From an optimization exercise on the open Yosys and OpenROAD flow, aimed at small area and a short achievable clock period; shortcuts taken in it are not production practice. RTL that was checked went through simulation tests only; none was proved equivalent to the original. Not every run is shown, and edits may drop behaviour that the tests do not exercise. Function not checked in runs 2 to 5 and 9 to 12: the RTL went through the layout flow alone.

===== design/flow/design.v =====
module SPI (clk,rst_n,MOSI,MISO,SS_n,rx_data,rx_valid,tx_data,tx_valid);
parameter IDLE=3'b000;
parameter CHK_CMD=3'b001;
parameter WRITE=3'b010;
parameter READ_ADDRESS=3'b011;
parameter READ_DATA=3'b100;
input MOSI,SS_n,clk,rst_n;
 output reg rx_valid;
output reg [9:0] rx_data;
input [7:0] tx_data;
input tx_valid;
reg  rd_address_first;
output reg MISO;
reg[3:0] count_1;
reg [3:0]count_2;
reg [3:0] count_3;
(* fsm_encoding = "gray" *)
reg [2:0] ns,cs;
always@(*)
begin
ns = cs;
case (cs)
    IDLE:begin
        if(!SS_n)
        ns=CHK_CMD;
        else
        ns= IDLE;
    end
    CHK_CMD:begin
        if(SS_n==0)
        begin
        if(MOSI==0)
        ns=WRITE;
        else
        if(rd_address_first==0)
        begin
        ns=READ_ADDRESS;
        end
        else
        begin
        ns=READ_DATA;
        end
        end
        else
        ns= IDLE;
    end
    WRITE:begin
        if(SS_n)
        ns= IDLE;
        else
        begin
        if(count_1 <10)
        ns= WRITE;
        end
    end
    READ_ADDRESS:begin
        if(SS_n)
        ns=IDLE;
        else
        begin
            if(count_2 < 10)
            ns=READ_ADDRESS;
    end 
    end
    READ_DATA: begin
         if(SS_n)
        ns=IDLE;
        else
        begin
            if(count_3 < 8)
            ns=READ_DATA;
    end 
    end
    default: ns= IDLE;
endcase    
end
always@(posedge clk,negedge rst_n)
begin
  if(!rst_n)
   cs<=IDLE; 
else
cs<= ns;
end
always@(posedge clk,negedge rst_n)
begin
if(!rst_n)
begin
  rx_data<=0;
  rx_valid<=0;
  count_1<=0;
   count_2<=0;
  rd_address_first<=0;
  count_3<=0;
MISO<=0;
end
else
case(cs)
IDLE:begin
  rx_valid<=0;
  count_1<=0;
 count_2<=0;
  count_3<=0;  
end
CHK_CMD:begin
    rx_valid<=0;
    count_1<=0;
   count_2<=0;
    count_3<=0;
end
WRITE: begin
    if(count_1<10)
    begin
        rx_data<={rx_data[8:0],MOSI};
        count_1<=count_1+1;
    end
        else
        rx_valid<=1;
    end
READ_ADDRESS: begin
 rd_address_first<=1;
    if(count_2<10)
    begin
        rx_data<={rx_data[8:0],MOSI };
       count_2<=count_2+1;
    end
        else
        rx_valid<=1;
    end
    READ_DATA: begin
    rd_address_first<=0;
    if(count_2<10)
    begin
        rx_data<={rx_data[8:0],MOSI };
       count_2<=count_2+1;
    end
        else
        begin
        rx_valid<=1;
        if(count_3 < 8 )
        begin
            if(tx_valid==1)
            begin
            MISO <= tx_data[7-count_3];
            count_3<=count_3+1;
            end
        end
        end    
    end
    default:begin
  rx_valid<=0;
  count_1<=0;
 count_2<=0;
  count_3<=7;  
end 
    endcase
end
endmodule
module RAM_pr2(clk,rst_n,din,rx_valid,dout,tx_valid);
parameter MEM_DEPTH = 256;
parameter ADDR_SIZE = 8;
input [9:0] din;
input rx_valid,clk,rst_n;
output reg[7:0] dout;
output reg tx_valid;
reg [ADDR_SIZE-1:0] wr_address;
reg [ADDR_SIZE-1:0] mem_1 [MEM_DEPTH-1:0];
always @(posedge clk,negedge rst_n) begin
    if(!rst_n)
    begin
    dout<=0;
    tx_valid<=0;
    end
    else
    begin
    if(rx_valid==1)
    begin
    case (din[9:8])
    2'b00: begin
      tx_valid<=0;  
    end
    2'b01: begin
        tx_valid<=0;
    end
    2'b10:begin
         tx_valid<=0;
    end
    2'b11: begin
        dout<= mem_1[wr_address];
        tx_valid<=1;
    end
    endcase
    end
end
end 
always @(posedge clk) begin
    if(rst_n && rx_valid==1)
    begin
    case (din[9:8])
    2'b00: wr_address<= din[7:0];
    2'b01: mem_1[wr_address]<= din[7:0];
    2'b10: wr_address<= din[7:0];
    default: ;
    endcase
    end
end
endmodule
module Master(SS_n,MOSI,MISO,clk,rst_n);
input MOSI,SS_n,clk,rst_n;
 output MISO;
 wire rx_valid;
wire [9:0] rx_data;
wire [7:0] tx_data;
wire tx_valid;
 SPI   s1 (clk,rst_n,MOSI,MISO,SS_n,rx_data,rx_valid,tx_data,tx_valid);
RAM_pr2  R1(clk,rst_n,rx_data,rx_valid,tx_data,tx_valid);
endmodule

===== design/flow/run.sh =====
#!/bin/bash
# synth_recipe.tcl (not shown) runs the flow's synth.tcl, then flattens the netlist and writes it again
# the make line also repeats each setting of config.mk as NAME=value (left out here)
make -C /OpenROAD-flow-scripts/flow DESIGN_CONFIG=/design/flow/config.mk WORK_HOME=/design/flow/orfs CLKGATE_MAP_FILE= SYNTH_SCRIPT=/design/flow/synth_recipe.tcl finish

===== design/flow/config.mk =====
export PLATFORM = sky130hd
export DESIGN_NAME = Master
export DESIGN_NICKNAME = Master
export VERILOG_FILES = /design/flow/design.v
export SDC_FILE = /design/flow/constraint.sdc
export NUM_CORES = 4
export LEC_CHECK = 0
export CAP_MARGIN = 20
export CORE_MARGIN = 2
export CORE_UTILIZATION = 35
export PLACE_DENSITY = 0.6
export SETUP_SLACK_MARGIN = 0.2
export SLEW_MARGIN = 20

===== design/flow/constraint.sdc =====
create_clock -name core_clock -period 3.7 [get_ports {clk}]
set_input_delay 0.7400 -clock core_clock [delete_from_list [all_inputs] [get_ports {clk}]]
set_output_delay 0.7400 -clock core_clock [all_outputs]
set_load 0.01 [all_outputs]

run_1/m1.png
The bar under the picture is 100 microns long.
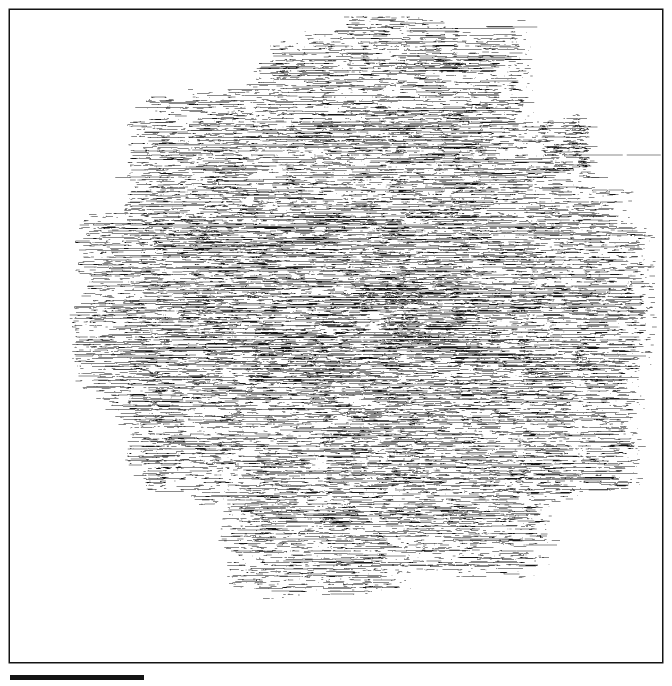
wire length on this layer: 92.1 mm
share of all routed wire: 41%
main direction: horizontal
M1 GR Usage: 0.264
vias post-DR: 43046
WL final: 224000 microns

run_1/m2.png
Cells faint in the background.
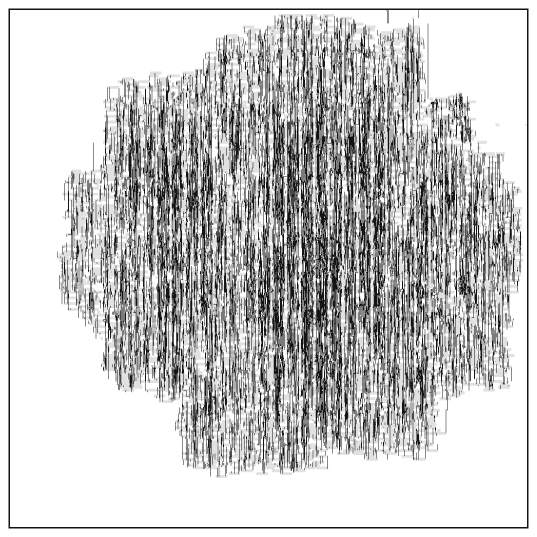
share of all routed wire: 47%
wire length on this layer: 105 mm
nets with wire on the layer: 3992
main direction: vertical
longest straight run: 163 microns
GR Layer Usage met2: 0.294

==> impl_metrics.json, run 1 <==
{
  "drive_gt1_frac": 0.284,
  "design.seq.count": 2093,
  "drv_cap": 0,
  "dieArea_sq_um": 238000,
  "async_flop_share": 0.0177,
  "status": "timing/DRC/antenna clean",
  "vias_per_cell": 5.51,
  "fin_crit_ns": 3.50,
  "netlist_area_sq_um": 81900,
  "postCtsHoldBufs": 0,
  "port_buffers": 4,
  "setup_ws_ns": 0.201,
  "hold_viol": 0,
  "finalCritPeriodShare": 0.946,
  "whs_ns": 0.119,
  "arrival_ns": 4.24,
  "timing.rr.start": "R1.wr_address[3]",
  "synthTopCellsByArea": "edfxtp_1 75%, mux4_2 12%, mux2i_1 2.0%",
  "core_area_sq_um": 233000,
  "end_kind": "flip-flop",
  "track_usage": 0.186,
  "initialDrtViolationCount": 5506,
  "die-height_microns": 488,
  "layout_common_cells": "2056 x edfxtp_1, 469 x buf_4, 451 x mux4_2",
  "nClkBuffers": 264,
  "die_x_microns": 488,
  "synth_fa_ha_area_frac": 0.000458,
  "synth_xor_area_frac": 0.000321,
  "worst-path-stages": 9,
  "worst_slew_pin_slew_ns": 1.04,
  "finClkSkew_ns": 0.0673,
  "insertion_delay_ns": 0.87,
  "cp-start-kind": "flip-flop",
  "rows": 177,
  "buffers": 526,
  "multi_input_cells": 1668,
  "path_buf_inv": 2,
  "crit_family": "compound AO/OA/AOI/OAI gates",
  "initial_utilization": 0.352,
  "synth-edff-count": 2056,
  "multi_input_area_share": 0.186,
  "finalSetupViolations": 0,
  "buffer_area_frac": 0.0481,
  "fillCellCount": 20361,
  "top_regs": "R1.mem_1 (2048), s1.rx_data (10)",
  "grt_pass1_wl_microns": 318000,
  "rsz0062_at_grt": "no",
  "yosysUniqueCellTypes": 73,
  "critPathLaunch": "R1.wr_address[3]",
  "grt_start_max_net_pins": 119,
  "wl_met2_microns": 105000,
  "fin_tns_setup_ns": 0,
  "seq_share": 0.654,
  "grt_overflow": 0,
  "placed_cells": 7421,
  "dp_hpwl_microns": 143000,
  "path_clk_slew_ns": 0.07,
  "cpPeakStageDelay_ns": 0.72,
  "largest_reg_flops": 2048,
  "final-max-slew-violation-count": 0,
  "place_ws_ns": 0.141,
  "synth_area_per_cell_sq_um": 20.4,
  "h-tree-depth": 4,
  "synth_top_family_by_area": "multiplexers",
  "cts.sinks": 2093,
  "synth_common_cells": "2056 x edfxtp_1, 451 x mux4_2, 321 x nor2_1",
  "wl_met1_microns": 92100,
  "r2r_slack_ns": 0.20,
  "hold_class": "input pin to async pin",
  "rr_endpoint": "R1.dout[0]",
  "required_ns": 4.44,
  "stdcell_count": 7818,
  "drcViolationCount": 0,
  "dr_wl_met3_microns": 20000,
  "crit_type": "flip-flop to flip-flop",
  "cts-root-buf": "clkbuf_16",
  "crit_fanout": 21,
  "design_area_sq_um": 95900,
  "synth_top_area_share": 0.753,
  "crit_chain": "buf_12 > buf_4 > nor2_2 > a22o_1 > nor4_1 > a2111oi_1 > o21ai_0 > a31oi_1 > o22ai_1",
  "tapCellCount": 3132,
  "synth_area_leader_cell": "edfxtp_1",
  "route.top_layer_used": "met4",
  "maxSlewHeadroom": 0.307,
  "synth_top_flop_cell": "edfxtp_1",
  "first_pass_iters": 5,
  "synth_compound_area_frac": 0.0304,
  "gp_congestion": 0.877,
  "ys_seq_area_frac": 0.765,
  "syn-instance-count": 4009,
  "yosysMostFrequentCell": "edfxtp_1",
  "inverters": 5,
  "cts_inserted_buffers": 210,
  "clock_path_buffers": 3,
  "layout.nets": 4511,
  "synthSimpleGateAreaFrac": 0.0342,
  "final_common_cell": "edfxtp_1",
  "slowest_stage": "a2111oi_1",
  "yosys_warnings": 2,
  "num_antenna_cells": 3,
  "cp-endpoint": "R1.dout[0]",
  "dpl_cell_area_sq_um": 89100,
  "busiest_layer": "met2",
  "grt_pass1_vias": 42430,
  "rr_worst_depth": 9,
  "multi_input_area_sq_um": 17900,
  "final_core_util": 0.412,
  "clkCellAreaFrac": 0.0709,
  "fmax_mhz": 286,
  "synthMuxAreaShare": 0.152,
  "wl_per_cell_microns": 28.6,
  "synth_seq_cells": 2093,
  "syn-num-nets": 4016,
  "antenna_found_initial": 10,
  "ant_nets": 0,
  "regArea_sq_um": 62700,
  "dominant_cells": "flip-flops and latches",
  "ios": 5,
  "top_register": "R1.mem_1",
  "area_growth_pct": 17.1,
  "tritoncts": "done"
}
run_1/m3.png
The bar under the picture is 100 microns long. Cells faint in the background.
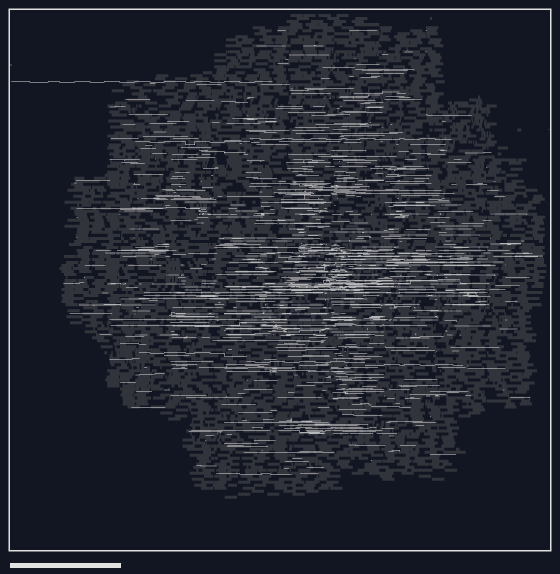
nets with wire on the layer: 498
wire length on this layer: 20000 microns
main direction: horizontal
longest straight run: 144 microns
met3 Resource Use GR: 0.0342

-- run 1: cells by family (layout without fill, tap and decap cells) --
| family | after synthesis | in the layout |
|---|---|---|
| AOI/OAI and AO/OA | 349 | 349 |
| muxes | 664 | 664 |
| other | 0 | 3 |
| DFF | 2093 | 2093 |
| adders and majority gates | 3 | 3 |
| xor gates and xnor gates | 3 | 3 |
| buffers and inverters | 248 | 922 |
| and+or+nand+nor | 649 | 649 |
-- run 1: worst register-to-register path, stage by stage, from the launching register on --
cell and delay (ns):
edfxtp_1 0.46, buf_12 0.23, buf_4 0.24, nor2_2 0.66, a22o_1 0.26, nor4_1 0.05
a2111oi_1 0.72, o21ai_0 0.37, a31oi_1 0.28, o22ai_1 0.13
-- run 1: repair_timing --
item | CTS | global route
setup endpoints to repair | 2 | 2
setup buffers | 0 | 2
cloned | 0 | 1
gates resized for setup | 2 | 4
==> run 2: changes to the inputs <==
--- a/design/flow/design.v
+++ b/design/flow/design.v
@@ -157,51 +157,59 @@
 endmodule
 module RAM_pr2(clk,rst_n,din,rx_valid,dout,tx_valid);
-parameter MEM_DEPTH = 256;
-parameter ADDR_SIZE = 8;
 input [9:0] din;
 input rx_valid,clk,rst_n;
-output reg[7:0] dout;
+output [7:0] dout;
 output reg tx_valid;
-reg [ADDR_SIZE-1:0] wr_address;
-reg [ADDR_SIZE-1:0] mem_1 [MEM_DEPTH-1:0];
+reg [7:0] wr_address;
+reg [7:0] cw;
+reg valid;
+reg [2:0] ph;
+reg match_r;
+reg [7:0] rd_r;
+reg rd_ok;
+reg [2047:0] st;
+wire ld_addr = rx_valid & ~din[8];
+wire wr = rx_valid & ~din[9] & din[8];
+wire [2:0] off_nx = ld_addr ? din[2:0] : wr_address[2:0];
+assign dout = cw;
 always @(posedge clk,negedge rst_n) begin
     if(!rst_n)
-    begin
-    dout<=0;
-    tx_valid<=0;
-    end
-    else
-    begin
-    if(rx_valid==1)
-    begin
-    case (din[9:8])
-    2'b00: begin
-      tx_valid<=0;  
-    end
-    2'b01: begin
         tx_valid<=0;
-    end
-    2'b10:begin
-         tx_valid<=0;
-    end
-    2'b11: begin
-        dout<= mem_1[wr_address];
-        tx_valid<=1;
-    end
-    endcase
-    end
-end
-end 
+    else if(rx_valid)
+        tx_valid<=din[9]&din[8];
+end
 always @(posedge clk) begin
-    if(rst_n && rx_valid==1)
-    begin
-    case (din[9:8])
-    2'b00: wr_address<= din[7:0];
-    2'b01: mem_1[wr_address]<= din[7:0];
-    2'b10: wr_address<= din[7:0];
-    default: ;
-    endcase
-    end
-end
+    ph <= ph + 3'd1;
+    match_r <= (ph + 3'd1) == off_nx;
+    if(ld_addr)
+        wr_address <= din[7:0];
+end
+always @(posedge clk) begin
+    rd_r <= st[{wr_address[7:3],6'd56} +: 8];
+    rd_ok <= match_r & ~ld_addr;
+end
+always @(posedge clk) begin
+    if(wr) begin
+        cw <= din[7:0];
+        valid <= 1'b1;
+    end else if(ld_addr)
+        valid <= 1'b0;
+    else if(rd_ok && !valid) begin
+        cw <= rd_r;
+        valid <= 1'b1;
+    end
+end
+genvar l, i;
+generate
+for (l = 0; l < 32; l = l + 1) begin : g_loop
+    wire sel = match_r & valid & (wr_address[7:3] == l);
+    always @(posedge clk)
+        st[l*64 +: 8] <= sel ? cw : st[l*64+56 +: 8];
+    for (i = 1; i < 8; i = i + 1) begin : g_word
+        always @(posedge clk)
+            st[l*64+i*8 +: 8] <= st[l*64+(i-1)*8 +: 8];
+    end
+end
+endgenerate
 endmodule
 module Master(SS_n,MOSI,MISO,clk,rst_n);
--- a/design/flow/config.mk
+++ b/design/flow/config.mk
@@ -9,4 +9,6 @@
 export CORE_MARGIN = 2
 export CORE_UTILIZATION = 35
+export CTS_CLUSTER_DIAMETER = 100
+export CTS_CLUSTER_SIZE = 30
 export PLACE_DENSITY = 0.6
 export SETUP_SLACK_MARGIN = 0.2
run_2/m2.png
Cells faint in the background.
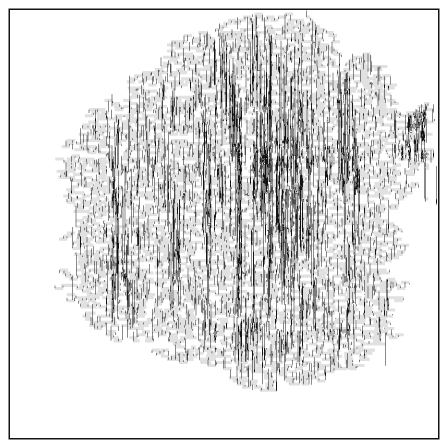
wire length on this layer: 31.3 mm
nets with wire on the layer: 2426
share of all routed wire: 42%
longest straight run: 116 microns
vias post-DR: 18540
GR Layer Usage met2: 0.155
WL final: 75100 microns

==> impl_metrics.json, run 2 <==
{
  "synth_top_family_by_area": "multiplexers",
  "stdcell_count": 4722,
  "finalSetupViolations": 0,
  "grt_start_max_net_pins": 36,
  "first_pass_iters": 4,
  "layout.nets": 2835,
  "multi_input_cells": 603,
  "tritoncts": "done",
  "cts-root-buf": "clkbuf_16",
  "fin_tns_setup_ns": 0,
  "rsz0062_at_grt": "no",
  "multi_input_area_share": 0.113,
  "cpPeakStageDelay_ns": 1.05,
  "insertion_delay_ns": 0.70,
  "largest_reg_flops": 2048,
  "layout_common_cells": "2062 x dfxtp_1, 275 x mux2_2, 83 x clkbuf_16",
  "initial_utilization": 0.351,
  "inverters": 7,
  "synthTopCellsByArea": "dfxtp_1 85%, mux2_2 6.3%, mux4_2 1.8%",
  "arrival_ns": 3.43,
  "finalCritPeriodShare": 0.779,
  "synth_common_cells": "2062 x dfxtp_1, 275 x mux2_2, 70 x mux2i_1",
  "status": "timing/DRC/antenna clean",
  "ios": 5,
  "maxSlewHeadroom": 0.304,
  "vias_per_cell": 3.93,
  "synth_xor_area_frac": 0.00126,
  "cts.sinks": 2107,
  "clock_path_buffers": 3,
  "track_usage": 0.106,
  "cp-start-kind": "flip-flop",
  "final_common_cell": "dfxtp_1",
  "yosysUniqueCellTypes": 47,
  "yosys_warnings": 2,
  "die-height_microns": 378,
  "synth_fa_ha_area_frac": 0.00102,
  "seq_share": 0.796,
  "cts_resized": 0,
  "ys_seq_area_frac": 0.870,
  "tapCellCount": 1876,
  "ant_nets": 0,
  "h-tree-depth": 3,
  "hold_class": "flip-flop to flip-flop",
  "slowest_stage": "edfxtp_1",
  "async_flop_share": 0.0138,
  "critPathLaunch": "R1.wr_address[7]",
  "yosysMostFrequentCell": "dfxtp_1",
  "netlist_area_sq_um": 48800,
  "nClkBuffers": 92,
  "grt_pass1_wl_microns": 112000,
  "final-max-slew-violation-count": 0,
  "synth_area_per_cell_sq_um": 17.6,
  "buffers": 27,
  "synthMuxAreaShare": 0.0967,
  "clkCellAreaFrac": 0.0421,
  "fin_crit_ns": 2.88,
  "dieArea_sq_um": 143000,
  "top_regs": "R1.st (2048), s1.rx_data (10)",
  "synth_top_area_share": 0.845,
  "busiest_layer": "met1",
  "synth_seq_cells": 2107,
  "timing.rr.start": "R1.wr_address[7]",
  "postCtsHoldBufs": 0,
  "crit_fanout": 22,
  "synth-edff-count": 16,
  "syn-instance-count": 2778,
  "end_kind": "flip-flop",
  "multi_input_area_sq_um": 6050,
  "drcViolationCount": 0,
  "required_ns": 4.25,
  "gp_congestion": 0.755,
  "buffer_area_frac": 0.00399,
  "grt_overflow": 0,
  "finClkSkew_ns": 0.0496,
  "hold_viol": 0,
  "num_antenna_cells": 1,
  "synth_top_flop_cell": "dfxtp_1",
  "die_x_microns": 378,
  "syn-num-nets": 2786,
  "top_register": "R1.st",
  "fmax_mhz": 347,
  "regArea_sq_um": 42500,
  "fillCellCount": 12669,
  "drv_cap": 0,
  "area_growth_pct": 9.28,
  "path_buf_inv": 0,
  "grt_pass1_vias": 17965
}
run_2/ir_map.png
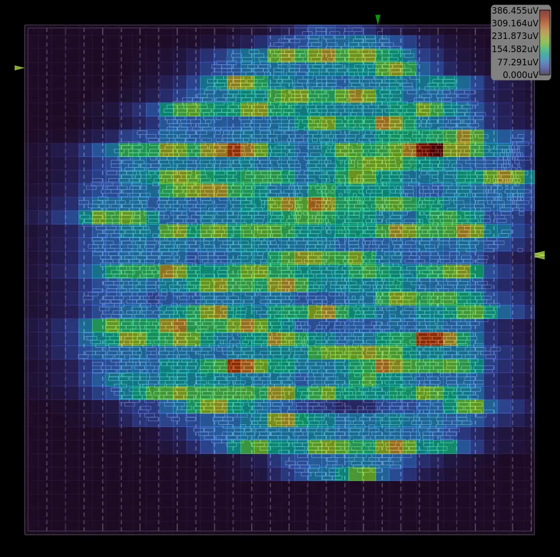

-- run 2: path summary, 6_finish.rpt --
path / end / slack [ns] / cells past startpoint
max: R1.st[1410] / 0.82 / 3
min: R1.st[886] / 0.30 / 0
max reg2reg: R1.st[1410] / 0.82 / 3
min reg2reg: R1.st[886] / 0.30 / 0
max in group asynchronous: s1.count_1[0] / 2.91 / 2
min in group asynchronous: s1.rx_data[4] / 0.43 / 2
-- run 2: stage by stage --
stage	util	setup WS, ns	instance area (sq um)	hold slack (ns)
2_1_floorplan	-	1.80	48800	0.310
6_report	0.384	0.816	53400	0.298
3_3_place_gp	0.368	0.927	51100	0.310
5_1_grt	0.384	0.716	53400	0.309
3_5_place_dp	0.368	0.870	51100	0.312
4_1_cts	0.384	0.791	53400	0.295
-- run 2: per-layer routing --
layer,vias up,wire length (microns),part of all wire
met3,118,2440,0.032
met4,0,2300,0.031
met5,-,0,0
li1,9141,-,-
met1,9084,39000,0.52
met2,197,31300,0.42
==> run 3: changes to the inputs <==
--- a/design/flow/config.mk
+++ b/design/flow/config.mk
@@ -12,4 +12,4 @@
 export CTS_CLUSTER_SIZE = 30
 export PLACE_DENSITY = 0.6
-export SETUP_SLACK_MARGIN = 0.2
+export SETUP_SLACK_MARGIN = 2.0
 export SLEW_MARGIN = 20
==> impl_metrics.json, run 3 <==
{
  "status": "timing/DRC/antenna clean",
  "cp-start-kind": "flip-flop",
  "h-tree-depth": 3,
  "grt_overflow": 0,
  "synthTopCellsByArea": "dfxtp_1 85%, mux2_2 6.3%, mux4_2 1.8%",
  "die-height_microns": 378,
  "track_usage": 0.109,
  "final_common_cell": "dfxtp_1",
  "cp-endpoint": "R1.st[196]",
  "regArea_sq_um": 42500,
  "area_growth_pct": 15.2,
  "place_ws_ns": 0.669,
  "final_core_util": 0.405,
  "synth_common_cells": "2062 x dfxtp_1, 275 x mux2_2, 70 x mux2i_1",
  "syn-instance-count": 2778,
  "gp_congestion": 0.727,
  "antenna_found_initial": 0,
  "layout.nets": 2956,
  "clock_path_buffers": 3,
  "fmax_mhz": 461,
  "postCtsHoldBufs": 0,
  "crit_fanout": 8,
  "cpPeakStageDelay_ns": 0.54,
  "path_buf_inv": 2,
  "netlist_area_sq_um": 48800,
  "finalSetupViolations": 0,
  "slowest_stage": "edfxtp_1",
  "synth_top_flop_cell": "dfxtp_1",
  "dpl_cell_area_sq_um": 51400,
  "top_register": "R1.st",
  "largest_reg_flops": 2048,
  "path_clk_slew_ns": 0.11,
  "end_kind": "flip-flop",
  "synth_top_area_share": 0.845,
  "synth-edff-count": 16,
  "core_area_sq_um": 139000,
  "initial_utilization": 0.351,
  "ys_seq_area_frac": 0.870,
  "crit_type": "flip-flop to flip-flop",
  "rr_endpoint": "R1.st[196]",
  "setup_ws_ns": 1.53,
  "rows": 137,
  "arrival_ns": 2.72,
  "ios": 5,
  "grt_pass1_vias": 18345,
  "multi_input_area_sq_um": 7320,
  "top_regs": "R1.st (2048), s1.rx_data (10)",
  "syn-num-nets": 2786,
  "crit_family": "simple AND/OR/NAND/NOR gates",
  "layout_common_cells": "2061 x dfxtp_1, 161 x mux2_4, 116 x mux2_2",
  "grt_use_met1": 0.163,
  "cts_inserted_buffers": 80,
  "finalCritPeriodShare": 0.587,
  "dr_wl_met3_microns": 2620,
  "synth_seq_cells": 2107,
  "timing.rr.start": "R1.wr_address[5]",
  "worst_slew_pin_slew_ns": 0.652,
  "grt_pass1_wl_microns": 116000,
  "port_buffers": 4,
  "vias_per_cell": 3.95,
  "first_pass_iters": 4,
  "num_antenna_cells": 0,
  "drv_cap": 0,
  "initialDrtViolationCount": 891,
  "wl_met1_microns": 41400,
  "insertion_delay_ns": 0.68,
  "crit_top_cell": "buf_12",
  "drive_gt1_frac": 0.223,
  "met3_usage": 0.0211,
  "ant_nets": 0,
  "cts-root-buf": "clkbuf_16",
  "tritoncts": "done",
  "maxSlewHeadroom": 0.565,
  "wl_per_cell_microns": 16.3,
  "min_path_cells": 0,
  "cts_resized": 182,
  "hold_viol": 0,
  "critPathLaunch": "R1.wr_address[5]",
  "worst-path-stages": 6,
  "stdcell_count": 4839,
  "finClkSkew_ns": 0.0456,
  "rr_worst_depth": 6,
  "dp_hpwl_microns": 45900,
  "r2r_slack_ns": 1.53,
  "drcViolationCount": 0,
  "post_cts_buffers": 76,
  "rsz0062_at_grt": "yes",
  "crit_chain": "buf_12 > or3b_4 > nor3b_4 > buf_12 > nand3_4 > mux2_4",
  "yosysUniqueCellTypes": 47,
  "hold_class": "flip-flop to flip-flop",
  "dieArea_sq_um": 143000,
  "wl_met2_microns": 32400,
  "grt_start_max_net_pins": 33,
  "design_area_sq_um": 56300,
  "synth_area_per_cell_sq_um": 17.6,
  "placed_cells": 4622,
  "yosysMostFrequentCell": "dfxtp_1",
  "die_x_microns": 378,
  "fin_crit_ns": 2.17,
  "final-max-slew-violation-count": 0,
  "busiest_layer": "met1",
  "synth_area_leader_cell": "dfxtp_1",
  "yosys_warnings": 2,
  "route.top_layer_used": "met4",
  "cts.sinks": 2107,
  "fillCellCount": 12364,
  "fin_tns_setup_ns": 0,
  "required_ns": 4.25,
  "async_flop_share": 0.0138
}
==> run 3: worst min path at each step <==
stage                 from           to  slack, ns
6_report       R1.st[1589]  R1.st[1597]       0.32
5_1_grt         R1.st[418]   R1.st[426]       0.32
4_1_cts         R1.st[518]   R1.st[526]       0.32
3_5_place_dp   R1.st[1078]  R1.st[1086]       0.31
3_3_place_gp   R1.st[1686]  R1.st[1694]       0.31
2_1_floorplan   R1.st[992]  R1.st[1000]       0.31
==> run 3: stage by stage <==
stage	hold slack (ns)
floorplan	0.310
global placement	0.309
detailed placement	0.312
CTS	0.319
global route	0.315
finish	0.316
==> run 3: final cells by class <==
type,instances,area share
clock buffers,93,0.0376
inverters,7,0.000667
clock inverters,4,0.00100
well taps,1876,0.0417
flip-flops and latches,2107,0.755
repair buffers,148,0.0334
multi-input cells,604,0.130
==> run 3: cells by family after synthesis <==
kind of cell,synth area share
DFF,0.870
muxes,0.0967
and+or+nand+nor,0.0125
AOI/OAI and AO/OA,0.0124
buffers and inverters,0.00623
xor gates and xnor gates,0.00126
adders and majority gates,0.00102
run_3/m2.png
Cells faint in the background.
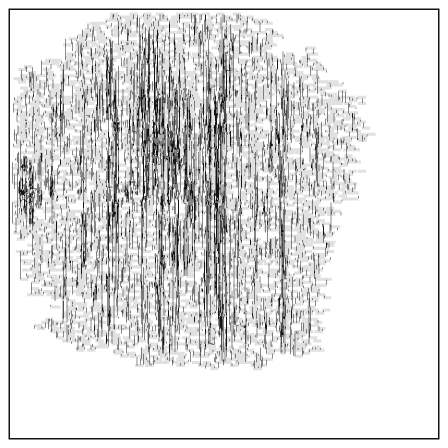
main direction: vertical
longest straight run: 113 microns
share of all routed wire: 41%
WL final: 79000 microns
vias post-DR: 19100
GR Layer Usage met2: 0.155

run_3/m4.png
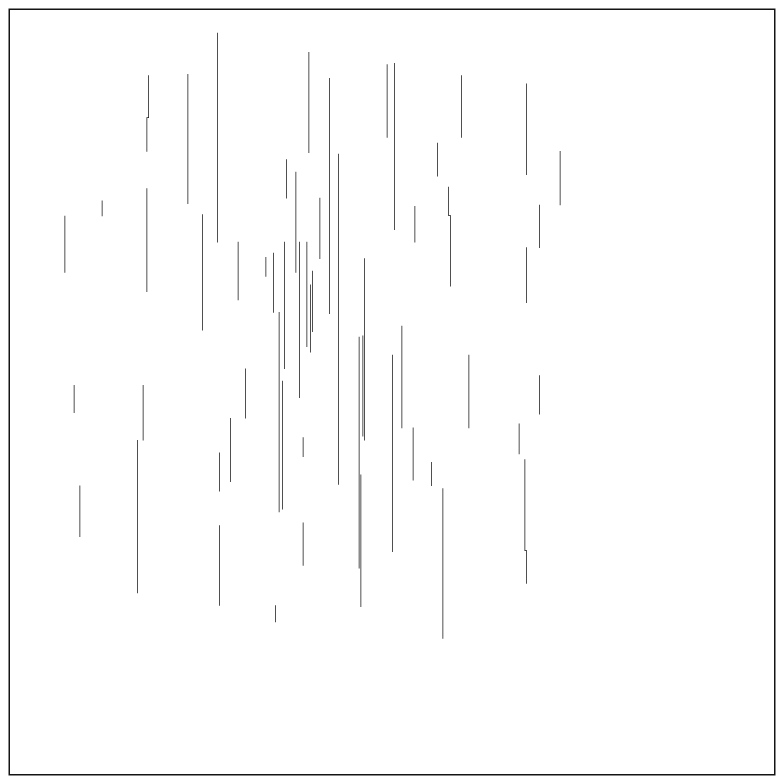
main direction: vertical
share of all routed wire: 3.3%
longest straight run: 163 microns
nets with wire on the layer: 27

==> run 4: changes to the inputs <==
--- a/design/flow/config.mk
+++ b/design/flow/config.mk
@@ -12,4 +12,4 @@
 export CTS_CLUSTER_SIZE = 30
 export PLACE_DENSITY = 0.6
-export SETUP_SLACK_MARGIN = 2.0
+export SETUP_SLACK_MARGIN = 1.5
 export SLEW_MARGIN = 20
run_4/m4.png
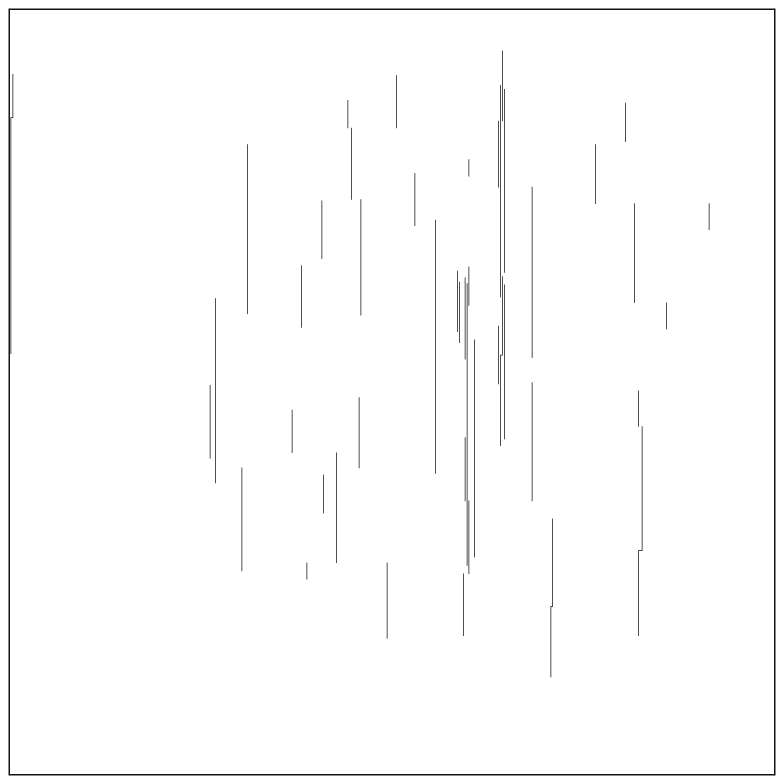
longest straight run: 139 microns
main direction: vertical
wire length on this layer: 2310 microns
nets with wire on the layer: 23
WL final: 76300 microns
vias post-DR: 18753

==> impl_metrics.json, run 4 <==
{
  "status": "timing/DRC/antenna clean",
  "design.seq.count": 2107,
  "synth-edff-count": 16,
  "grt_pass1_wl_microns": 114000,
  "final-max-slew-violation-count": 0,
  "finClkSkew_ns": 0.0482,
  "drcViolationCount": 0,
  "rsz0062_at_grt": "yes",
  "synthMuxAreaShare": 0.0967,
  "synth_seq_cells": 2107,
  "drive_gt1_frac": 0.187,
  "crit_fanout": 8,
  "crit_type": "flip-flop to flip-flop",
  "ios": 5,
  "yosysUniqueCellTypes": 47,
  "place_ws_ns": 0.870,
  "crit_chain": "buf_6 > buf_12 > or3b_4 > nor3b_4 > buf_12 > nand3_4 > mux2_4",
  "multi_input_area_share": 0.117,
  "vias_per_cell": 3.94,
  "netlist_area_sq_um": 48800,
  "finalSetupViolations": 0,
  "h-tree-depth": 3,
  "postCtsHoldBufs": 0,
  "hold_end": "R1.st[988]",
  "final_common_cell": "dfxtp_1",
  "track_usage": 0.107,
  "worst_slew_pin_slew_ns": 0.868,
  "r2r_slack_ns": 1.45,
  "syn-instance-count": 2778,
  "finalCritPeriodShare": 0.608,
  "synth_fa_ha_area_frac": 0.00102,
  "tapCellCount": 1876,
  "clkCellAreaFrac": 0.0415,
  "hold_class": "flip-flop to flip-flop",
  "synth_area_leader_cell": "dfxtp_1",
  "rows": 137,
  "cp-start-kind": "flip-flop",
  "yosys_warnings": 2,
  "crit_top_cell": "buf_12",
  "async_flop_share": 0.0138,
  "grt_use_met1": 0.156,
  "nClkBuffers": 92,
  "wl_per_cell_microns": 16.0,
  "dr_wl_met3_microns": 2480,
  "worst-path-stages": 7,
  "timing.rr.start": "R1.wr_address[5]",
  "min_path_cells": 0,
  "path_clk_slew_ns": 0.11,
  "largest_reg_flops": 2048,
  "initial_utilization": 0.351,
  "clock_path_buffers": 3,
  "top_register": "R1.st",
  "synth_xor_area_frac": 0.00126,
  "path_buf_inv": 3,
  "layout_common_cells": "2060 x dfxtp_1, 274 x mux2_2, 84 x clkbuf_16",
  "insertion_delay_ns": 0.70,
  "route.top_layer_used": "met4",
  "first_pass_iters": 5,
  "synthSimpleGateAreaFrac": 0.0125,
  "rr_worst_depth": 7,
  "drv_cap": 0,
  "arrival_ns": 2.81,
  "crit_family": "simple AND/OR/NAND/NOR gates",
  "tritoncts": "done",
  "gp_congestion": 0.755,
  "cp-endpoint": "R1.st[196]",
  "regArea_sq_um": 42500,
  "die_x_microns": 378,
  "seq_share": 0.784,
  "wl_met1_microns": 39500,
  "dp_hpwl_microns": 46600,
  "initialDrtViolationCount": 1027,
  "ys_seq_area_frac": 0.870,
  "multi_input_cells": 603,
  "cts-root-buf": "clkbuf_16",
  "ant_nets": 0,
  "inverters": 7,
  "rr_endpoint": "R1.st[196]",
  "grt_overflow": 0,
  "num_antenna_cells": 1,
  "fillCellCount": 12593,
  "cpPeakStageDelay_ns": 0.45,
  "synth_area_per_cell_sq_um": 17.6,
  "yosysMostFrequentCell": "dfxtp_1",
  "wl_met2_microns": 32100,
  "multi_input_area_sq_um": 6360,
  "grt_start_max_net_pins": 36,
  "grt_pass1_vias": 18250,
  "synth_top_area_share": 0.845,
  "top_regs": "R1.st (2048), s1.rx_data (10)",
  "layout.nets": 2873,
  "synth_compound_area_frac": 0.0124,
  "dieArea_sq_um": 143000,
  "fmax_mhz": 444,
  "met3_usage": 0.0208,
  "slowest_stage": "edfxtp_1",
  "syn-num-nets": 2786,
  "hold_start": "R1.st[980]",
  "area_growth_pct": 10.9,
  "synth_top_flop_cell": "dfxtp_1",
  "fin_crit_ns": 2.25,
  "busiest_layer": "met2",
  "core_area_sq_um": 139000,
  "hold_viol": 0,
  "port_buffers": 4,
  "synth_common_cells": "2062 x dfxtp_1, 275 x mux2_2, 70 x mux2i_1",
  "die-height_microns": 378,
  "setup_ws_ns": 1.45,
  "synthTopCellsByArea": "dfxtp_1 85%, mux2_2 6.3%, mux4_2 1.8%",
  "maxSlewHeadroom": 0.421,
  "required_ns": 4.26,
  "synth_top_family_by_area": "multiplexers",
  "buffer_area_frac": 0.0130,
  "dominant_cells": "flip-flops and latches",
  "cts.sinks": 2107,
  "cts_inserted_buffers": 81,
  "fin_tns_setup_ns": 0,
  "buffers": 65,
  "critPathLaunch": "R1.wr_address[5]"
}
run_4/m2.png
Cells faint in the background.
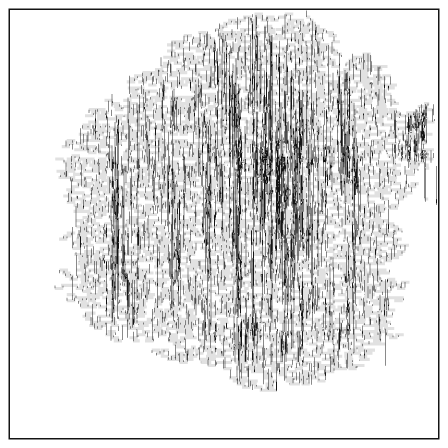
longest straight run: 98.9 microns
main direction: vertical
GR Layer Usage met2: 0.158

## run 4: cell types whose count changed in the layout (fill, tap and decap cells not counted), moves of 5 or more
cell,delta
buf_6,-30
dfrtp_1,+5
dfrtp_2,-5
clkinv_8,+5
buf_12,-25
nor2_4,-5
mux2_4,-160
o22ai_1,+5
buf_4,-22
a21oi_1,+7
mux2_2,+158
## run 4: stage by stage
| step | util | instance area, sq um | cells | hold WS (ns) |
|---|---|---|---|---|
| detailed placement | 0.368 | 51100 | 4620 | 0.312 |
| finish | 0.390 | 54200 | 4760 | 0.299 |
| CTS | 0.388 | 54000 | 4752 | 0.295 |
| floorplan | - | 48800 | 2778 | 0.310 |
| global route | 0.390 | 54200 | 4760 | 0.308 |
| global placement | 0.368 | 51100 | 4620 | 0.310 |
## run 4: repair_timing
item | CTS | global route
gates cloned | 1 | 1
endpoints found under the setup margin | 265 | 137
gates resized for setup | 74 | 21
pin swaps | 9 | 4
setup buffers | 30 | 6
==> run 5: changes to the inputs <==
--- a/design/flow/config.mk
+++ b/design/flow/config.mk
@@ -9,7 +9,7 @@
 export CORE_MARGIN = 2
 export CORE_UTILIZATION = 35
-export CTS_CLUSTER_DIAMETER = 100
-export CTS_CLUSTER_SIZE = 30
+export CTS_CLUSTER_DIAMETER = 50
+export CTS_CLUSTER_SIZE = 40
 export PLACE_DENSITY = 0.6
-export SETUP_SLACK_MARGIN = 1.5
+export SETUP_SLACK_MARGIN = 0.2
 export SLEW_MARGIN = 20
==> impl_metrics.json, run 5 <==
{
  "placed_cells": 4620,
  "finalCritPeriodShare": 0.776,
  "fin_crit_ns": 2.87,
  "synth_compound_area_frac": 0.0124,
  "crit_type": "flip-flop to flip-flop",
  "synth_top_family_by_area": "multiplexers",
  "die-height_microns": 378,
  "vias_per_cell": 3.91,
  "dieArea_sq_um": 143000,
  "largest_reg_flops": 2048,
  "synth_top_area_share": 0.845,
  "final_common_cell": "dfxtp_1",
  "synthSimpleGateAreaFrac": 0.0125,
  "design_area_sq_um": 55500,
  "yosysUniqueCellTypes": 47,
  "synth_area_leader_cell": "dfxtp_1",
  "initial_utilization": 0.351,
  "track_usage": 0.108,
  "cp-start-kind": "flip-flop",
  "ys_seq_area_frac": 0.870,
  "yosysMostFrequentCell": "dfxtp_1",
  "arrival_ns": 3.48,
  "top_regs": "R1.st (2048), s1.rx_data (10)",
  "worst_slew_pin_slew_ns": 1.05,
  "finalSetupViolations": 0,
  "ios": 5,
  "core_area_sq_um": 139000,
  "busiest_layer": "met2",
  "synth_xor_area_frac": 0.00126,
  "layout_common_cells": "2062 x dfxtp_1, 275 x mux2_2, 117 x clkbuf_16",
  "synthMuxAreaShare": 0.0967,
  "grt_overflow": 0,
  "synthTopCellsByArea": "dfxtp_1 85%, mux2_2 6.3%, mux4_2 1.8%",
  "ant_nets": 0,
  "whs_ns": 0.303,
  "dpl_cell_area_sq_um": 51100,
  "h-tree-depth": 3,
  "yosys_warnings": 2,
  "synth_common_cells": "2062 x dfxtp_1, 275 x mux2_2, 70 x mux2i_1",
  "wl_met1_microns": 39400,
  "synth_top_flop_cell": "dfxtp_1",
  "wl_per_cell_microns": 15.8,
  "postCtsHoldBufs": 0,
  "netlist_area_sq_um": 48800,
  "crit_fanout": 22,
  "synth_fa_ha_area_frac": 0.00102,
  "initialDrtViolationCount": 958,
  "syn-instance-count": 2778,
  "post_cts_buffers": 0,
  "dr_wl_met3_microns": 2570,
  "grt_use_met2": 0.161,
  "area_growth_pct": 13.6,
  "synth_seq_cells": 2107,
  "cts_resized": 0,
  "rows": 137,
  "tritoncts": "done",
  "fin_tns_setup_ns": 0,
  "grt_pass1_vias": 18571,
  "path_clk_slew_ns": 0.09,
  "top_register": "R1.st",
  "maxSlewHeadroom": 0.298,
  "clock_path_buffers": 3,
  "cts.sinks": 2107,
  "cts-root-buf": "clkbuf_16",
  "rsz0062_at_grt": "no",
  "gp_congestion": 0.755,
  "first_pass_iters": 5,
  "insertion_delay_ns": 0.74,
  "place_ws_ns": 0.870,
  "end_kind": "flip-flop",
  "wl_met2_microns": 32600,
  "synth-edff-count": 16,
  "fmax_mhz": 348,
  "port_buffers": 4,
  "drv_cap": 0,
  "drive_gt1_frac": 0.198,
  "hold_viol": 0,
  "route.top_layer_used": "met4",
  "stdcell_count": 4843,
  "required_ns": 4.31,
  "grt_start_max_net_pins": 36,
  "die_x_microns": 378,
  "final-max-slew-violation-count": 0,
  "grt_pass1_wl_microns": 115000,
  "finClkSkew_ns": 0.0372,
  "synth_area_per_cell_sq_um": 17.6,
  "setup_ws_ns": 0.828,
  "async_flop_share": 0.0138,
  "cts_inserted_buffers": 117,
  "final_core_util": 0.399,
  "syn-num-nets": 2786,
  "layout.nets": 2871,
  "dp_hpwl_microns": 46600,
  "grt_use_met1": 0.157,
  "status": "timing/DRC/antenna clean",
  "drcViolationCount": 0,
  "antenna_found_initial": 2,
  "hold_class": "flip-flop to flip-flop"
}
## run 5: cell counts after synthesis
Identical to the previous run, type by type.
## run 5: area by class of cell
cell class	instances	area (sq um)
Multi-Input combinational cell	603	6050
Sequential cell	2107	42500
Clock inverter	96	1350
Clock buffer	126	3010
Timing Repair Buffer	27	213
Fill cell	12494	83500
Antenna cell	1	2.50
Inverter	7	26.3
Tap cell	1876	2350
## run 5: final timing paths
check                                       from            end  slack [ns]  cells past startpoint
worst max-delay path            R1.wr_address[7]    R1.st[1410]        0.83                      3
worst min-delay path                  R1.st[947]     R1.st[955]        0.30                      0
worst max register to register  R1.wr_address[7]    R1.st[1410]        0.83                      3
worst min register to register        R1.st[947]     R1.st[955]        0.30                      0
max in group asynchronous                  rst_n  s1.count_1[0]        2.92                      2
min in group asynchronous                  rst_n  s1.rx_data[6]        0.41                      2
## run 5: worst max-delay path: stages (launching register included)
cell      delay, ns
edfxtp_1       1.05
nand3_1        0.55
nor2_2         0.70
mux2_2         0.42
run_5/m4.png
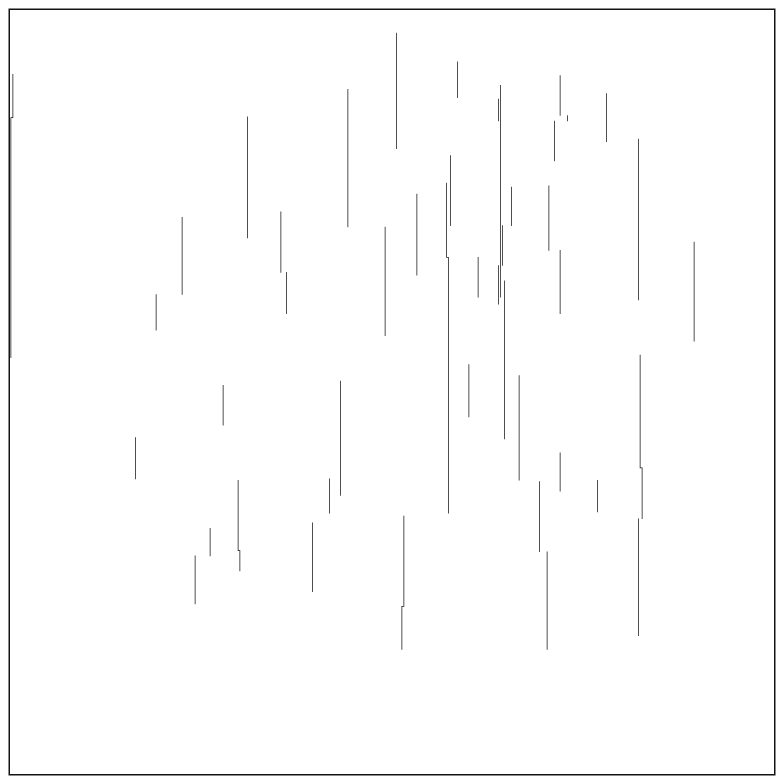
nets with wire on the layer: 14
wire length on this layer: 1900 microns
main direction: vertical
WL final: 76400 microns
vias post-DR: 18947

run_5/m3.png
The bar under the picture is 100 microns long. Cells faint in the background.
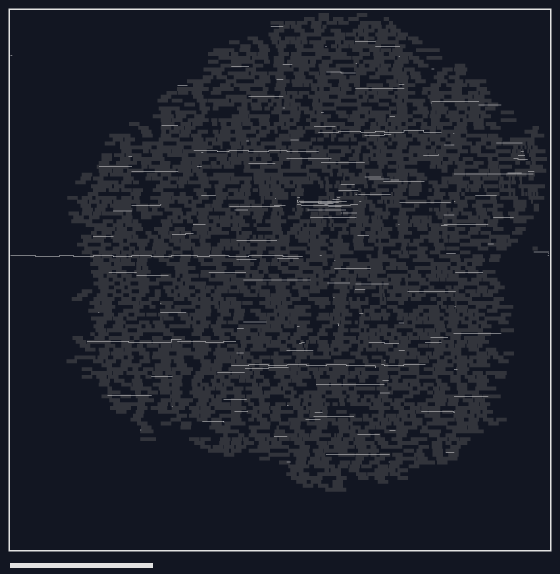
share of all routed wire: 3.4%
nets with wire on the layer: 58
met3 Resource Use GR: 0.0197

==> run 6: changes to the inputs <==
--- a/design/flow/design.v
+++ b/design/flow/design.v
@@ -166,10 +166,8 @@
 reg [2:0] ph;
 reg match_r;
-reg [7:0] rd_r;
-reg rd_ok;
 reg [2047:0] st;
 wire ld_addr = rx_valid & ~din[8];
 wire wr = rx_valid & ~din[9] & din[8];
-wire [2:0] off_nx = ld_addr ? din[2:0] : wr_address[2:0];
+wire [7:0] addr_nx = ld_addr ? din[7:0] : wr_address;
 assign dout = cw;
 always @(posedge clk,negedge rst_n) begin
@@ -181,12 +179,9 @@
 always @(posedge clk) begin
     ph <= ph + 3'd1;
-    match_r <= (ph + 3'd1) == off_nx;
+    match_r <= (ph + 3'd1) == addr_nx[2:0];
     if(ld_addr)
         wr_address <= din[7:0];
 end
-always @(posedge clk) begin
-    rd_r <= st[{wr_address[7:3],6'd56} +: 8];
-    rd_ok <= match_r & ~ld_addr;
-end
+wire [7:0] rd = st[{wr_address[7:3],6'd56} +: 8];
 always @(posedge clk) begin
     if(wr) begin
@@ -195,6 +190,6 @@
     end else if(ld_addr)
         valid <= 1'b0;
-    else if(rd_ok && !valid) begin
-        cw <= rd_r;
+    else if(match_r && !valid) begin
+        cw <= rd;
         valid <= 1'b1;
     end
--- a/design/flow/config.mk
+++ b/design/flow/config.mk
@@ -9,6 +9,4 @@
 export CORE_MARGIN = 2
 export CORE_UTILIZATION = 35
-export CTS_CLUSTER_DIAMETER = 50
-export CTS_CLUSTER_SIZE = 40
 export PLACE_DENSITY = 0.6
 export SETUP_SLACK_MARGIN = 0.2
run_6/m1.png
The bar under the picture is 100 microns long.
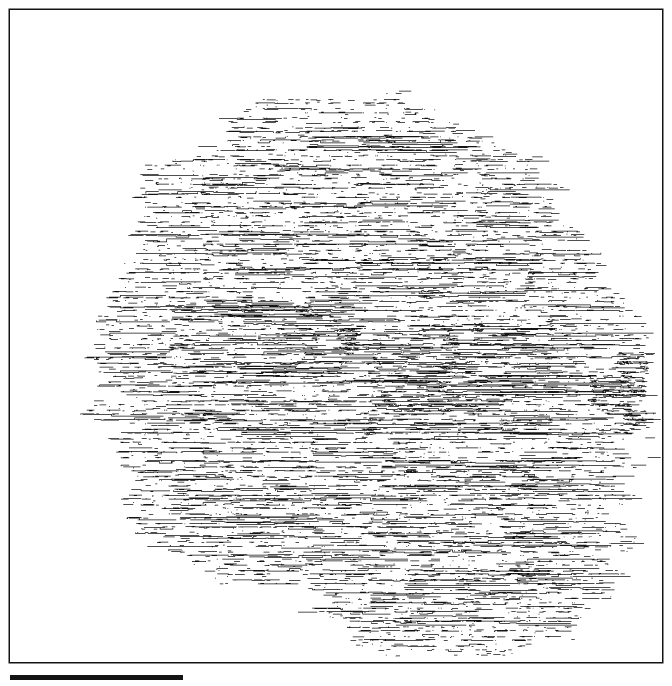
wire length on this layer: 38.7 mm
nets with wire on the layer: 2912
main direction: horizontal
longest straight run: 75.4 microns
share of all routed wire: 51%
WL final: 75600 microns
vias post-DR: 19356
M1 GR Usage: 0.154

run_6/m4.png
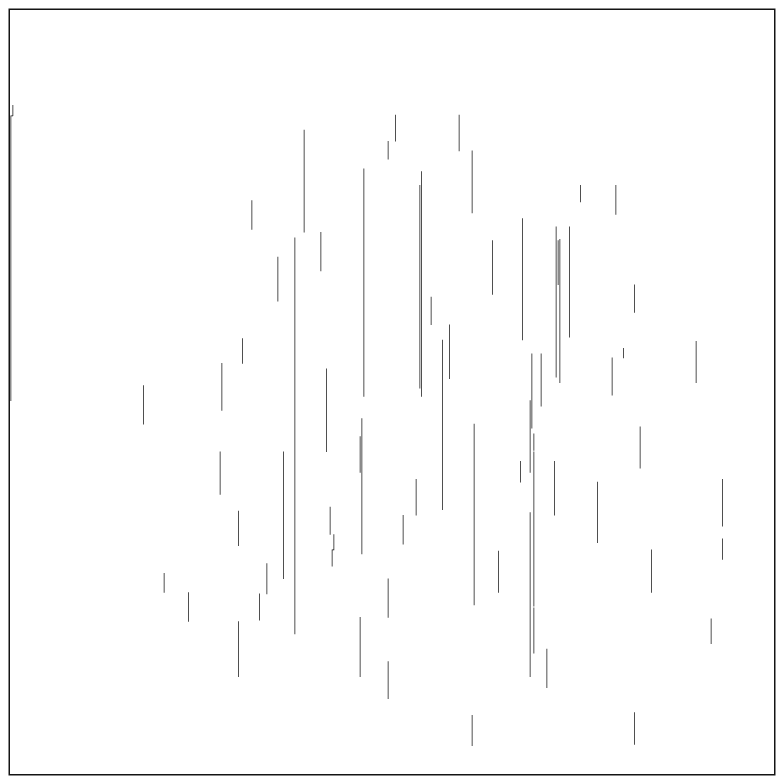
nets with wire on the layer: 30
wire length on this layer: 2440 microns

==> impl_metrics.json, run 6 <==
{
  "first_pass_iters": 5,
  "cts_inserted_buffers": 187,
  "synth_top_flop_cell": "dfxtp_1",
  "timing.rr.start": "R1.wr_address[5]",
  "synthTopCellsByArea": "dfxtp_1 85%, mux2_2 6.3%, mux4_2 1.9%",
  "arrival_ns": 3.43,
  "netlist_area_sq_um": 48500,
  "tritoncts": "done",
  "final_common_cell": "dfxtp_1",
  "grt_start_max_net_pins": 45,
  "worst_slew_pin_slew_ns": 0.979,
  "status": "timing/DRC/antenna clean",
  "layout_common_cells": "2056 x dfxtp_1, 273 x mux2_2, 190 x clkbuf_16",
  "placed_cells": 4525,
  "fin_tns_setup_ns": 0,
  "rr_endpoint": "R1.cw[0]",
  "core_area_sq_um": 137000,
  "maxSlewHeadroom": 0.347,
  "vias_per_cell": 3.98,
  "initialDrtViolationCount": 1048,
  "track_usage": 0.108,
  "grt_pass1_wl_microns": 115000,
  "drcViolationCount": 0,
  "synth_common_cells": "2056 x dfxtp_1, 273 x mux2_2, 59 x mux2i_1",
  "hold_class": "flip-flop to flip-flop",
  "grt_overflow": 0,
  "dr_wl_met3_microns": 3080,
  "met3_usage": 0.0267,
  "wl_per_cell_microns": 15.5,
  "required_ns": 4.20,
  "drive_gt1_frac": 0.217,
  "rows": 136,
  "yosysUniqueCellTypes": 49,
  "post_cts_buffers": 0,
  "top_register": "R1.st",
  "synth_fa_ha_area_frac": 0.00103,
  "r2r_slack_ns": 0.77,
  "stdcell_count": 4868,
  "synth_area_leader_cell": "dfxtp_1",
  "cts-root-buf": "clkbuf_16",
  "rr_worst_depth": 6,
  "top_regs": "R1.st (2048), s1.rx_data (10)",
  "postCtsHoldBufs": 0,
  "yosys_warnings": 2,
  "whs_ns": 0.304,
  "finClkSkew_ns": 0.0290,
  "syn-num-nets": 2772,
  "wl_met2_microns": 31400,
  "antenna_found_initial": 3,
  "crit_family": "multiplexers",
  "fmax_mhz": 341,
  "synth-edff-count": 13,
  "worst-path-stages": 6,
  "critPathLaunch": "R1.wr_address[5]",
  "hold_start": "R1.st[1745]",
  "crit_type": "flip-flop to flip-flop",
  "synth_compound_area_frac": 0.0103,
  "die_x_microns": 376,
  "cts.sinks": 2098,
  "hold_end": "R1.st[1753]",
  "route.top_layer_used": "met4",
  "final-max-slew-violation-count": 0,
  "crit_chain": "buf_12 > mux4_2 > mux2i_1 > nor2_1 > nor4_1 > nor3_1",
  "synthSimpleGateAreaFrac": 0.0144,
  "ios": 5,
  "yosysMostFrequentCell": "dfxtp_1",
  "dp_hpwl_microns": 44600,
  "busiest_layer": "met2",
  "async_flop_share": 0.0138,
  "dpl_cell_area_sq_um": 50700,
  "rsz0062_at_grt": "no",
  "ant_nets": 0,
  "design_area_sq_um": 57100,
  "crit_fanout": 22,
  "wl_met1_microns": 38700,
  "layout.nets": 2928,
  "clock_path_buffers": 3,
  "cp-endpoint": "R1.cw[0]",
  "synth_seq_cells": 2098,
  "syn-instance-count": 2764,
  "cp-start-kind": "flip-flop",
  "die-height_microns": 376,
  "gp_congestion": 0.752,
  "grt_pass1_vias": 19258,
  "min_path_cells": 0,
  "h-tree-depth": 4,
  "synth_xor_area_frac": 0.00108,
  "synth_top_family_by_area": "multiplexers",
  "initial_utilization": 0.353,
  "fillCellCount": 12161,
  "finalCritPeriodShare": 0.792,
  "end_kind": "flip-flop",
  "synth_area_per_cell_sq_um": 17.6,
  "grt_use_met2": 0.154,
  "area_growth_pct": 17.7,
  "cpPeakStageDelay_ns": 0.73,
  "path_buf_inv": 1,
  "synth_top_area_share": 0.848,
  "fin_crit_ns": 2.93,
  "slowest_stage": "edfxtp_1",
  "dieArea_sq_um": 142000,
  "port_buffers": 4,
  "insertion_delay_ns": 0.77,
  "drv_cap": 0,
  "cts_resized": 0,
  "path_clk_slew_ns": 0.06,
  "largest_reg_flops": 2048,
  "synthMuxAreaShare": 0.0959,
  "ys_seq_area_frac": 0.871,
  "finalSetupViolations": 0,
  "hold_viol": 0
}
## run 6: through the flow
step | setup slack [ns] | utilization
floorplan | 1.72 | -
global placement | 0.755 | 0.369
detailed placement | 0.772 | 0.369
CTS | 0.765 | 0.416
global route | 0.711 | 0.416
finish | 0.770 | 0.416
## run 6: area by class of cell
class / instances / area (sq um) / area share
diodes: 1 / 2.50 / 0.0000438
clock buffers: 277 / 5560 / 0.0973
clock inverters: 65 / 852 / 0.0149
inverters: 6 / 22.5 / 0.000394
multi-input cells: 601 / 5960 / 0.104
flip-flops and latches: 2098 / 42300 / 0.740
well taps: 1794 / 2240 / 0.0393
repair buffers: 26 / 230 / 0.00403
==> run 7: changes to the inputs <==
==> design/flow/design.v (replaced) <==
module SPI (clk,rst_n,MOSI,MISO,SS_n,rx_data,rx_valid,tx_data,tx_valid);
input MOSI,SS_n,clk,rst_n;
output reg rx_valid;
output reg [9:0] rx_data;
input [7:0] tx_data;
input tx_valid;
output reg MISO;
reg chk, act, sh;
reg is_ra, is_rd;
reg rd_address_first;
reg [3:0] cnt;
reg [3:0] count_3;
wire send = act & is_rd & ~sh & tx_valid & ~count_3[3];
always @(posedge clk,negedge rst_n)
begin
    if(!rst_n) begin
        chk <= 1'b0;
        act <= 1'b0;
        sh <= 1'b0;
        rx_valid <= 1'b0;
        rd_address_first <= 1'b0;
        MISO <= 1'b0;
    end else begin
        chk <= ~SS_n & ~chk & ~act;
        act <= ~SS_n & (chk | act);
        sh <= ~SS_n & (chk | (sh & (cnt != 4'd9)));
        rx_valid <= act & ~sh;
        if(act & is_ra)
            rd_address_first <= 1'b1;
        else if(act & is_rd)
            rd_address_first <= 1'b0;
        if(send)
            MISO <= tx_data[~count_3[2:0]];
    end
end
always @(posedge clk)
begin
    if(chk) begin
        is_ra <= MOSI & ~rd_address_first;
        is_rd <= MOSI & rd_address_first;
    end
    if(!act)
        cnt <= 4'd0;
    else if(sh)
        cnt <= cnt + 4'd1;
    if(!act)
        count_3 <= 4'd0;
    else if(send)
        count_3 <= count_3 + 4'd1;
    if(sh)
        rx_data <= {rx_data[8:0],MOSI};
end
endmodule
module RAM_pr2(clk,rst_n,din,rx_valid,dout,tx_valid);
input [9:0] din;
input rx_valid,clk,rst_n;
output [7:0] dout;
output reg tx_valid;
reg [7:0] wr_address;
reg [7:0] cw;
reg valid;
reg [2:0] ph;
reg match_r;
reg [7:0] hi_oh;      
reg [3:0] lo_wb;      
reg [7:0] rd_r;
reg rd_ok;
reg [2047:0] st;
wire ld_addr = rx_valid & ~din[8];
wire wr = rx_valid & ~din[9] & din[8];
wire [7:0] addr_nx = ld_addr ? din[7:0] : wr_address;
wire match_nx = (ph + 3'd1) == addr_nx[2:0];
wire fetch = rd_ok & ~valid;
wire valid_nx = wr | (~ld_addr & (valid | fetch));
assign dout = cw;
always @(posedge clk,negedge rst_n) begin
    if(!rst_n)
        tx_valid<=0;
    else if(rx_valid)
        tx_valid<=din[9]&din[8];
end
integer k;
always @(posedge clk) begin
    ph <= ph + 3'd1;
    wr_address <= addr_nx;
    match_r <= match_nx;
    valid <= valid_nx;
    for (k = 0; k < 8; k = k + 1)
        hi_oh[k] <= addr_nx[7:5] == k;
    for (k = 0; k < 4; k = k + 1)
        lo_wb[k] <= (addr_nx[4:3] == k) & match_nx & valid_nx;
    if(wr)
        cw <= din[7:0];
    else if(fetch)
        cw <= rd_r;
end
reg [7:0] rd;
integer g;
always @(*) begin
    rd = 8'd0;
    for (g = 0; g < 8; g = g + 1)
        rd = rd | ({8{hi_oh[g]}} & st[{g[2:0],wr_address[4:3],6'd56} +: 8]);
end
always @(posedge clk) begin
    rd_r <= rd;
    rd_ok <= match_r & ~ld_addr;
end
genvar l, i;
generate
for (l = 0; l < 32; l = l + 1) begin : g_loop
    wire sel = hi_oh[l/4] & lo_wb[l%4];
    always @(posedge clk)
        st[l*64 +: 8] <= sel ? cw : st[l*64+56 +: 8];
    for (i = 1; i < 8; i = i + 1) begin : g_word
        always @(posedge clk)
            st[l*64+i*8 +: 8] <= st[l*64+(i-1)*8 +: 8];
    end
end
endgenerate
endmodule
module Master(SS_n,MOSI,MISO,clk,rst_n);
input MOSI,SS_n,clk,rst_n;
 output MISO;
 wire rx_valid;
wire [9:0] rx_data;
wire [7:0] tx_data;
wire tx_valid;
 SPI   s1 (clk,rst_n,MOSI,MISO,SS_n,rx_data,rx_valid,tx_data,tx_valid);
RAM_pr2  R1(clk,rst_n,rx_data,rx_valid,tx_data,tx_valid);
endmodule
--- a/design/flow/config.mk
+++ b/design/flow/config.mk
@@ -9,5 +9,7 @@
 export CORE_MARGIN = 2
 export CORE_UTILIZATION = 35
+export CTS_CLUSTER_DIAMETER = 100
+export CTS_CLUSTER_SIZE = 30
 export PLACE_DENSITY = 0.6
-export SETUP_SLACK_MARGIN = 0.2
+export SETUP_SLACK_MARGIN = 2.3
 export SLEW_MARGIN = 20
run_7/m1.png
The bar under the picture is 100 microns long.
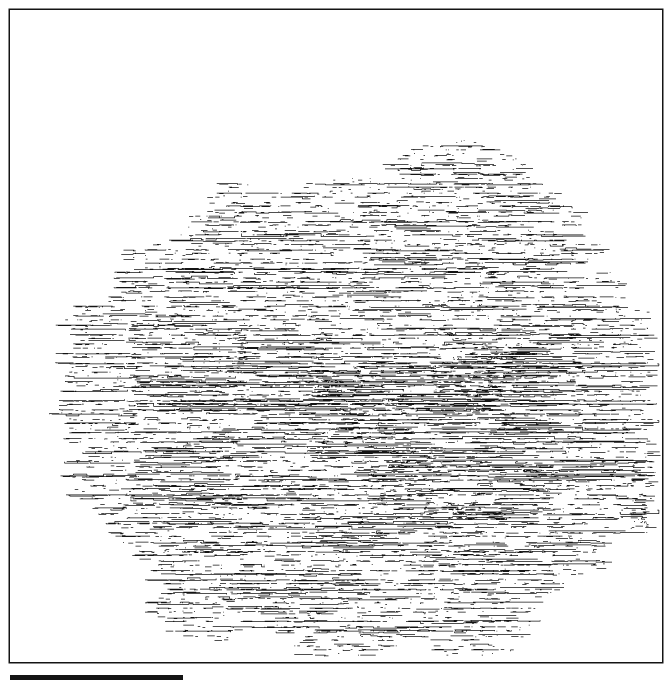
share of all routed wire: 51%
nets with wire on the layer: 2851
longest straight run: 116 microns
M1 GR Usage: 0.156
WL final: 77200 microns
vias post-DR: 18669

==> impl_metrics.json, run 7 <==
{
  "die-height_microns": 376,
  "die_x_microns": 376,
  "setup_ws_ns": 1.71,
  "grt_overflow": 0,
  "final_core_util": 0.395,
  "synth_area_per_cell_sq_um": 17.5,
  "tritoncts": "done",
  "layout_common_cells": "2080 x dfxtp_1, 264 x mux2_2, 84 x mux2i_1",
  "rr_worst_depth": 5,
  "port_buffers": 4,
  "netlist_area_sq_um": 48400,
  "synthMuxAreaShare": 0.0917,
  "fillCellCount": 12382,
  "busiest_layer": "met2",
  "crit_type": "flip-flop to output pin",
  "arrival_ns": 1.25,
  "layout.nets": 2875,
  "maxSlewHeadroom": 0.562,
  "dieArea_sq_um": 141000,
  "required_ns": 2.96,
  "cts_inserted_buffers": 81,
  "crit_family": "flip-flops",
  "initial_utilization": 0.352,
  "rsz0062_at_grt": "yes",
  "num_antenna_cells": 0,
  "async_flop_share": 0.00331,
  "synth_xor_area_frac": 0.00163,
  "crit_fanout": 2,
  "synth_top_flop_cell": "dfxtp_1",
  "synth_common_cells": "2090 x dfxtp_1, 264 x mux2_2, 107 x mux2i_1",
  "final-max-slew-violation-count": 0,
  "ios": 5,
  "synthTopCellsByArea": "dfxtp_1 86%, mux2_2 6.1%, mux2i_1 2.2%",
  "largest_reg_flops": 2048,
  "first_pass_iters": 4,
  "drcViolationCount": 0,
  "post_cts_buffers": 30,
  "fin_crit_ns": 1.99,
  "top_register": "R1.st",
  "final_common_cell": "dfxtp_1",
  "area_growth_pct": 12.0,
  "path_buf_inv": 1,
  "cts.sinks": 2117,
  "cpPeakStageDelay_ns": 0.43,
  "fin_tns_setup_ns": 0,
  "postCtsHoldBufs": 0,
  "synth-edff-count": 20,
  "syn-num-nets": 2778,
  "yosys_warnings": 2,
  "hold_class": "flip-flop to flip-flop",
  "wl_met2_microns": 32700,
  "vias_per_cell": 3.99,
  "wl_met1_microns": 39100,
  "slowest_stage": "dfrtp_1",
  "synth_area_leader_cell": "dfxtp_1",
  "insertion_delay_ns": 0.69,
  "initialDrtViolationCount": 1070,
  "dpl_cell_area_sq_um": 50600,
  "dr_wl_met3_microns": 2660,
  "finalCritPeriodShare": 0.537,
  "ys_seq_area_frac": 0.880,
  "core_area_sq_um": 137000,
  "worst-path-stages": 1,
  "antenna_found_initial": 2,
  "dp_hpwl_microns": 47000,
  "synthSimpleGateAreaFrac": 0.0111,
  "finClkSkew_ns": 0.0381,
  "grt_pass1_vias": 18116,
  "cts-root-buf": "clkbuf_16",
  "syn-instance-count": 2770,
  "ant_nets": 0,
  "grt_pass1_wl_microns": 115000,
  "path_clk_slew_ns": 0.11,
  "fmax_mhz": 504,
  "h-tree-depth": 3,
  "worst_slew_pin_slew_ns": 0.658,
  "status": "timing/DRC/antenna clean",
  "gp_congestion": 0.768,
  "cts_resized": 137,
  "cp-start-kind": "flip-flop",
  "synth_fa_ha_area_frac": 0.00103,
  "drv_cap": 0,
  "drive_gt1_frac": 0.196,
  "crit_chain": "buf_2",
  "wl_per_cell_microns": 16.5,
  "hold_viol": 0,
  "place_ws_ns": 1.39,
  "grt_start_max_net_pins": 33,
  "synth_top_area_share": 0.864,
  "track_usage": 0.109,
  "finalSetupViolations": 0,
  "stdcell_count": 4677,
  "synth_top_family_by_area": "multiplexers",
  "clock_path_buffers": 3,
  "synth_seq_cells": 2117,
  "yosysUniqueCellTypes": 35,
  "whs_ns": 0.311,
  "rows": 136,
  "design_area_sq_um": 54300,
  "route.top_layer_used": "met4",
  "met3_usage": 0.0218,
  "synth_compound_area_frac": 0.00863,
  "yosysMostFrequentCell": "dfxtp_1",
  "top_regs": "R1.st (2048), s1.rx_data (10)",
  "placed_cells": 4519,
  "min_path_cells": 0,
  "end_kind": "output pin"
}
run_7/m2.png
Cells faint in the background.
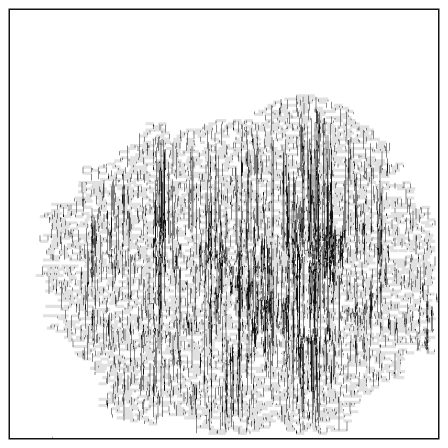
nets with wire on the layer: 2520
longest straight run: 111 microns
GR Layer Usage met2: 0.163

==> run 7: changes by cell type after synthesis, moves of 22 or more <==
cell | previous run | this run
o22ai_1 | 23 | 48
nand2_1 | 26 | 54
dfxtp_1 | 2056 | 2090
nor2_1 | 35 | 8
mux4_2 | 42 | 17
nor2_2 | 23 | 0
dfrtp_1 | 29 | 7
mux2i_1 | 59 | 107
==> run 7: layout make-up <==
type,count,area (sq um),share of cell area
clock buffers,90,2080,0.0384
clock inverters,9,120,0.00221
inverters,13,48.8,0.000899
multi-input cells,580,6170,0.114
flip-flops and latches,2117,42700,0.786
well taps,1794,2240,0.0414
repair buffers,74,941,0.0173
==> run 7: path summary, 6_finish.rpt <==
check                           slack, ns     endpoint        startpoint
max in group asynchronous            3.01        s1.sh             rst_n
min in group asynchronous            0.36  R1.tx_valid             rst_n
worst min register to register       0.31  R1.st[1316]       R1.st[1308]
worst max register to register       1.82   R1.rd_r[2]  R1.wr_address[3]
worst max-delay path                 1.71         MISO           s1.MISO
worst min-delay path                 0.31  R1.st[1316]       R1.st[1308]
==> run 8: changes to the inputs <==
--- a/design/flow/config.mk
+++ b/design/flow/config.mk
@@ -12,4 +12,4 @@
 export CTS_CLUSTER_SIZE = 30
 export PLACE_DENSITY = 0.6
-export SETUP_SLACK_MARGIN = 2.3
+export SETUP_SLACK_MARGIN = 2.0
 export SLEW_MARGIN = 20
==> impl_metrics.json, run 8 <==
{
  "path_buf_inv": 1,
  "async_flop_share": 0.00331,
  "wl_met1_microns": 39200,
  "synth_area_per_cell_sq_um": 17.5,
  "grt_start_max_net_pins": 34,
  "finClkSkew_ns": 0.0292,
  "wl_met2_microns": 36500,
  "fin_crit_ns": 1.96,
  "top_register": "R1.st",
  "final_common_cell": "dfxtp_1",
  "fmax_mhz": 510,
  "fillCellCount": 12383,
  "cts.sinks": 2117,
  "post_cts_buffers": 29,
  "cts-root-buf": "clkbuf_16",
  "synth_top_family_by_area": "multiplexers",
  "synth_area_leader_cell": "dfxtp_1",
  "largest_reg_flops": 2048,
  "synth_xor_area_frac": 0.00163,
  "cpPeakStageDelay_ns": 0.40,
  "gp_congestion": 0.785,
  "tritoncts": "done",
  "first_pass_iters": 5,
  "antenna_found_initial": 2,
  "required_ns": 2.96,
  "synth_top_flop_cell": "dfxtp_1",
  "track_usage": 0.113,
  "dp_hpwl_microns": 51700,
  "netlist_area_sq_um": 48400,
  "stdcell_count": 4667,
  "synth_seq_cells": 2117,
  "arrival_ns": 1.22,
  "grt_use_met2": 0.183,
  "die-height_microns": 376,
  "final_core_util": 0.392,
  "syn-instance-count": 2770,
  "die_x_microns": 376,
  "dpl_cell_area_sq_um": 50600,
  "layout_common_cells": "2084 x dfxtp_1, 264 x mux2_2, 88 x mux2i_1",
  "synth-edff-count": 20,
  "initial_utilization": 0.352,
  "path_clk_slew_ns": 0.10,
  "area_growth_pct": 11.4,
  "layout.nets": 2866,
  "grt_pass1_vias": 18091,
  "h-tree-depth": 3,
  "finalSetupViolations": 0,
  "design_area_sq_um": 54000,
  "cts_resized": 67,
  "synthSimpleGateAreaFrac": 0.0111,
  "drv_cap": 0,
  "crit_fanout": 2,
  "wl_per_cell_microns": 17.2,
  "vias_per_cell": 4.00,
  "core_area_sq_um": 137000,
  "busiest_layer": "met2",
  "rsz0062_at_grt": "yes",
  "synthTopCellsByArea": "dfxtp_1 86%, mux2_2 6.1%, mux2i_1 2.2%",
  "finalCritPeriodShare": 0.530,
  "synth_common_cells": "2090 x dfxtp_1, 264 x mux2_2, 107 x mux2i_1",
  "hold_viol": 0,
  "hold_class": "input pin to async pin",
  "slowest_stage": "dfrtp_1",
  "fin_tns_setup_ns": 0,
  "drive_gt1_frac": 0.181,
  "syn-num-nets": 2778,
  "yosys_warnings": 2,
  "crit_chain": "buf_2",
  "rows": 136,
  "placed_cells": 4520,
  "worst_slew_pin_slew_ns": 0.659,
  "maxSlewHeadroom": 0.561,
  "ios": 5,
  "top_regs": "R1.st (2048), s1.rx_data (10)",
  "synth_compound_area_frac": 0.00863,
  "yosysUniqueCellTypes": 35,
  "cp-start-kind": "flip-flop",
  "postCtsHoldBufs": 0,
  "synth_fa_ha_area_frac": 0.00103,
  "ys_seq_area_frac": 0.880,
  "ant_nets": 0,
  "synth_top_area_share": 0.864,
  "initialDrtViolationCount": 1042,
  "port_buffers": 4,
  "grt_overflow": 0,
  "dieArea_sq_um": 141000,
  "synthMuxAreaShare": 0.0917,
  "cts_inserted_buffers": 81,
  "insertion_delay_ns": 0.68,
  "route.top_layer_used": "met4",
  "crit_type": "flip-flop to output pin",
  "yosysMostFrequentCell": "dfxtp_1",
  "final-max-slew-violation-count": 0,
  "end_kind": "output pin",
  "status": "timing/DRC/antenna clean",
  "clock_path_buffers": 3,
  "drcViolationCount": 0,
  "crit_family": "flip-flops",
  "dr_wl_met3_microns": 2300,
  "grt_pass1_wl_microns": 118000
}
## run 8: cell counts after synthesis
Identical to the previous run, type by type.
## run 8: through the flow
step | setup WS (ns) | hold slack, ns
floorplan | 1.98 | 0.310
global placement | 1.10 | 0.310
finish | 1.74 | 0.309
detailed placement | 1.09 | 0.312
global route | 1.66 | 0.288
CTS | 1.67 | 0.263
## run 8: path summary, 6_finish.rpt
path | start | endpoint | slack, ns | cells past startpoint
hold / removal | rst_n | s1.chk | 0.31 | 1
max in group asynchronous | rst_n | s1.sh | 3.13 | 1
setup / recovery | s1.MISO | MISO | 1.74 | 1
min in group core_clock | R1.st[940] | R1.st[948] | 0.32 | 0
setup reg to reg | R1.wr_address[3] | R1.rd_r[5] | 1.79 | 7
hold reg to reg | R1.st[940] | R1.st[948] | 0.32 | 0
## run 8: cell type report
cell class              count  area [sq um]  share of cell area
clock buffers              89          2100              0.0389
repair buffers             66           847              0.0157
clock inverters             7          76.3             0.00141
multi-input cells         579          6010               0.111
inverters                  13          48.8            0.000904
diodes                      2          5.00           0.0000927
well taps                1794          2240              0.0416
flip-flops and latches   2117         42600               0.790
run_8/m1.png
The bar under the picture is 100 microns long.
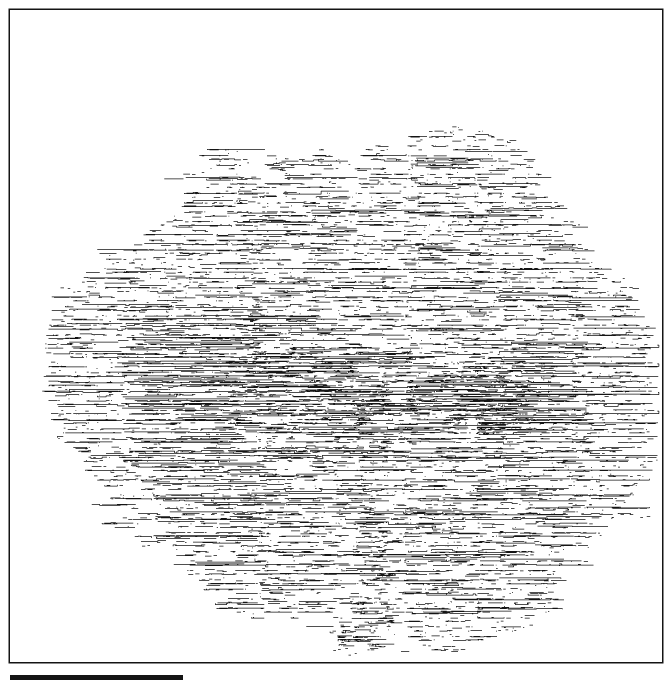
nets with wire on the layer: 2846
wire length on this layer: 39.2 mm
main direction: horizontal
longest straight run: 74.5 microns
M1 GR Usage: 0.155
vias post-DR: 18646
WL final: 80500 microns

run_8/m3.png
The bar under the picture is 100 microns long. Cells faint in the background.
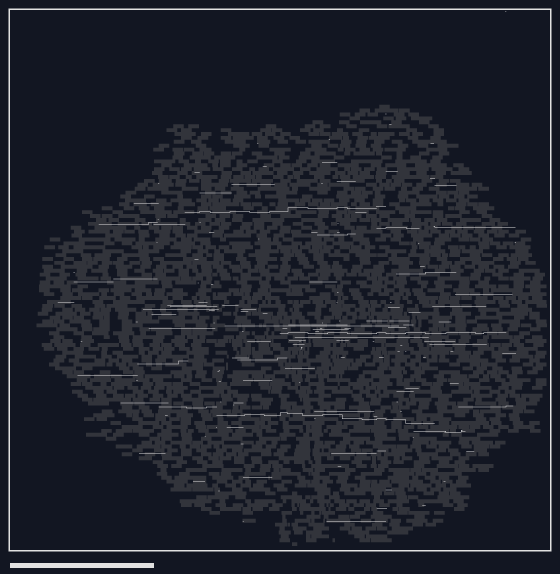
main direction: horizontal
wire length on this layer: 2300 microns
share of all routed wire: 2.9%
met3 Resource Use GR: 0.0187

==> run 9: changes to the inputs <==
--- a/design/flow/design.v
+++ b/design/flow/design.v
@@ -57,18 +57,42 @@
 output [7:0] dout;
 output reg tx_valid;
-reg [7:0] wr_address;
+reg [5:0] hi_oh;
+reg [1:0] lo;
+reg [1:0] part;
+reg [1:0] a10;
+reg is21;
 reg [7:0] cw;
 reg valid;
-reg [2:0] ph;
+reg [1:0] p3;         
+reg [1:0] p4;         
 reg match_r;
-reg [7:0] hi_oh;      
 reg [3:0] lo_wb;      
 reg [7:0] rd_r;
 reg rd_ok;
-reg [2047:0] st;
 wire ld_addr = rx_valid & ~din[8];
 wire wr = rx_valid & ~din[9] & din[8];
-wire [7:0] addr_nx = ld_addr ? din[7:0] : wr_address;
-wire match_nx = (ph + 3'd1) == addr_nx[2:0];
+wire [5:0] h = din[7:2];
+reg [2:0] d_hi;
+reg [1:0] d_lo, d_part;
+reg d_is21;
+always @(*) begin
+    d_is21 = 1'b0;
+    if (h[1:0] != 2'd3) begin
+        d_hi = {1'b0, h[5:4]}; d_lo = h[3:2]; d_part = h[1:0];
+    end else if (h[3:2] != 2'd3) begin
+        d_hi = 3'd4; d_lo = h[5:4]; d_part = h[3:2];
+    end else if (h[5:4] != 2'd3) begin
+        d_hi = 3'd5; d_lo = 2'd0; d_part = h[5:4];
+    end else begin
+        d_hi = 3'd5; d_lo = 2'd1; d_part = 2'd0; d_is21 = 1'b1;
+    end
+end
+wire [1:0] lo_nx = ld_addr ? d_lo : lo;
+wire [1:0] part_nx = ld_addr ? d_part : part;
+wire [1:0] a10_nx = ld_addr ? din[1:0] : a10;
+wire is21_nx = ld_addr ? d_is21 : is21;
+wire [1:0] p4_nx = p4 + 2'd1;
+wire [1:0] p3_nx = (p4 == 2'd3) ? ((p3 == 2'd2) ? 2'd0 : p3 + 2'd1) : p3;
+wire match_nx = (p4_nx == a10_nx) & (is21_nx | (p3_nx == part_nx));
 wire fetch = rd_ok & ~valid;
 wire valid_nx = wr | (~ld_addr & (valid | fetch));
@@ -82,12 +106,18 @@
 integer k;
 always @(posedge clk) begin
-    ph <= ph + 3'd1;
-    wr_address <= addr_nx;
+    p4 <= p4_nx;
+    p3 <= p3_nx;
+    if(ld_addr) begin
+        for (k = 0; k < 6; k = k + 1)
+            hi_oh[k] <= d_hi == k;
+        lo <= d_lo;
+        part <= d_part;
+        a10 <= din[1:0];
+        is21 <= d_is21;
+    end
     match_r <= match_nx;
     valid <= valid_nx;
-    for (k = 0; k < 8; k = k + 1)
-        hi_oh[k] <= addr_nx[7:5] == k;
     for (k = 0; k < 4; k = k + 1)
-        lo_wb[k] <= (addr_nx[4:3] == k) & match_nx & valid_nx;
+        lo_wb[k] <= (lo_nx == k) & match_nx & valid_nx;
     if(wr)
         cw <= din[7:0];
@@ -95,10 +125,13 @@
         cw <= rd_r;
 end
+wire [7:0] last [0:23];
+assign last[22] = 8'd0;
+assign last[23] = 8'd0;
 reg [7:0] rd;
 integer g;
 always @(*) begin
     rd = 8'd0;
-    for (g = 0; g < 8; g = g + 1)
-        rd = rd | ({8{hi_oh[g]}} & st[{g[2:0],wr_address[4:3],6'd56} +: 8]);
+    for (g = 0; g < 6; g = g + 1)
+        rd = rd | ({8{hi_oh[g]}} & last[{g[2:0],lo}]);
 end
 always @(posedge clk) begin
@@ -106,14 +139,13 @@
     rd_ok <= match_r & ~ld_addr;
 end
-genvar l, i;
+genvar l;
 generate
-for (l = 0; l < 32; l = l + 1) begin : g_loop
+for (l = 0; l < 22; l = l + 1) begin : g_loop
+    localparam N = (l == 21) ? 4 : 12;
+    reg [8*N-1:0] w;
     wire sel = hi_oh[l/4] & lo_wb[l%4];
+    assign last[l] = w[8*N-8 +: 8];
     always @(posedge clk)
-        st[l*64 +: 8] <= sel ? cw : st[l*64+56 +: 8];
-    for (i = 1; i < 8; i = i + 1) begin : g_word
-        always @(posedge clk)
-            st[l*64+i*8 +: 8] <= st[l*64+(i-1)*8 +: 8];
-    end
+        w <= {w[8*N-9:0], sel ? cw : w[8*N-8 +: 8]};
 end
 endgenerate
run_9/m2.png
Cells faint in the background.
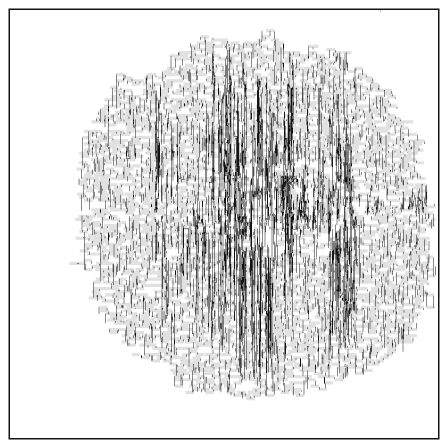
nets with wire on the layer: 2316
longest straight run: 119 microns
main direction: vertical
share of all routed wire: 43%
WL final: 69500 microns
GR Layer Usage met2: 0.151

==> impl_metrics.json, run 9 <==
{
  "status": "timing/DRC/antenna clean",
  "drv_cap": 0,
  "stdcell_count": 4481,
  "dr_wl_met3_microns": 2420,
  "synth_area_leader_cell": "dfxtp_1",
  "synth_area_per_cell_sq_um": 18.1,
  "core_area_sq_um": 133000,
  "finClkSkew_ns": 0.0257,
  "syn-num-nets": 2597,
  "cpPeakStageDelay_ns": 0.41,
  "grt_pass1_vias": 16063,
  "synthTopCellsByArea": "dfxtp_1 89%, mux2_2 4.4%, edfxtp_1 1.7%",
  "die-height_microns": 370,
  "synthSimpleGateAreaFrac": 0.0119,
  "syn-instance-count": 2589,
  "yosys_warnings": 2,
  "drcViolationCount": 0,
  "rsz0062_at_grt": "yes",
  "slowest_stage": "dfrtp_1",
  "area_growth_pct": 11.1,
  "grt_overflow": 0,
  "wl_met2_microns": 29600,
  "rr_endpoint": "R1.lo_wb[2]",
  "place_ws_ns": 1.34,
  "hold_end": "R1.g_loop[13].w[65]",
  "die_x_microns": 370,
  "crit_family": "flip-flops",
  "route.top_layer_used": "met4",
  "netlist_area_sq_um": 46900,
  "placed_cells": 4329,
  "layout.nets": 2705,
  "top_register": "R1.g_loop.w",
  "wl_per_cell_microns": 15.5,
  "synth-edff-count": 26,
  "synth_common_cells": "2082 x dfxtp_1, 184 x mux2_2, 54 x nand2_1",
  "worst_slew_pin_slew_ns": 0.727,
  "whs_ns": 0.314,
  "cts-root-buf": "clkbuf_16",
  "critPathLaunch": "s1.MISO",
  "synth_seq_cells": 2115,
  "async_flop_share": 0.00331,
  "ant_nets": 0,
  "timing.rr.start": "s1.rx_data[8]",
  "required_ns": 2.96,
  "initialDrtViolationCount": 1114,
  "crit_type": "flip-flop to output pin",
  "port_buffers": 4,
  "r2r_slack_ns": 1.85,
  "cp-start-kind": "flip-flop",
  "fin_tns_setup_ns": 0,
  "antenna_found_initial": 2,
  "track_usage": 0.101,
  "rows": 134,
  "synth_xor_area_frac": 0.00149,
  "synthMuxAreaShare": 0.0632,
  "crit_chain": "buf_6",
  "finalCritPeriodShare": 0.526,
  "yosysMostFrequentCell": "dfxtp_1",
  "finalSetupViolations": 0,
  "grt_pass1_wl_microns": 102000,
  "synth_top_family_by_area": "multiplexers",
  "largest_reg_flops": 2048,
  "dp_hpwl_microns": 44500,
  "dpl_cell_area_sq_um": 49100,
  "final_core_util": 0.391,
  "postCtsHoldBufs": 0,
  "arrival_ns": 1.21,
  "drive_gt1_frac": 0.162,
  "final-max-slew-violation-count": 0,
  "end_kind": "output pin",
  "top_regs": "R1.g_loop.w (2048), s1.rx_data (10)",
  "yosysUniqueCellTypes": 43,
  "cts_inserted_buffers": 80,
  "fin_crit_ns": 1.95,
  "hold_start": "R1.g_loop[13].w[57]",
  "fmax_mhz": 513,
  "cts.sinks": 2115,
  "wl_met1_microns": 36100,
  "setup_ws_ns": 1.75,
  "crit_fanout": 2,
  "synth_top_flop_cell": "dfxtp_1",
  "min_path_cells": 0,
  "ios": 5,
  "maxSlewHeadroom": 0.515,
  "path_buf_inv": 1,
  "h-tree-depth": 3,
  "gp_congestion": 0.814,
  "first_pass_iters": 5,
  "tritoncts": "done",
  "final_common_cell": "dfxtp_1",
  "ys_seq_area_frac": 0.909,
  "synth_fa_ha_area_frac": 0.00107,
  "hold_class": "flip-flop to flip-flop",
  "initial_utilization": 0.352,
  "synth_compound_area_frac": 0.00883,
  "dieArea_sq_um": 137000,
  "synth_top_area_share": 0.889,
  "layout_common_cells": "2080 x dfxtp_1, 183 x mux2_2, 81 x clkbuf_16",
  "vias_per_cell": 3.83,
  "grt_start_max_net_pins": 32,
  "design_area_sq_um": 52100,
  "hold_viol": 0,
  "rr_worst_depth": 5,
  "insertion_delay_ns": 0.68,
  "clock_path_buffers": 3,
  "path_clk_slew_ns": 0.10
}
run_9/m1.png
The bar under the picture is 100 microns long.
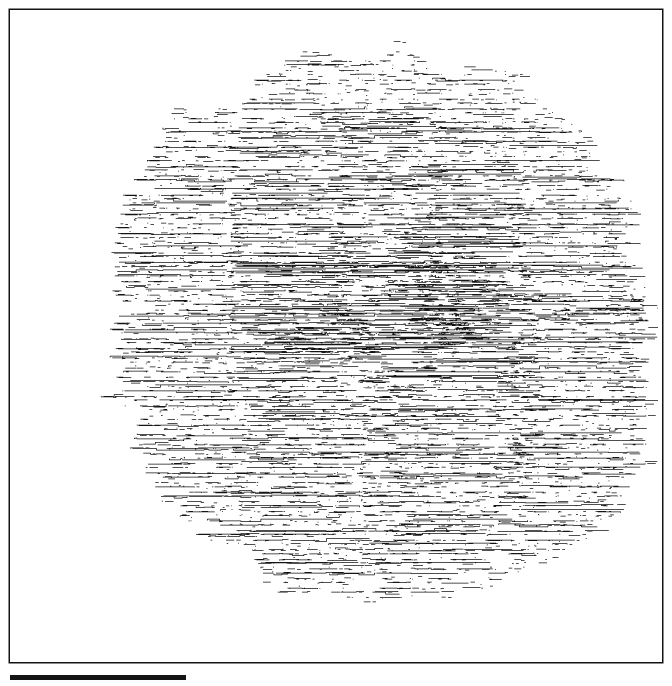
main direction: horizontal
longest straight run: 88.3 microns
nets with wire on the layer: 2690
vias post-DR: 17179
M1 GR Usage: 0.149

run 9: cell types whose count changed in the layout (fill, tap and decap cells not counted), sizes merged, moves of 9 or more:
cell / change
mux4: +17
nor2: +24
mux2: -79
mux2i: -97
a21oi: +9
o21ai: +15
o22ai: -48
nor3: -9
a221oi: +17
run 9: timing repair:
action	4_1_cts	5_1_grt
pin swaps	7	10
gates cloned	1	0
buffers inserted	31	22
gates resized for setup	71	39
setup endpoints to repair	122	118
run 9: per-layer routing:
layer,vias up,global-route usage
li1,8479,-
met1,8404,0.149
met2,212,0.151
met3,84,0.0170
met4,0,0.0314
met5,-,0
run 9: final cells by class:
| cell class | instances | area (sq um) |
|---|---|---|
| Antenna cell | 2 | 5.00 |
| Clock buffer | 91 | 2070 |
| Inverter | 9 | 41.3 |
| Fill cell | 12057 | 81200 |
| Multi-Input combinational cell | 423 | 4420 |
| Timing Repair Buffer | 68 | 656 |
| Tap cell | 1768 | 2210 |
| Sequential cell | 2115 | 42600 |
| Clock inverter | 5 | 51.3 |
run 9: worst max path at each step:
stage	end	cells past startpoint
finish	MISO	1
floorplan	R1.lo_wb[1]	7
global route	MISO	1
detailed placement	R1.rd_r[0]	4
global placement	R1.rd_r[0]	4
CTS	MISO	1
run_9/m3.png
The bar under the picture is 100 microns long. Cells faint in the background.
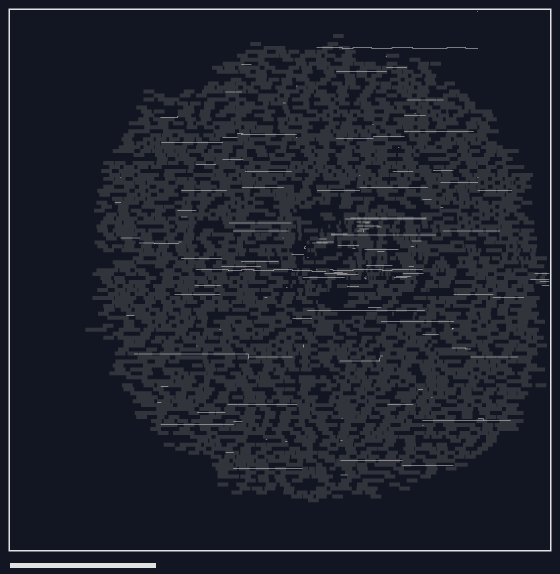

==> run 10: changes to the inputs <==
--- a/design/flow/config.mk
+++ b/design/flow/config.mk
@@ -8,8 +8,8 @@
 export CAP_MARGIN = 20
 export CORE_MARGIN = 2
-export CORE_UTILIZATION = 35
+export CORE_UTILIZATION = 60
 export CTS_CLUSTER_DIAMETER = 100
 export CTS_CLUSTER_SIZE = 30
-export PLACE_DENSITY = 0.6
+export PLACE_DENSITY = 0.7
 export SETUP_SLACK_MARGIN = 2.0
 export SLEW_MARGIN = 20
run_10/m3.png
The bar under the picture is 100 microns long. Cells faint in the background.
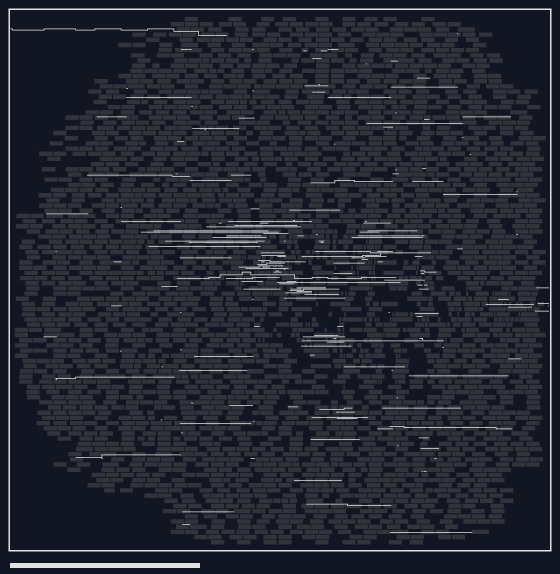
longest straight run: 74.1 microns
nets with wire on the layer: 93
main direction: horizontal
share of all routed wire: 4.3%
vias post-DR: 17374
WL final: 69700 microns

==> impl_metrics.json, run 10 <==
{
  "crit_family": "flip-flops",
  "arrival_ns": 1.19,
  "ys_seq_area_frac": 0.909,
  "seq_share": 0.836,
  "wl_met2_microns": 30400,
  "buffer_area_frac": 0.0107,
  "busiest_layer": "met2",
  "dr_wl_met3_microns": 2990,
  "inverters": 9,
  "synth_top_family_by_area": "multiplexers",
  "syn-instance-count": 2589,
  "insertion_delay_ns": 0.66,
  "synth-edff-count": 26,
  "fmax_mhz": 518,
  "multi_input_area_sq_um": 4320,
  "hold_class": "flip-flop to flip-flop",
  "yosys_warnings": 2,
  "dominant_cells": "flip-flops and latches",
  "first_pass_iters": 5,
  "ant_nets": 0,
  "worst_slew_pin_slew_ns": 0.663,
  "ios": 5,
  "nClkBuffers": 89,
  "finClkSkew_ns": 0.0250,
  "required_ns": 2.96,
  "multi_input_area_share": 0.0847,
  "maxSlewHeadroom": 0.558,
  "synth_top_flop_cell": "dfxtp_1",
  "netlist_area_sq_um": 46900,
  "die_x_microns": 284,
  "syn-num-nets": 2597,
  "cts-root-buf": "clkbuf_16",
  "layout_common_cells": "2080 x dfxtp_1, 183 x mux2_2, 83 x clkbuf_16",
  "slowest_stage": "dfrtp_1",
  "fillCellCount": 5193,
  "path_buf_inv": 1,
  "area_growth_pct": 8.77,
  "synthSimpleGateAreaFrac": 0.0119,
  "crit_type": "flip-flop to output pin",
  "synth_top_area_share": 0.889,
  "core_area_sq_um": 77500,
  "multi_input_cells": 423,
  "antenna_found_initial": 0,
  "largest_reg_flops": 2048,
  "status": "timing/DRC/antenna clean",
  "synth_seq_cells": 2115,
  "final_common_cell": "dfxtp_1",
  "met3_usage": 0.0325,
  "grt_start_max_net_pins": 32,
  "drcViolationCount": 0,
  "fin_tns_setup_ns": 0,
  "synthTopCellsByArea": "dfxtp_1 89%, mux2_2 4.4%, edfxtp_1 1.7%",
  "whs_ns": 0.313,
  "synth_compound_area_frac": 0.00883,
  "num_antenna_cells": 1,
  "wl_met1_microns": 33800,
  "grt_overflow": 0,
  "grt_pass1_vias": 17329,
  "dp_hpwl_microns": 43800,
  "crit_chain": "buf_6",
  "synthMuxAreaShare": 0.0632,
  "async_flop_share": 0.00331,
  "cp-start-kind": "flip-flop",
  "finalCritPeriodShare": 0.522,
  "route.top_layer_used": "met4",
  "synth_fa_ha_area_frac": 0.00107,
  "final-max-slew-violation-count": 0,
  "synth_common_cells": "2082 x dfxtp_1, 184 x mux2_2, 54 x nand2_1",
  "synth_xor_area_frac": 0.00149,
  "tapCellCount": 1040,
  "synth_area_per_cell_sq_um": 18.1,
  "synth_area_leader_cell": "dfxtp_1",
  "path_clk_slew_ns": 0.10,
  "h-tree-depth": 3,
  "grt_use_met2": 0.266,
  "hold_viol": 0,
  "cts_inserted_buffers": 80,
  "rows": 102
}
run_10/m1.png
The bar under the picture is 100 microns long.
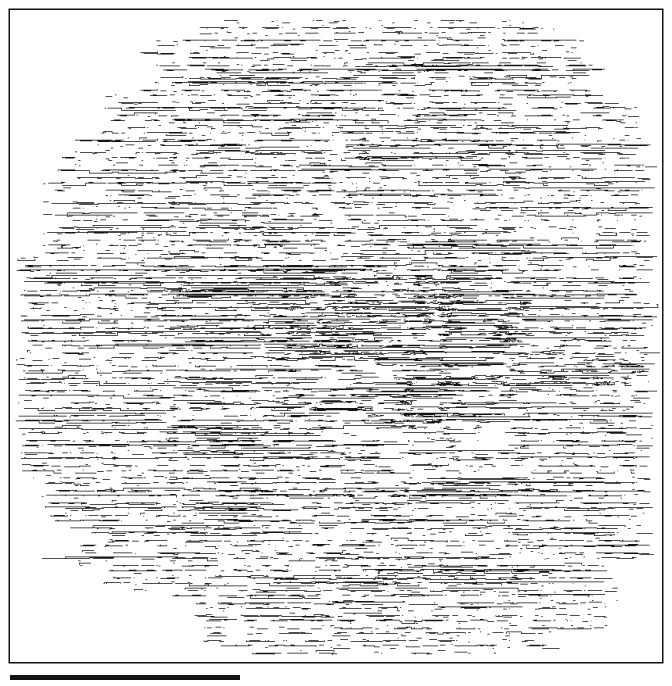
main direction: horizontal
wire length on this layer: 33.8 mm
M1 GR Usage: 0.251

[run 10: metrics by stage]
stage	setup WS (ns)	std cells	instance area, sq um	utilization
finish	1.77	3733	51000	0.658
global route	1.72	3732	51000	0.658
CTS	1.72	3722	50800	0.656
detailed placement	1.37	3603	48200	0.623
global placement	1.44	3599	48200	0.622
floorplan	1.94	2589	46900	-
[run 10: path summary, 6_finish.rpt]
check                               startpoint  cells past startpoint                   to  slack (ns)
max                                    s1.MISO                      1                 MISO        1.77
min                        R1.g_loop[14].w[82]                      0  R1.g_loop[14].w[90]        0.31
max reg2reg                      s1.rx_data[8]                      5          R1.lo_wb[2]        1.80
min reg2reg                R1.g_loop[14].w[82]                      0  R1.g_loop[14].w[90]        0.31
max in group asynchronous                rst_n                      1               s1.act        3.05
min in group asynchronous                rst_n                      1          s1.rx_valid        0.36
[run 10: timing repair]
action,in CTS,in global routing
endpoints found under the hold margin,0,0
setup endpoints to repair,105,103
buffers inserted,24,10
gates resized for setup,52,28
pin swaps,6,3
cloned,2,0
==> run 11: changes to the inputs <==
--- a/design/flow/design.v
+++ b/design/flow/design.v
@@ -88,11 +88,9 @@
     end
 end
-wire [1:0] lo_nx = ld_addr ? d_lo : lo;
-wire [1:0] part_nx = ld_addr ? d_part : part;
-wire [1:0] a10_nx = ld_addr ? din[1:0] : a10;
-wire is21_nx = ld_addr ? d_is21 : is21;
 wire [1:0] p4_nx = p4 + 2'd1;
 wire [1:0] p3_nx = (p4 == 2'd3) ? ((p3 == 2'd2) ? 2'd0 : p3 + 2'd1) : p3;
-wire match_nx = (p4_nx == a10_nx) & (is21_nx | (p3_nx == part_nx));
+wire match_old = (p4_nx == a10) & (is21 | (p3_nx == part));
+wire match_new = (p4_nx == din[1:0]) & (d_is21 | (p3_nx == d_part));
+wire match_nx = ld_addr ? match_new : match_old;
 wire fetch = rd_ok & ~valid;
 wire valid_nx = wr | (~ld_addr & (valid | fetch));
@@ -119,5 +117,5 @@
     valid <= valid_nx;
     for (k = 0; k < 4; k = k + 1)
-        lo_wb[k] <= (lo_nx == k) & match_nx & valid_nx;
+        lo_wb[k] <= (lo == k) & match_old & valid_nx;
     if(wr)
         cw <= din[7:0];
==> impl_metrics.json, run 11 <==
{
  "wl_met2_microns": 32900,
  "rows": 102,
  "synth_top_flop_cell": "dfxtp_1",
  "syn-instance-count": 2601,
  "path_buf_inv": 1,
  "crit_fanout": 2,
  "yosysMostFrequentCell": "dfxtp_1",
  "drive_gt1_frac": 0.159,
  "grt_pass1_wl_microns": 108000,
  "drcViolationCount": 0,
  "finClkSkew_ns": 0.0425,
  "timing.rr.start": "R1.lo[0]",
  "ys_seq_area_frac": 0.905,
  "stdcell_count": 3757,
  "antenna_found_initial": 3,
  "hold_viol": 0,
  "drv_cap": 0,
  "first_pass_iters": 5,
  "wl_per_cell_microns": 19.2,
  "met3_usage": 0.0317,
  "synth_common_cells": "2075 x dfxtp_1, 195 x mux2_2, 46 x nand2_1",
  "cts.sinks": 2115,
  "vias_per_cell": 4.67,
  "final_common_cell": "dfxtp_1",
  "place_ws_ns": 1.25,
  "insertion_delay_ns": 0.67,
  "initial_utilization": 0.607,
  "arrival_ns": 1.20,
  "yosysUniqueCellTypes": 49,
  "grt_start_max_net_pins": 32,
  "slowest_stage": "dfrtp_1",
  "synthTopCellsByArea": "dfxtp_1 88%, mux2_2 4.7%, edfxtp_1 2.1%",
  "grt_overflow": 0,
  "layout.nets": 2713,
  "synthMuxAreaShare": 0.0661,
  "clock_path_buffers": 3,
  "fmax_mhz": 516,
  "ios": 5,
  "top_register": "R1.g_loop.w",
  "dpl_cell_area_sq_um": 48500,
  "fin_tns_setup_ns": 0,
  "die_x_microns": 285,
  "crit_family": "flip-flops",
  "finalSetupViolations": 0,
  "r2r_slack_ns": 1.79,
  "design_area_sq_um": 51400,
  "final-max-slew-violation-count": 0,
  "dp_hpwl_microns": 46600,
  "synthSimpleGateAreaFrac": 0.0104,
  "num_antenna_cells": 0,
  "hold_class": "flip-flop to flip-flop",
  "port_buffers": 4,
  "synth_area_leader_cell": "dfxtp_1",
  "crit_chain": "buf_6",
  "min_path_cells": 0,
  "hold_start": "R1.g_loop[3].w[70]",
  "synth_top_area_share": 0.880,
  "cp-endpoint": "MISO",
  "die-height_microns": 285,
  "cpPeakStageDelay_ns": 0.41,
  "cts_resized": 66,
  "worst_slew_pin_slew_ns": 1.10,
  "synth-edff-count": 33,
  "final_core_util": 0.661,
  "core_area_sq_um": 77700,
  "setup_ws_ns": 1.76,
  "synth_top_family_by_area": "multiplexers",
  "path_clk_slew_ns": 0.11,
  "netlist_area_sq_um": 47200,
  "route.top_layer_used": "met4",
  "async_flop_share": 0.00331,
  "hold_end": "R1.g_loop[3].w[78]",
  "placed_cells": 3616,
  "syn-num-nets": 2609,
  "crit_type": "flip-flop to output pin",
  "wl_met1_microns": 35200,
  "status": "timing/DRC/antenna clean",
  "whs_ns": 0.308,
  "finalCritPeriodShare": 0.524,
  "cts_inserted_buffers": 80,
  "required_ns": 2.96,
  "rr_worst_depth": 7,
  "h-tree-depth": 3,
  "synth_area_per_cell_sq_um": 18.2,
  "synth_compound_area_frac": 0.0103,
  "dr_wl_met3_microns": 2740,
  "dieArea_sq_um": 80900,
  "top_regs": "R1.g_loop.w (2048), s1.rx_data (10)",
  "track_usage": 0.180,
  "cp-start-kind": "flip-flop",
  "layout_common_cells": "2074 x dfxtp_1, 192 x mux2_2, 83 x clkbuf_16",
  "gp_congestion": 0.866,
  "synth_seq_cells": 2115,
  "grt_pass1_vias": 17395,
  "busiest_layer": "met2",
  "synth_fa_ha_area_frac": 0.00106,
  "post_cts_buffers": 28
}
run 11: cell types whose count changed after synthesis, sizes merged, moves of 5 or more:
cell,delta
mux4,-8
mux2,+21
a221oi,-9
mux2i,+8
nor2,-14
nand2,-8
o21ai,+6
a21oi,+9
a22oi,-8
dfxtp,-7
nor2b,+5
o2111ai,+8
edfxtp,+7
run 11: logic make-up (layout without fill, tap and decap cells):
| group | count (synthesis) | after routing |
|---|---|---|
| mux | 251 | 251 |
| fa+ha+maj | 4 | 4 |
| buf+inv | 50 | 166 |
| simple gates | 100 | 100 |
| flops | 2115 | 2115 |
| compound gates | 68 | 68 |
| xor+xnor | 13 | 13 |
run 11: area by class of cell:
| class | count | area [sq um] |
|---|---|---|
| Sequential cell | 2115 | 42700 |
| Fill cell | 5125 | 26300 |
| Multi-Input combinational cell | 436 | 4460 |
| Clock buffer | 87 | 2050 |
| Tap cell | 1040 | 1300 |
| Timing Repair Buffer | 65 | 724 |
| Clock inverter | 7 | 98.8 |
| Inverter | 7 | 26.3 |
run_11/m2.png
Cells faint in the background.
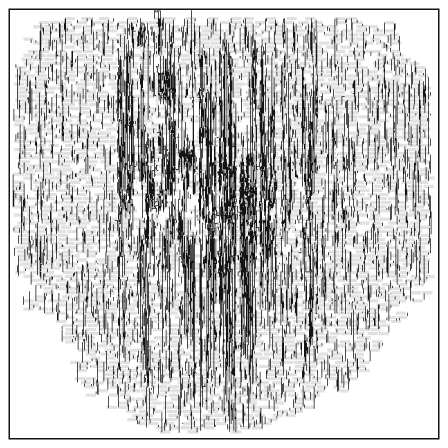
nets with wire on the layer: 2402
share of all routed wire: 45%
GR Layer Usage met2: 0.287
vias post-DR: 17537

run_11/m1.png
The bar under the picture is 100 microns long.
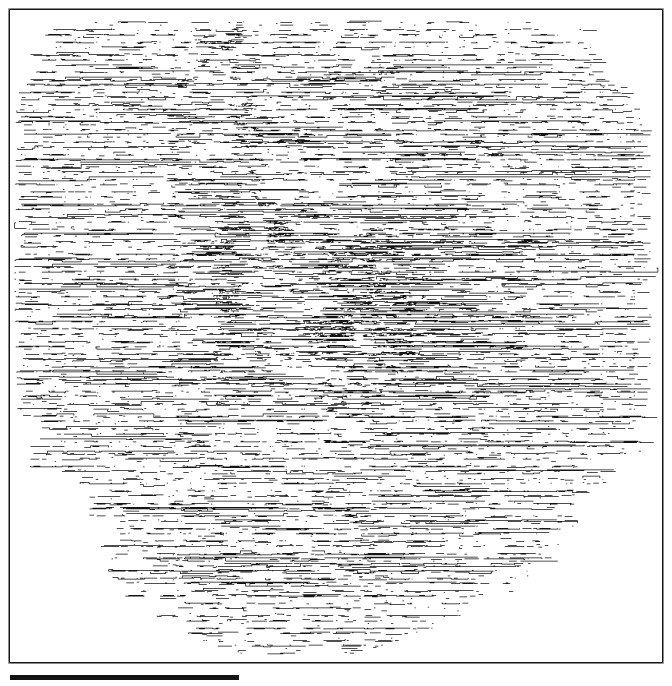
longest straight run: 84.6 microns
main direction: horizontal
M1 GR Usage: 0.260
WL final: 72300 microns

run_11/m3.png
The bar under the picture is 100 microns long. Cells faint in the background.
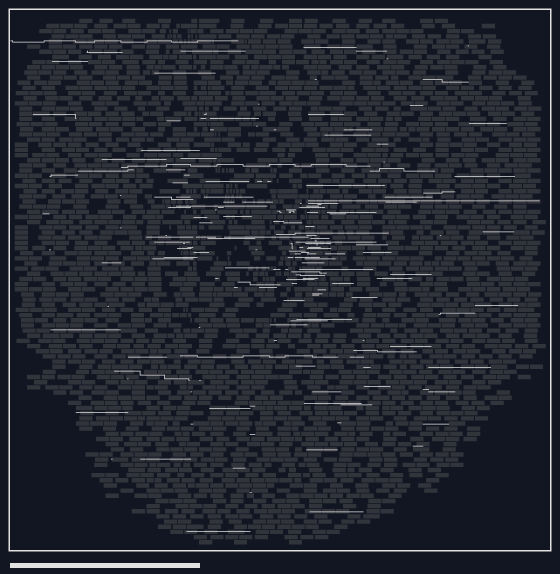

==> run 12: changes to the inputs <==
--- a/design/flow/config.mk
+++ b/design/flow/config.mk
@@ -8,8 +8,8 @@
 export CAP_MARGIN = 20
 export CORE_MARGIN = 2
-export CORE_UTILIZATION = 60
+export CORE_UTILIZATION = 70
 export CTS_CLUSTER_DIAMETER = 100
 export CTS_CLUSTER_SIZE = 30
-export PLACE_DENSITY = 0.7
+export PLACE_DENSITY = 0.8
 export SETUP_SLACK_MARGIN = 2.0
 export SLEW_MARGIN = 20
run_12/m3.png
The bar under the picture is 100 microns long. Cells faint in the background.
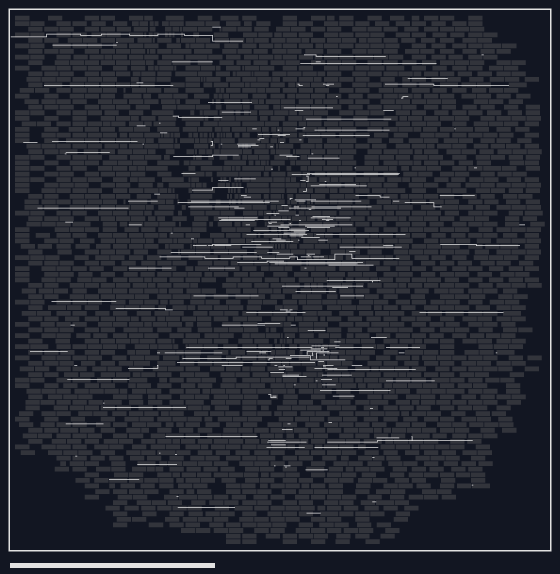
longest straight run: 67.2 microns
wire length on this layer: 3590 microns
main direction: horizontal
nets with wire on the layer: 122
share of all routed wire: 4.5%
met3 Resource Use GR: 0.0380
WL final: 80000 microns

run_12/m4.png
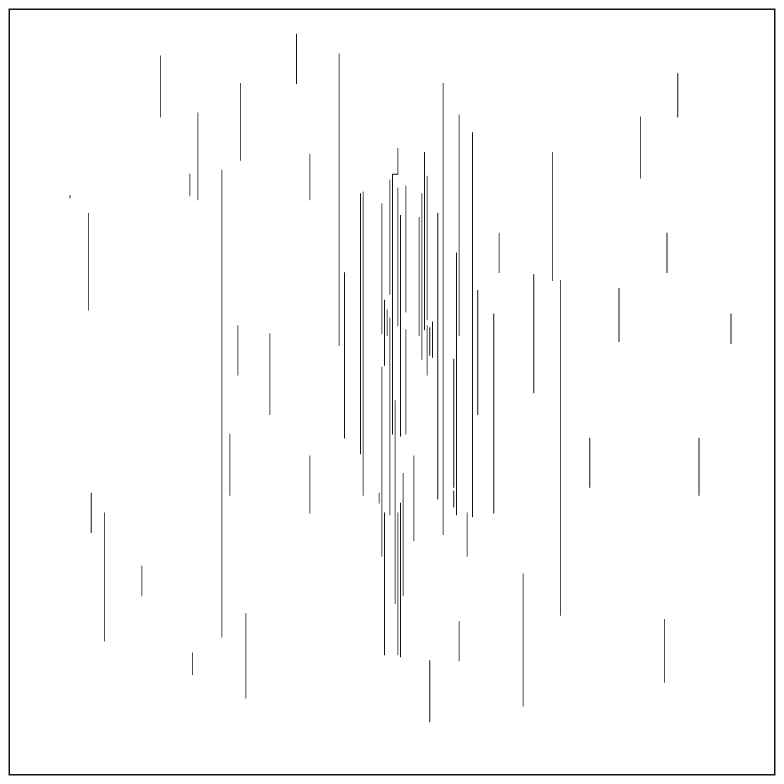
nets with wire on the layer: 50
share of all routed wire: 3.9%
main direction: vertical
vias post-DR: 17957

==> impl_metrics.json, run 12 <==
{
  "initial_utilization": 0.705,
  "cts.sinks": 2115,
  "fin_crit_ns": 1.95,
  "grt_use_met2": 0.386,
  "crit_family": "flip-flops",
  "grt_use_met1": 0.308,
  "maxSlewHeadroom": 0.488,
  "final_common_cell": "dfxtp_1",
  "crit_fanout": 2,
  "final-max-slew-violation-count": 0,
  "cts_inserted_buffers": 80,
  "initialDrtViolationCount": 1230,
  "synth_area_leader_cell": "dfxtp_1",
  "wl_met2_microns": 38600,
  "ys_seq_area_frac": 0.905,
  "synth_area_per_cell_sq_um": 18.2,
  "synth_top_area_share": 0.880,
  "gp_congestion": 0.865,
  "num_antenna_cells": 0,
  "path_clk_slew_ns": 0.11,
  "area_growth_pct": 7.94,
  "top_register": "R1.g_loop.w",
  "synthSimpleGateAreaFrac": 0.0104,
  "drive_gt1_frac": 0.154,
  "yosysMostFrequentCell": "dfxtp_1",
  "status": "timing/DRC/antenna clean",
  "synth_compound_area_frac": 0.0103,
  "fmax_mhz": 513,
  "tritoncts": "done",
  "insertion_delay_ns": 0.68,
  "whs_ns": 0.322,
  "cpPeakStageDelay_ns": 0.41,
  "clock_path_buffers": 3,
  "end_kind": "output pin",
  "slowest_stage": "dfrtp_1",
  "core_area_sq_um": 66900,
  "cp-start-kind": "flip-flop",
  "async_flop_share": 0.00331,
  "track_usage": 0.233,
  "cts-root-buf": "clkbuf_16",
  "synth_top_flop_cell": "dfxtp_1",
  "synth-edff-count": 33,
  "worst_slew_pin_slew_ns": 0.766,
  "busiest_layer": "met2",
  "dp_hpwl_microns": 46300,
  "required_ns": 2.96,
  "finalCritPeriodShare": 0.527,
  "die_x_microns": 264,
  "synth_seq_cells": 2115,
  "drcViolationCount": 0,
  "crit_chain": "buf_6",
  "synthTopCellsByArea": "dfxtp_1 88%, mux2_2 4.7%, edfxtp_1 2.1%",
  "finClkSkew_ns": 0.0341,
  "grt_pass1_vias": 18866,
  "layout.nets": 2700,
  "design_area_sq_um": 51000,
  "grt_overflow": 0,
  "yosysUniqueCellTypes": 49,
  "syn-instance-count": 2601,
  "hold_class": "flip-flop to flip-flop",
  "first_pass_iters": 8,
  "grt_pass1_wl_microns": 118000,
  "fillCellCount": 3374,
  "hold_viol": 0,
  "cts_resized": 55,
  "yosys_warnings": 2,
  "drv_cap": 0,
  "antenna_found_initial": 1,
  "ant_nets": 0,
  "largest_reg_flops": 2048,
  "ios": 5,
  "synth_common_cells": "2075 x dfxtp_1, 195 x mux2_2, 46 x nand2_1",
  "path_buf_inv": 1,
  "dieArea_sq_um": 69500,
  "arrival_ns": 1.21,
  "rows": 95,
  "port_buffers": 4,
  "synthMuxAreaShare": 0.0661,
  "wl_per_cell_microns": 22.3,
  "top_regs": "R1.g_loop.w (2048), s1.rx_data (10)",
  "fin_tns_setup_ns": 0,
  "postCtsHoldBufs": 0,
  "h-tree-depth": 3,
  "crit_type": "flip-flop to output pin",
  "syn-num-nets": 2609,
  "rsz0062_at_grt": "yes",
  "synth_fa_ha_area_frac": 0.00106
}
## run 12: cell counts after synthesis
No cell type changed its count.
## run 12: path summary, 6_finish.rpt
path	from	to	slack [ns]	cells past startpoint
setup / recovery	s1.MISO	MISO	1.75	1
hold / removal	R1.g_loop[14].w[46]	R1.g_loop[14].w[54]	0.32	0
setup reg to reg	R1.lo[0]	R1.rd_r[5]	1.79	7
hold reg to reg	R1.g_loop[14].w[46]	R1.g_loop[14].w[54]	0.32	0
max in group asynchronous	rst_n	s1.sh	3.05	1
min in group asynchronous	rst_n	s1.MISO	0.35	1
## run 12: area by class of cell
cell class / instances / area, sq um / share of cell area
Clock inverter: 5 / 51.3 / 0.00101
Inverter: 7 / 26.3 / 0.000516
Multi-Input combinational cell: 436 / 4430 / 0.0869
Tap cell: 873 / 1090 / 0.0214
Clock buffer: 90 / 2080 / 0.0409
Sequential cell: 2115 / 42700 / 0.838
Timing Repair Buffer: 52 / 571 / 0.0112
## run 12: metrics by stage
step                      utilization  instances  setup WS [ns]
after detailed placement        0.720       3444           1.50
after floorplan                     -       2601           2.06
after global routing            0.762       3578           1.69
final                           0.762       3578           1.75
after CTS                       0.759       3566           1.73
after global placement          0.720       3444           1.59
==> run 13: changes to the inputs <==
--- a/design/flow/design.v
+++ b/design/flow/design.v
@@ -10,6 +10,6 @@
 reg rd_address_first;
 reg [3:0] cnt;
-reg [3:0] count_3;
-wire send = act & is_rd & ~sh & tx_valid & ~count_3[3];
+wire send = act & is_rd & ~sh & tx_valid & ~cnt[3];
+wire last_bit = cnt == 4'd9;
 always @(posedge clk,negedge rst_n)
 begin
@@ -24,5 +24,5 @@
         chk <= ~SS_n & ~chk & ~act;
         act <= ~SS_n & (chk | act);
-        sh <= ~SS_n & (chk | (sh & (cnt != 4'd9)));
+        sh <= ~SS_n & (chk | (sh & ~last_bit));
         rx_valid <= act & ~sh;
         if(act & is_ra)
@@ -31,5 +31,5 @@
             rd_address_first <= 1'b0;
         if(send)
-            MISO <= tx_data[~count_3[2:0]];
+            MISO <= tx_data[~cnt[2:0]];
     end
 end
@@ -40,12 +40,8 @@
         is_rd <= MOSI & rd_address_first;
     end
-    if(!act)
+    if(!act || (sh && last_bit))
         cnt <= 4'd0;
-    else if(sh)
+    else if(sh || send)
         cnt <= cnt + 4'd1;
-    if(!act)
-        count_3 <= 4'd0;
-    else if(send)
-        count_3 <= count_3 + 4'd1;
     if(sh)
         rx_data <= {rx_data[8:0],MOSI};
--- a/design/flow/config.mk
+++ b/design/flow/config.mk
@@ -8,8 +8,8 @@
 export CAP_MARGIN = 20
 export CORE_MARGIN = 2
-export CORE_UTILIZATION = 70
+export CORE_UTILIZATION = 60
 export CTS_CLUSTER_DIAMETER = 100
 export CTS_CLUSTER_SIZE = 30
-export PLACE_DENSITY = 0.8
+export PLACE_DENSITY = 0.7
 export SETUP_SLACK_MARGIN = 2.0
 export SLEW_MARGIN = 20
==> impl_metrics.json, run 13 <==
{
  "cts-root-buf": "clkbuf_16",
  "fillCellCount": 5253,
  "ios": 5,
  "dieArea_sq_um": 80600,
  "setup_ws_ns": 1.72,
  "fin_crit_ns": 1.98,
  "drive_gt1_frac": 0.150,
  "syn-num-nets": 2596,
  "maxSlewHeadroom": 0.559,
  "synth_xor_area_frac": 0.00205,
  "synth_seq_cells": 2111,
  "tritoncts": "done",
  "whs_ns": 0.317,
  "cts_inserted_buffers": 80,
  "final_core_util": 0.656,
  "crit_fanout": 2,
  "place_ws_ns": 1.16,
  "layout_common_cells": "2071 x dfxtp_1, 195 x mux2_2, 81 x clkbuf_16",
  "synth_common_cells": "2071 x dfxtp_1, 195 x mux2_2, 45 x nand2_1",
  "design_area_sq_um": 50900,
  "arrival_ns": 1.24,
  "rsz0062_at_grt": "yes",
  "hold_viol": 0,
  "busiest_layer": "met2",
  "grt_use_met2": 0.291,
  "grt_pass1_vias": 17403,
  "crit_type": "flip-flop to output pin",
  "finalCritPeriodShare": 0.536,
  "wl_per_cell_microns": 19.4,
  "top_register": "R1.g_loop.w",
  "clock_path_buffers": 3,
  "insertion_delay_ns": 0.66,
  "largest_reg_flops": 2048,
  "grt_start_max_net_pins": 32,
  "initial_utilization": 0.606,
  "area_growth_pct": 8.26,
  "path_clk_slew_ns": 0.11,
  "synth_fa_ha_area_frac": 0.000798,
  "finClkSkew_ns": 0.0265,
  "port_buffers": 4,
  "syn-instance-count": 2589,
  "worst_slew_pin_slew_ns": 0.660,
  "core_area_sq_um": 77600,
  "required_ns": 2.96,
  "die-height_microns": 284,
  "netlist_area_sq_um": 47000,
  "cts.sinks": 2111,
  "gp_congestion": 0.873,
  "ant_nets": 0,
  "cpPeakStageDelay_ns": 0.43,
  "stdcell_count": 3734,
  "crit_family": "flip-flops",
  "synthTopCellsByArea": "dfxtp_1 88%, mux2_2 4.7%, edfxtp_1 2.1%",
  "end_kind": "output pin",
  "postCtsHoldBufs": 0,
  "status": "timing/DRC/antenna clean"
}
[run 13: changes by cell type in the layout (fill, tap and decap cells not counted), sizes merged, moves of 2 or more]
cell    before   now
dfxtp     2075  2071
clkbuf      90    87
xnor2        7     5
nor2b       10     8
and2         6     1
inv         11    13
nor2        18    23
[run 13: worst paths after layout]
check / from / end / slack (ns) / depth (start not counted)
min in group asynchronous: rst_n / s1.rx_valid / 0.33 / 1
max: s1.MISO / MISO / 1.72 / 1
min: R1.g_loop[15].w[84] / R1.g_loop[15].w[92] / 0.32 / 0
max in group asynchronous: rst_n / s1.act / 3.11 / 1
max reg2reg: R1.lo[0] / R1.rd_r[4] / 1.78 / 8
min reg2reg: R1.g_loop[15].w[84] / R1.g_loop[15].w[92] / 0.32 / 0
[run 13: layout make-up]
class	instances	area, sq um	share of cell area
multi-input cells	429	4310	0.0847
clock inverters	7	101	0.00199
repair buffers	51	497	0.00976
well taps	1040	1300	0.0256
flip-flops and latches	2111	42600	0.837
inverters	8	30.0	0.000590
diodes	1	2.50	0.0000491
clock buffers	87	2050	0.0402
[run 13: repair_timing]
action,4_1_cts,5_1_grt
cloned,2,0
endpoints found under the setup margin,100,90
buffers inserted,15,16
pin swaps,18,7
resized for setup,47,13
run_13/m4.png
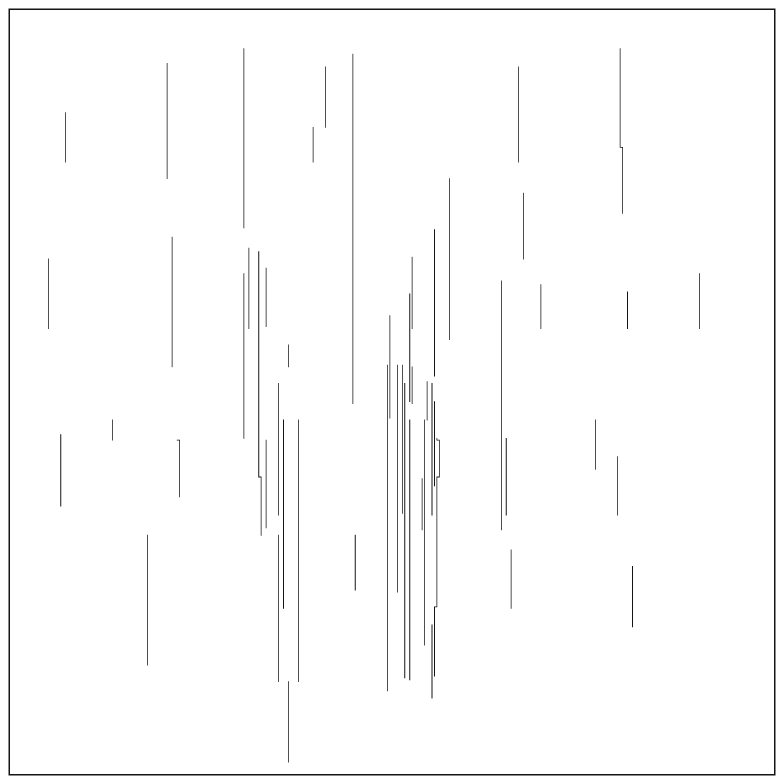
share of all routed wire: 3.4%
main direction: vertical
wire length on this layer: 2440 microns
nets with wire on the layer: 33
WL final: 72400 microns
vias post-DR: 17461

run_13/m3.png
The bar under the picture is 100 microns long. Cells faint in the background.
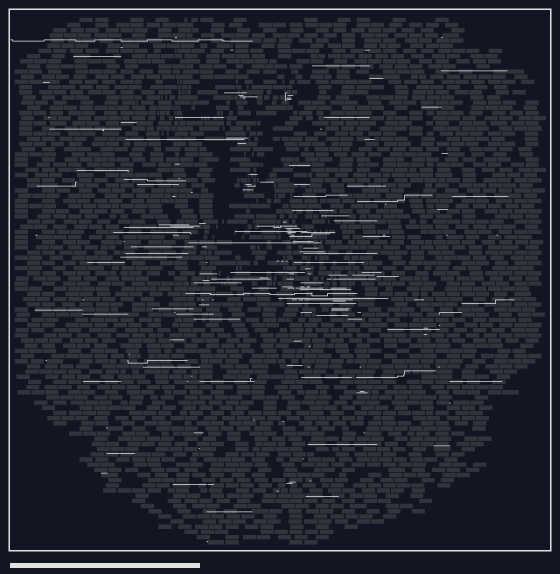
main direction: horizontal
longest straight run: 69.2 microns
share of all routed wire: 3.4%
wire length on this layer: 2480 microns
met3 Resource Use GR: 0.0278


==> layout pictures side by side <==
Metal 2.
Cells faint in the background.
(a)
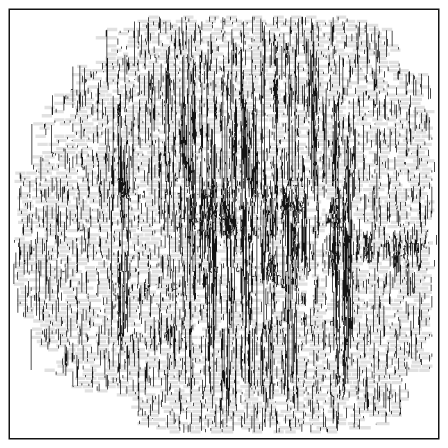
(b)
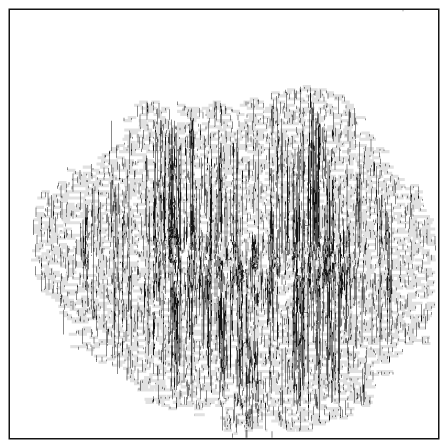
(c)
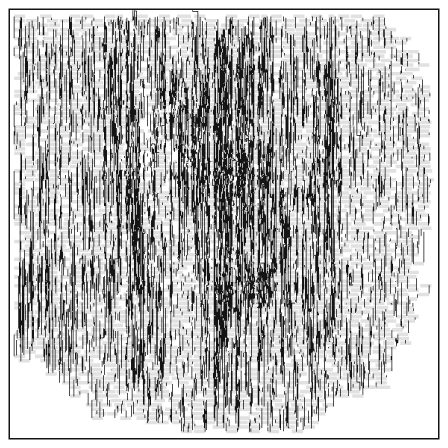
(d)
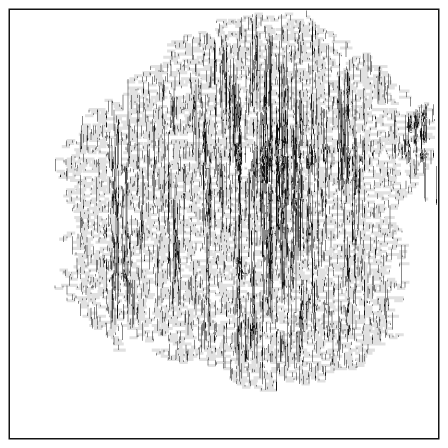
- (c) = run 12
- (b) = run 8
- (a) = run 10
- (d) = run 5

==> what the ideal ports hide <==
In the flow no input, the clock included, has a driving cell. The finished layouts below were timed again as built, in two steps. Step 1 (the two cells are an assumption about what drives the block):
set clk [get_ports {clk}]
set_driving_cell -lib_cell sky130_fd_sc_hd__clkbuf_16 $clk
set_driving_cell -lib_cell sky130_fd_sc_hd__buf_2 [delete_from_list [all_inputs] $clk]
Step 2 times the ports against the registers' clock, not the clock port: input delays grow and output delays shrink by t, the midpoint of the rising clock arrivals with the driver on. Three values: ideal, step 1, step 2; two values: the first two.
run	t (ns)	setup WS [ns]	clock arrival spread, ns
run 1	0.930	0.201 / 0.201 / 0.201	0.073 / 0.074
run 2	0.745	0.816 / 0.816 / 0.816	0.052 / 0.052
run 3	0.730	1.529 / 1.529 / 1.529	0.049 / 0.049
run 4	0.744	1.450 / 1.450 / 1.450	0.051 / 0.050
run 5	0.788	0.828 / 0.828 / 0.828	0.043 / 0.042
run 6	0.835	0.770 / 0.770 / 0.770	0.043 / 0.043
run 7	0.736	1.714 / 1.651 / 1.820	0.044 / 0.045
run 8	0.750	1.738 / 1.654 / 1.788	0.037 / 0.036
run 9	0.737	1.752 / 1.685 / 1.849	0.028 / 0.028
run 10	0.711	1.769 / 1.701 / 1.800	0.030 / 0.030
run 11	0.714	1.762 / 1.695 / 1.789	0.046 / 0.046
run 12	0.728	1.750 / 1.684 / 1.788	0.041 / 0.041
run 13	0.718	1.718 / 1.648 / 1.778	0.029 / 0.029
After both steps every run listed still meets setup and hold.
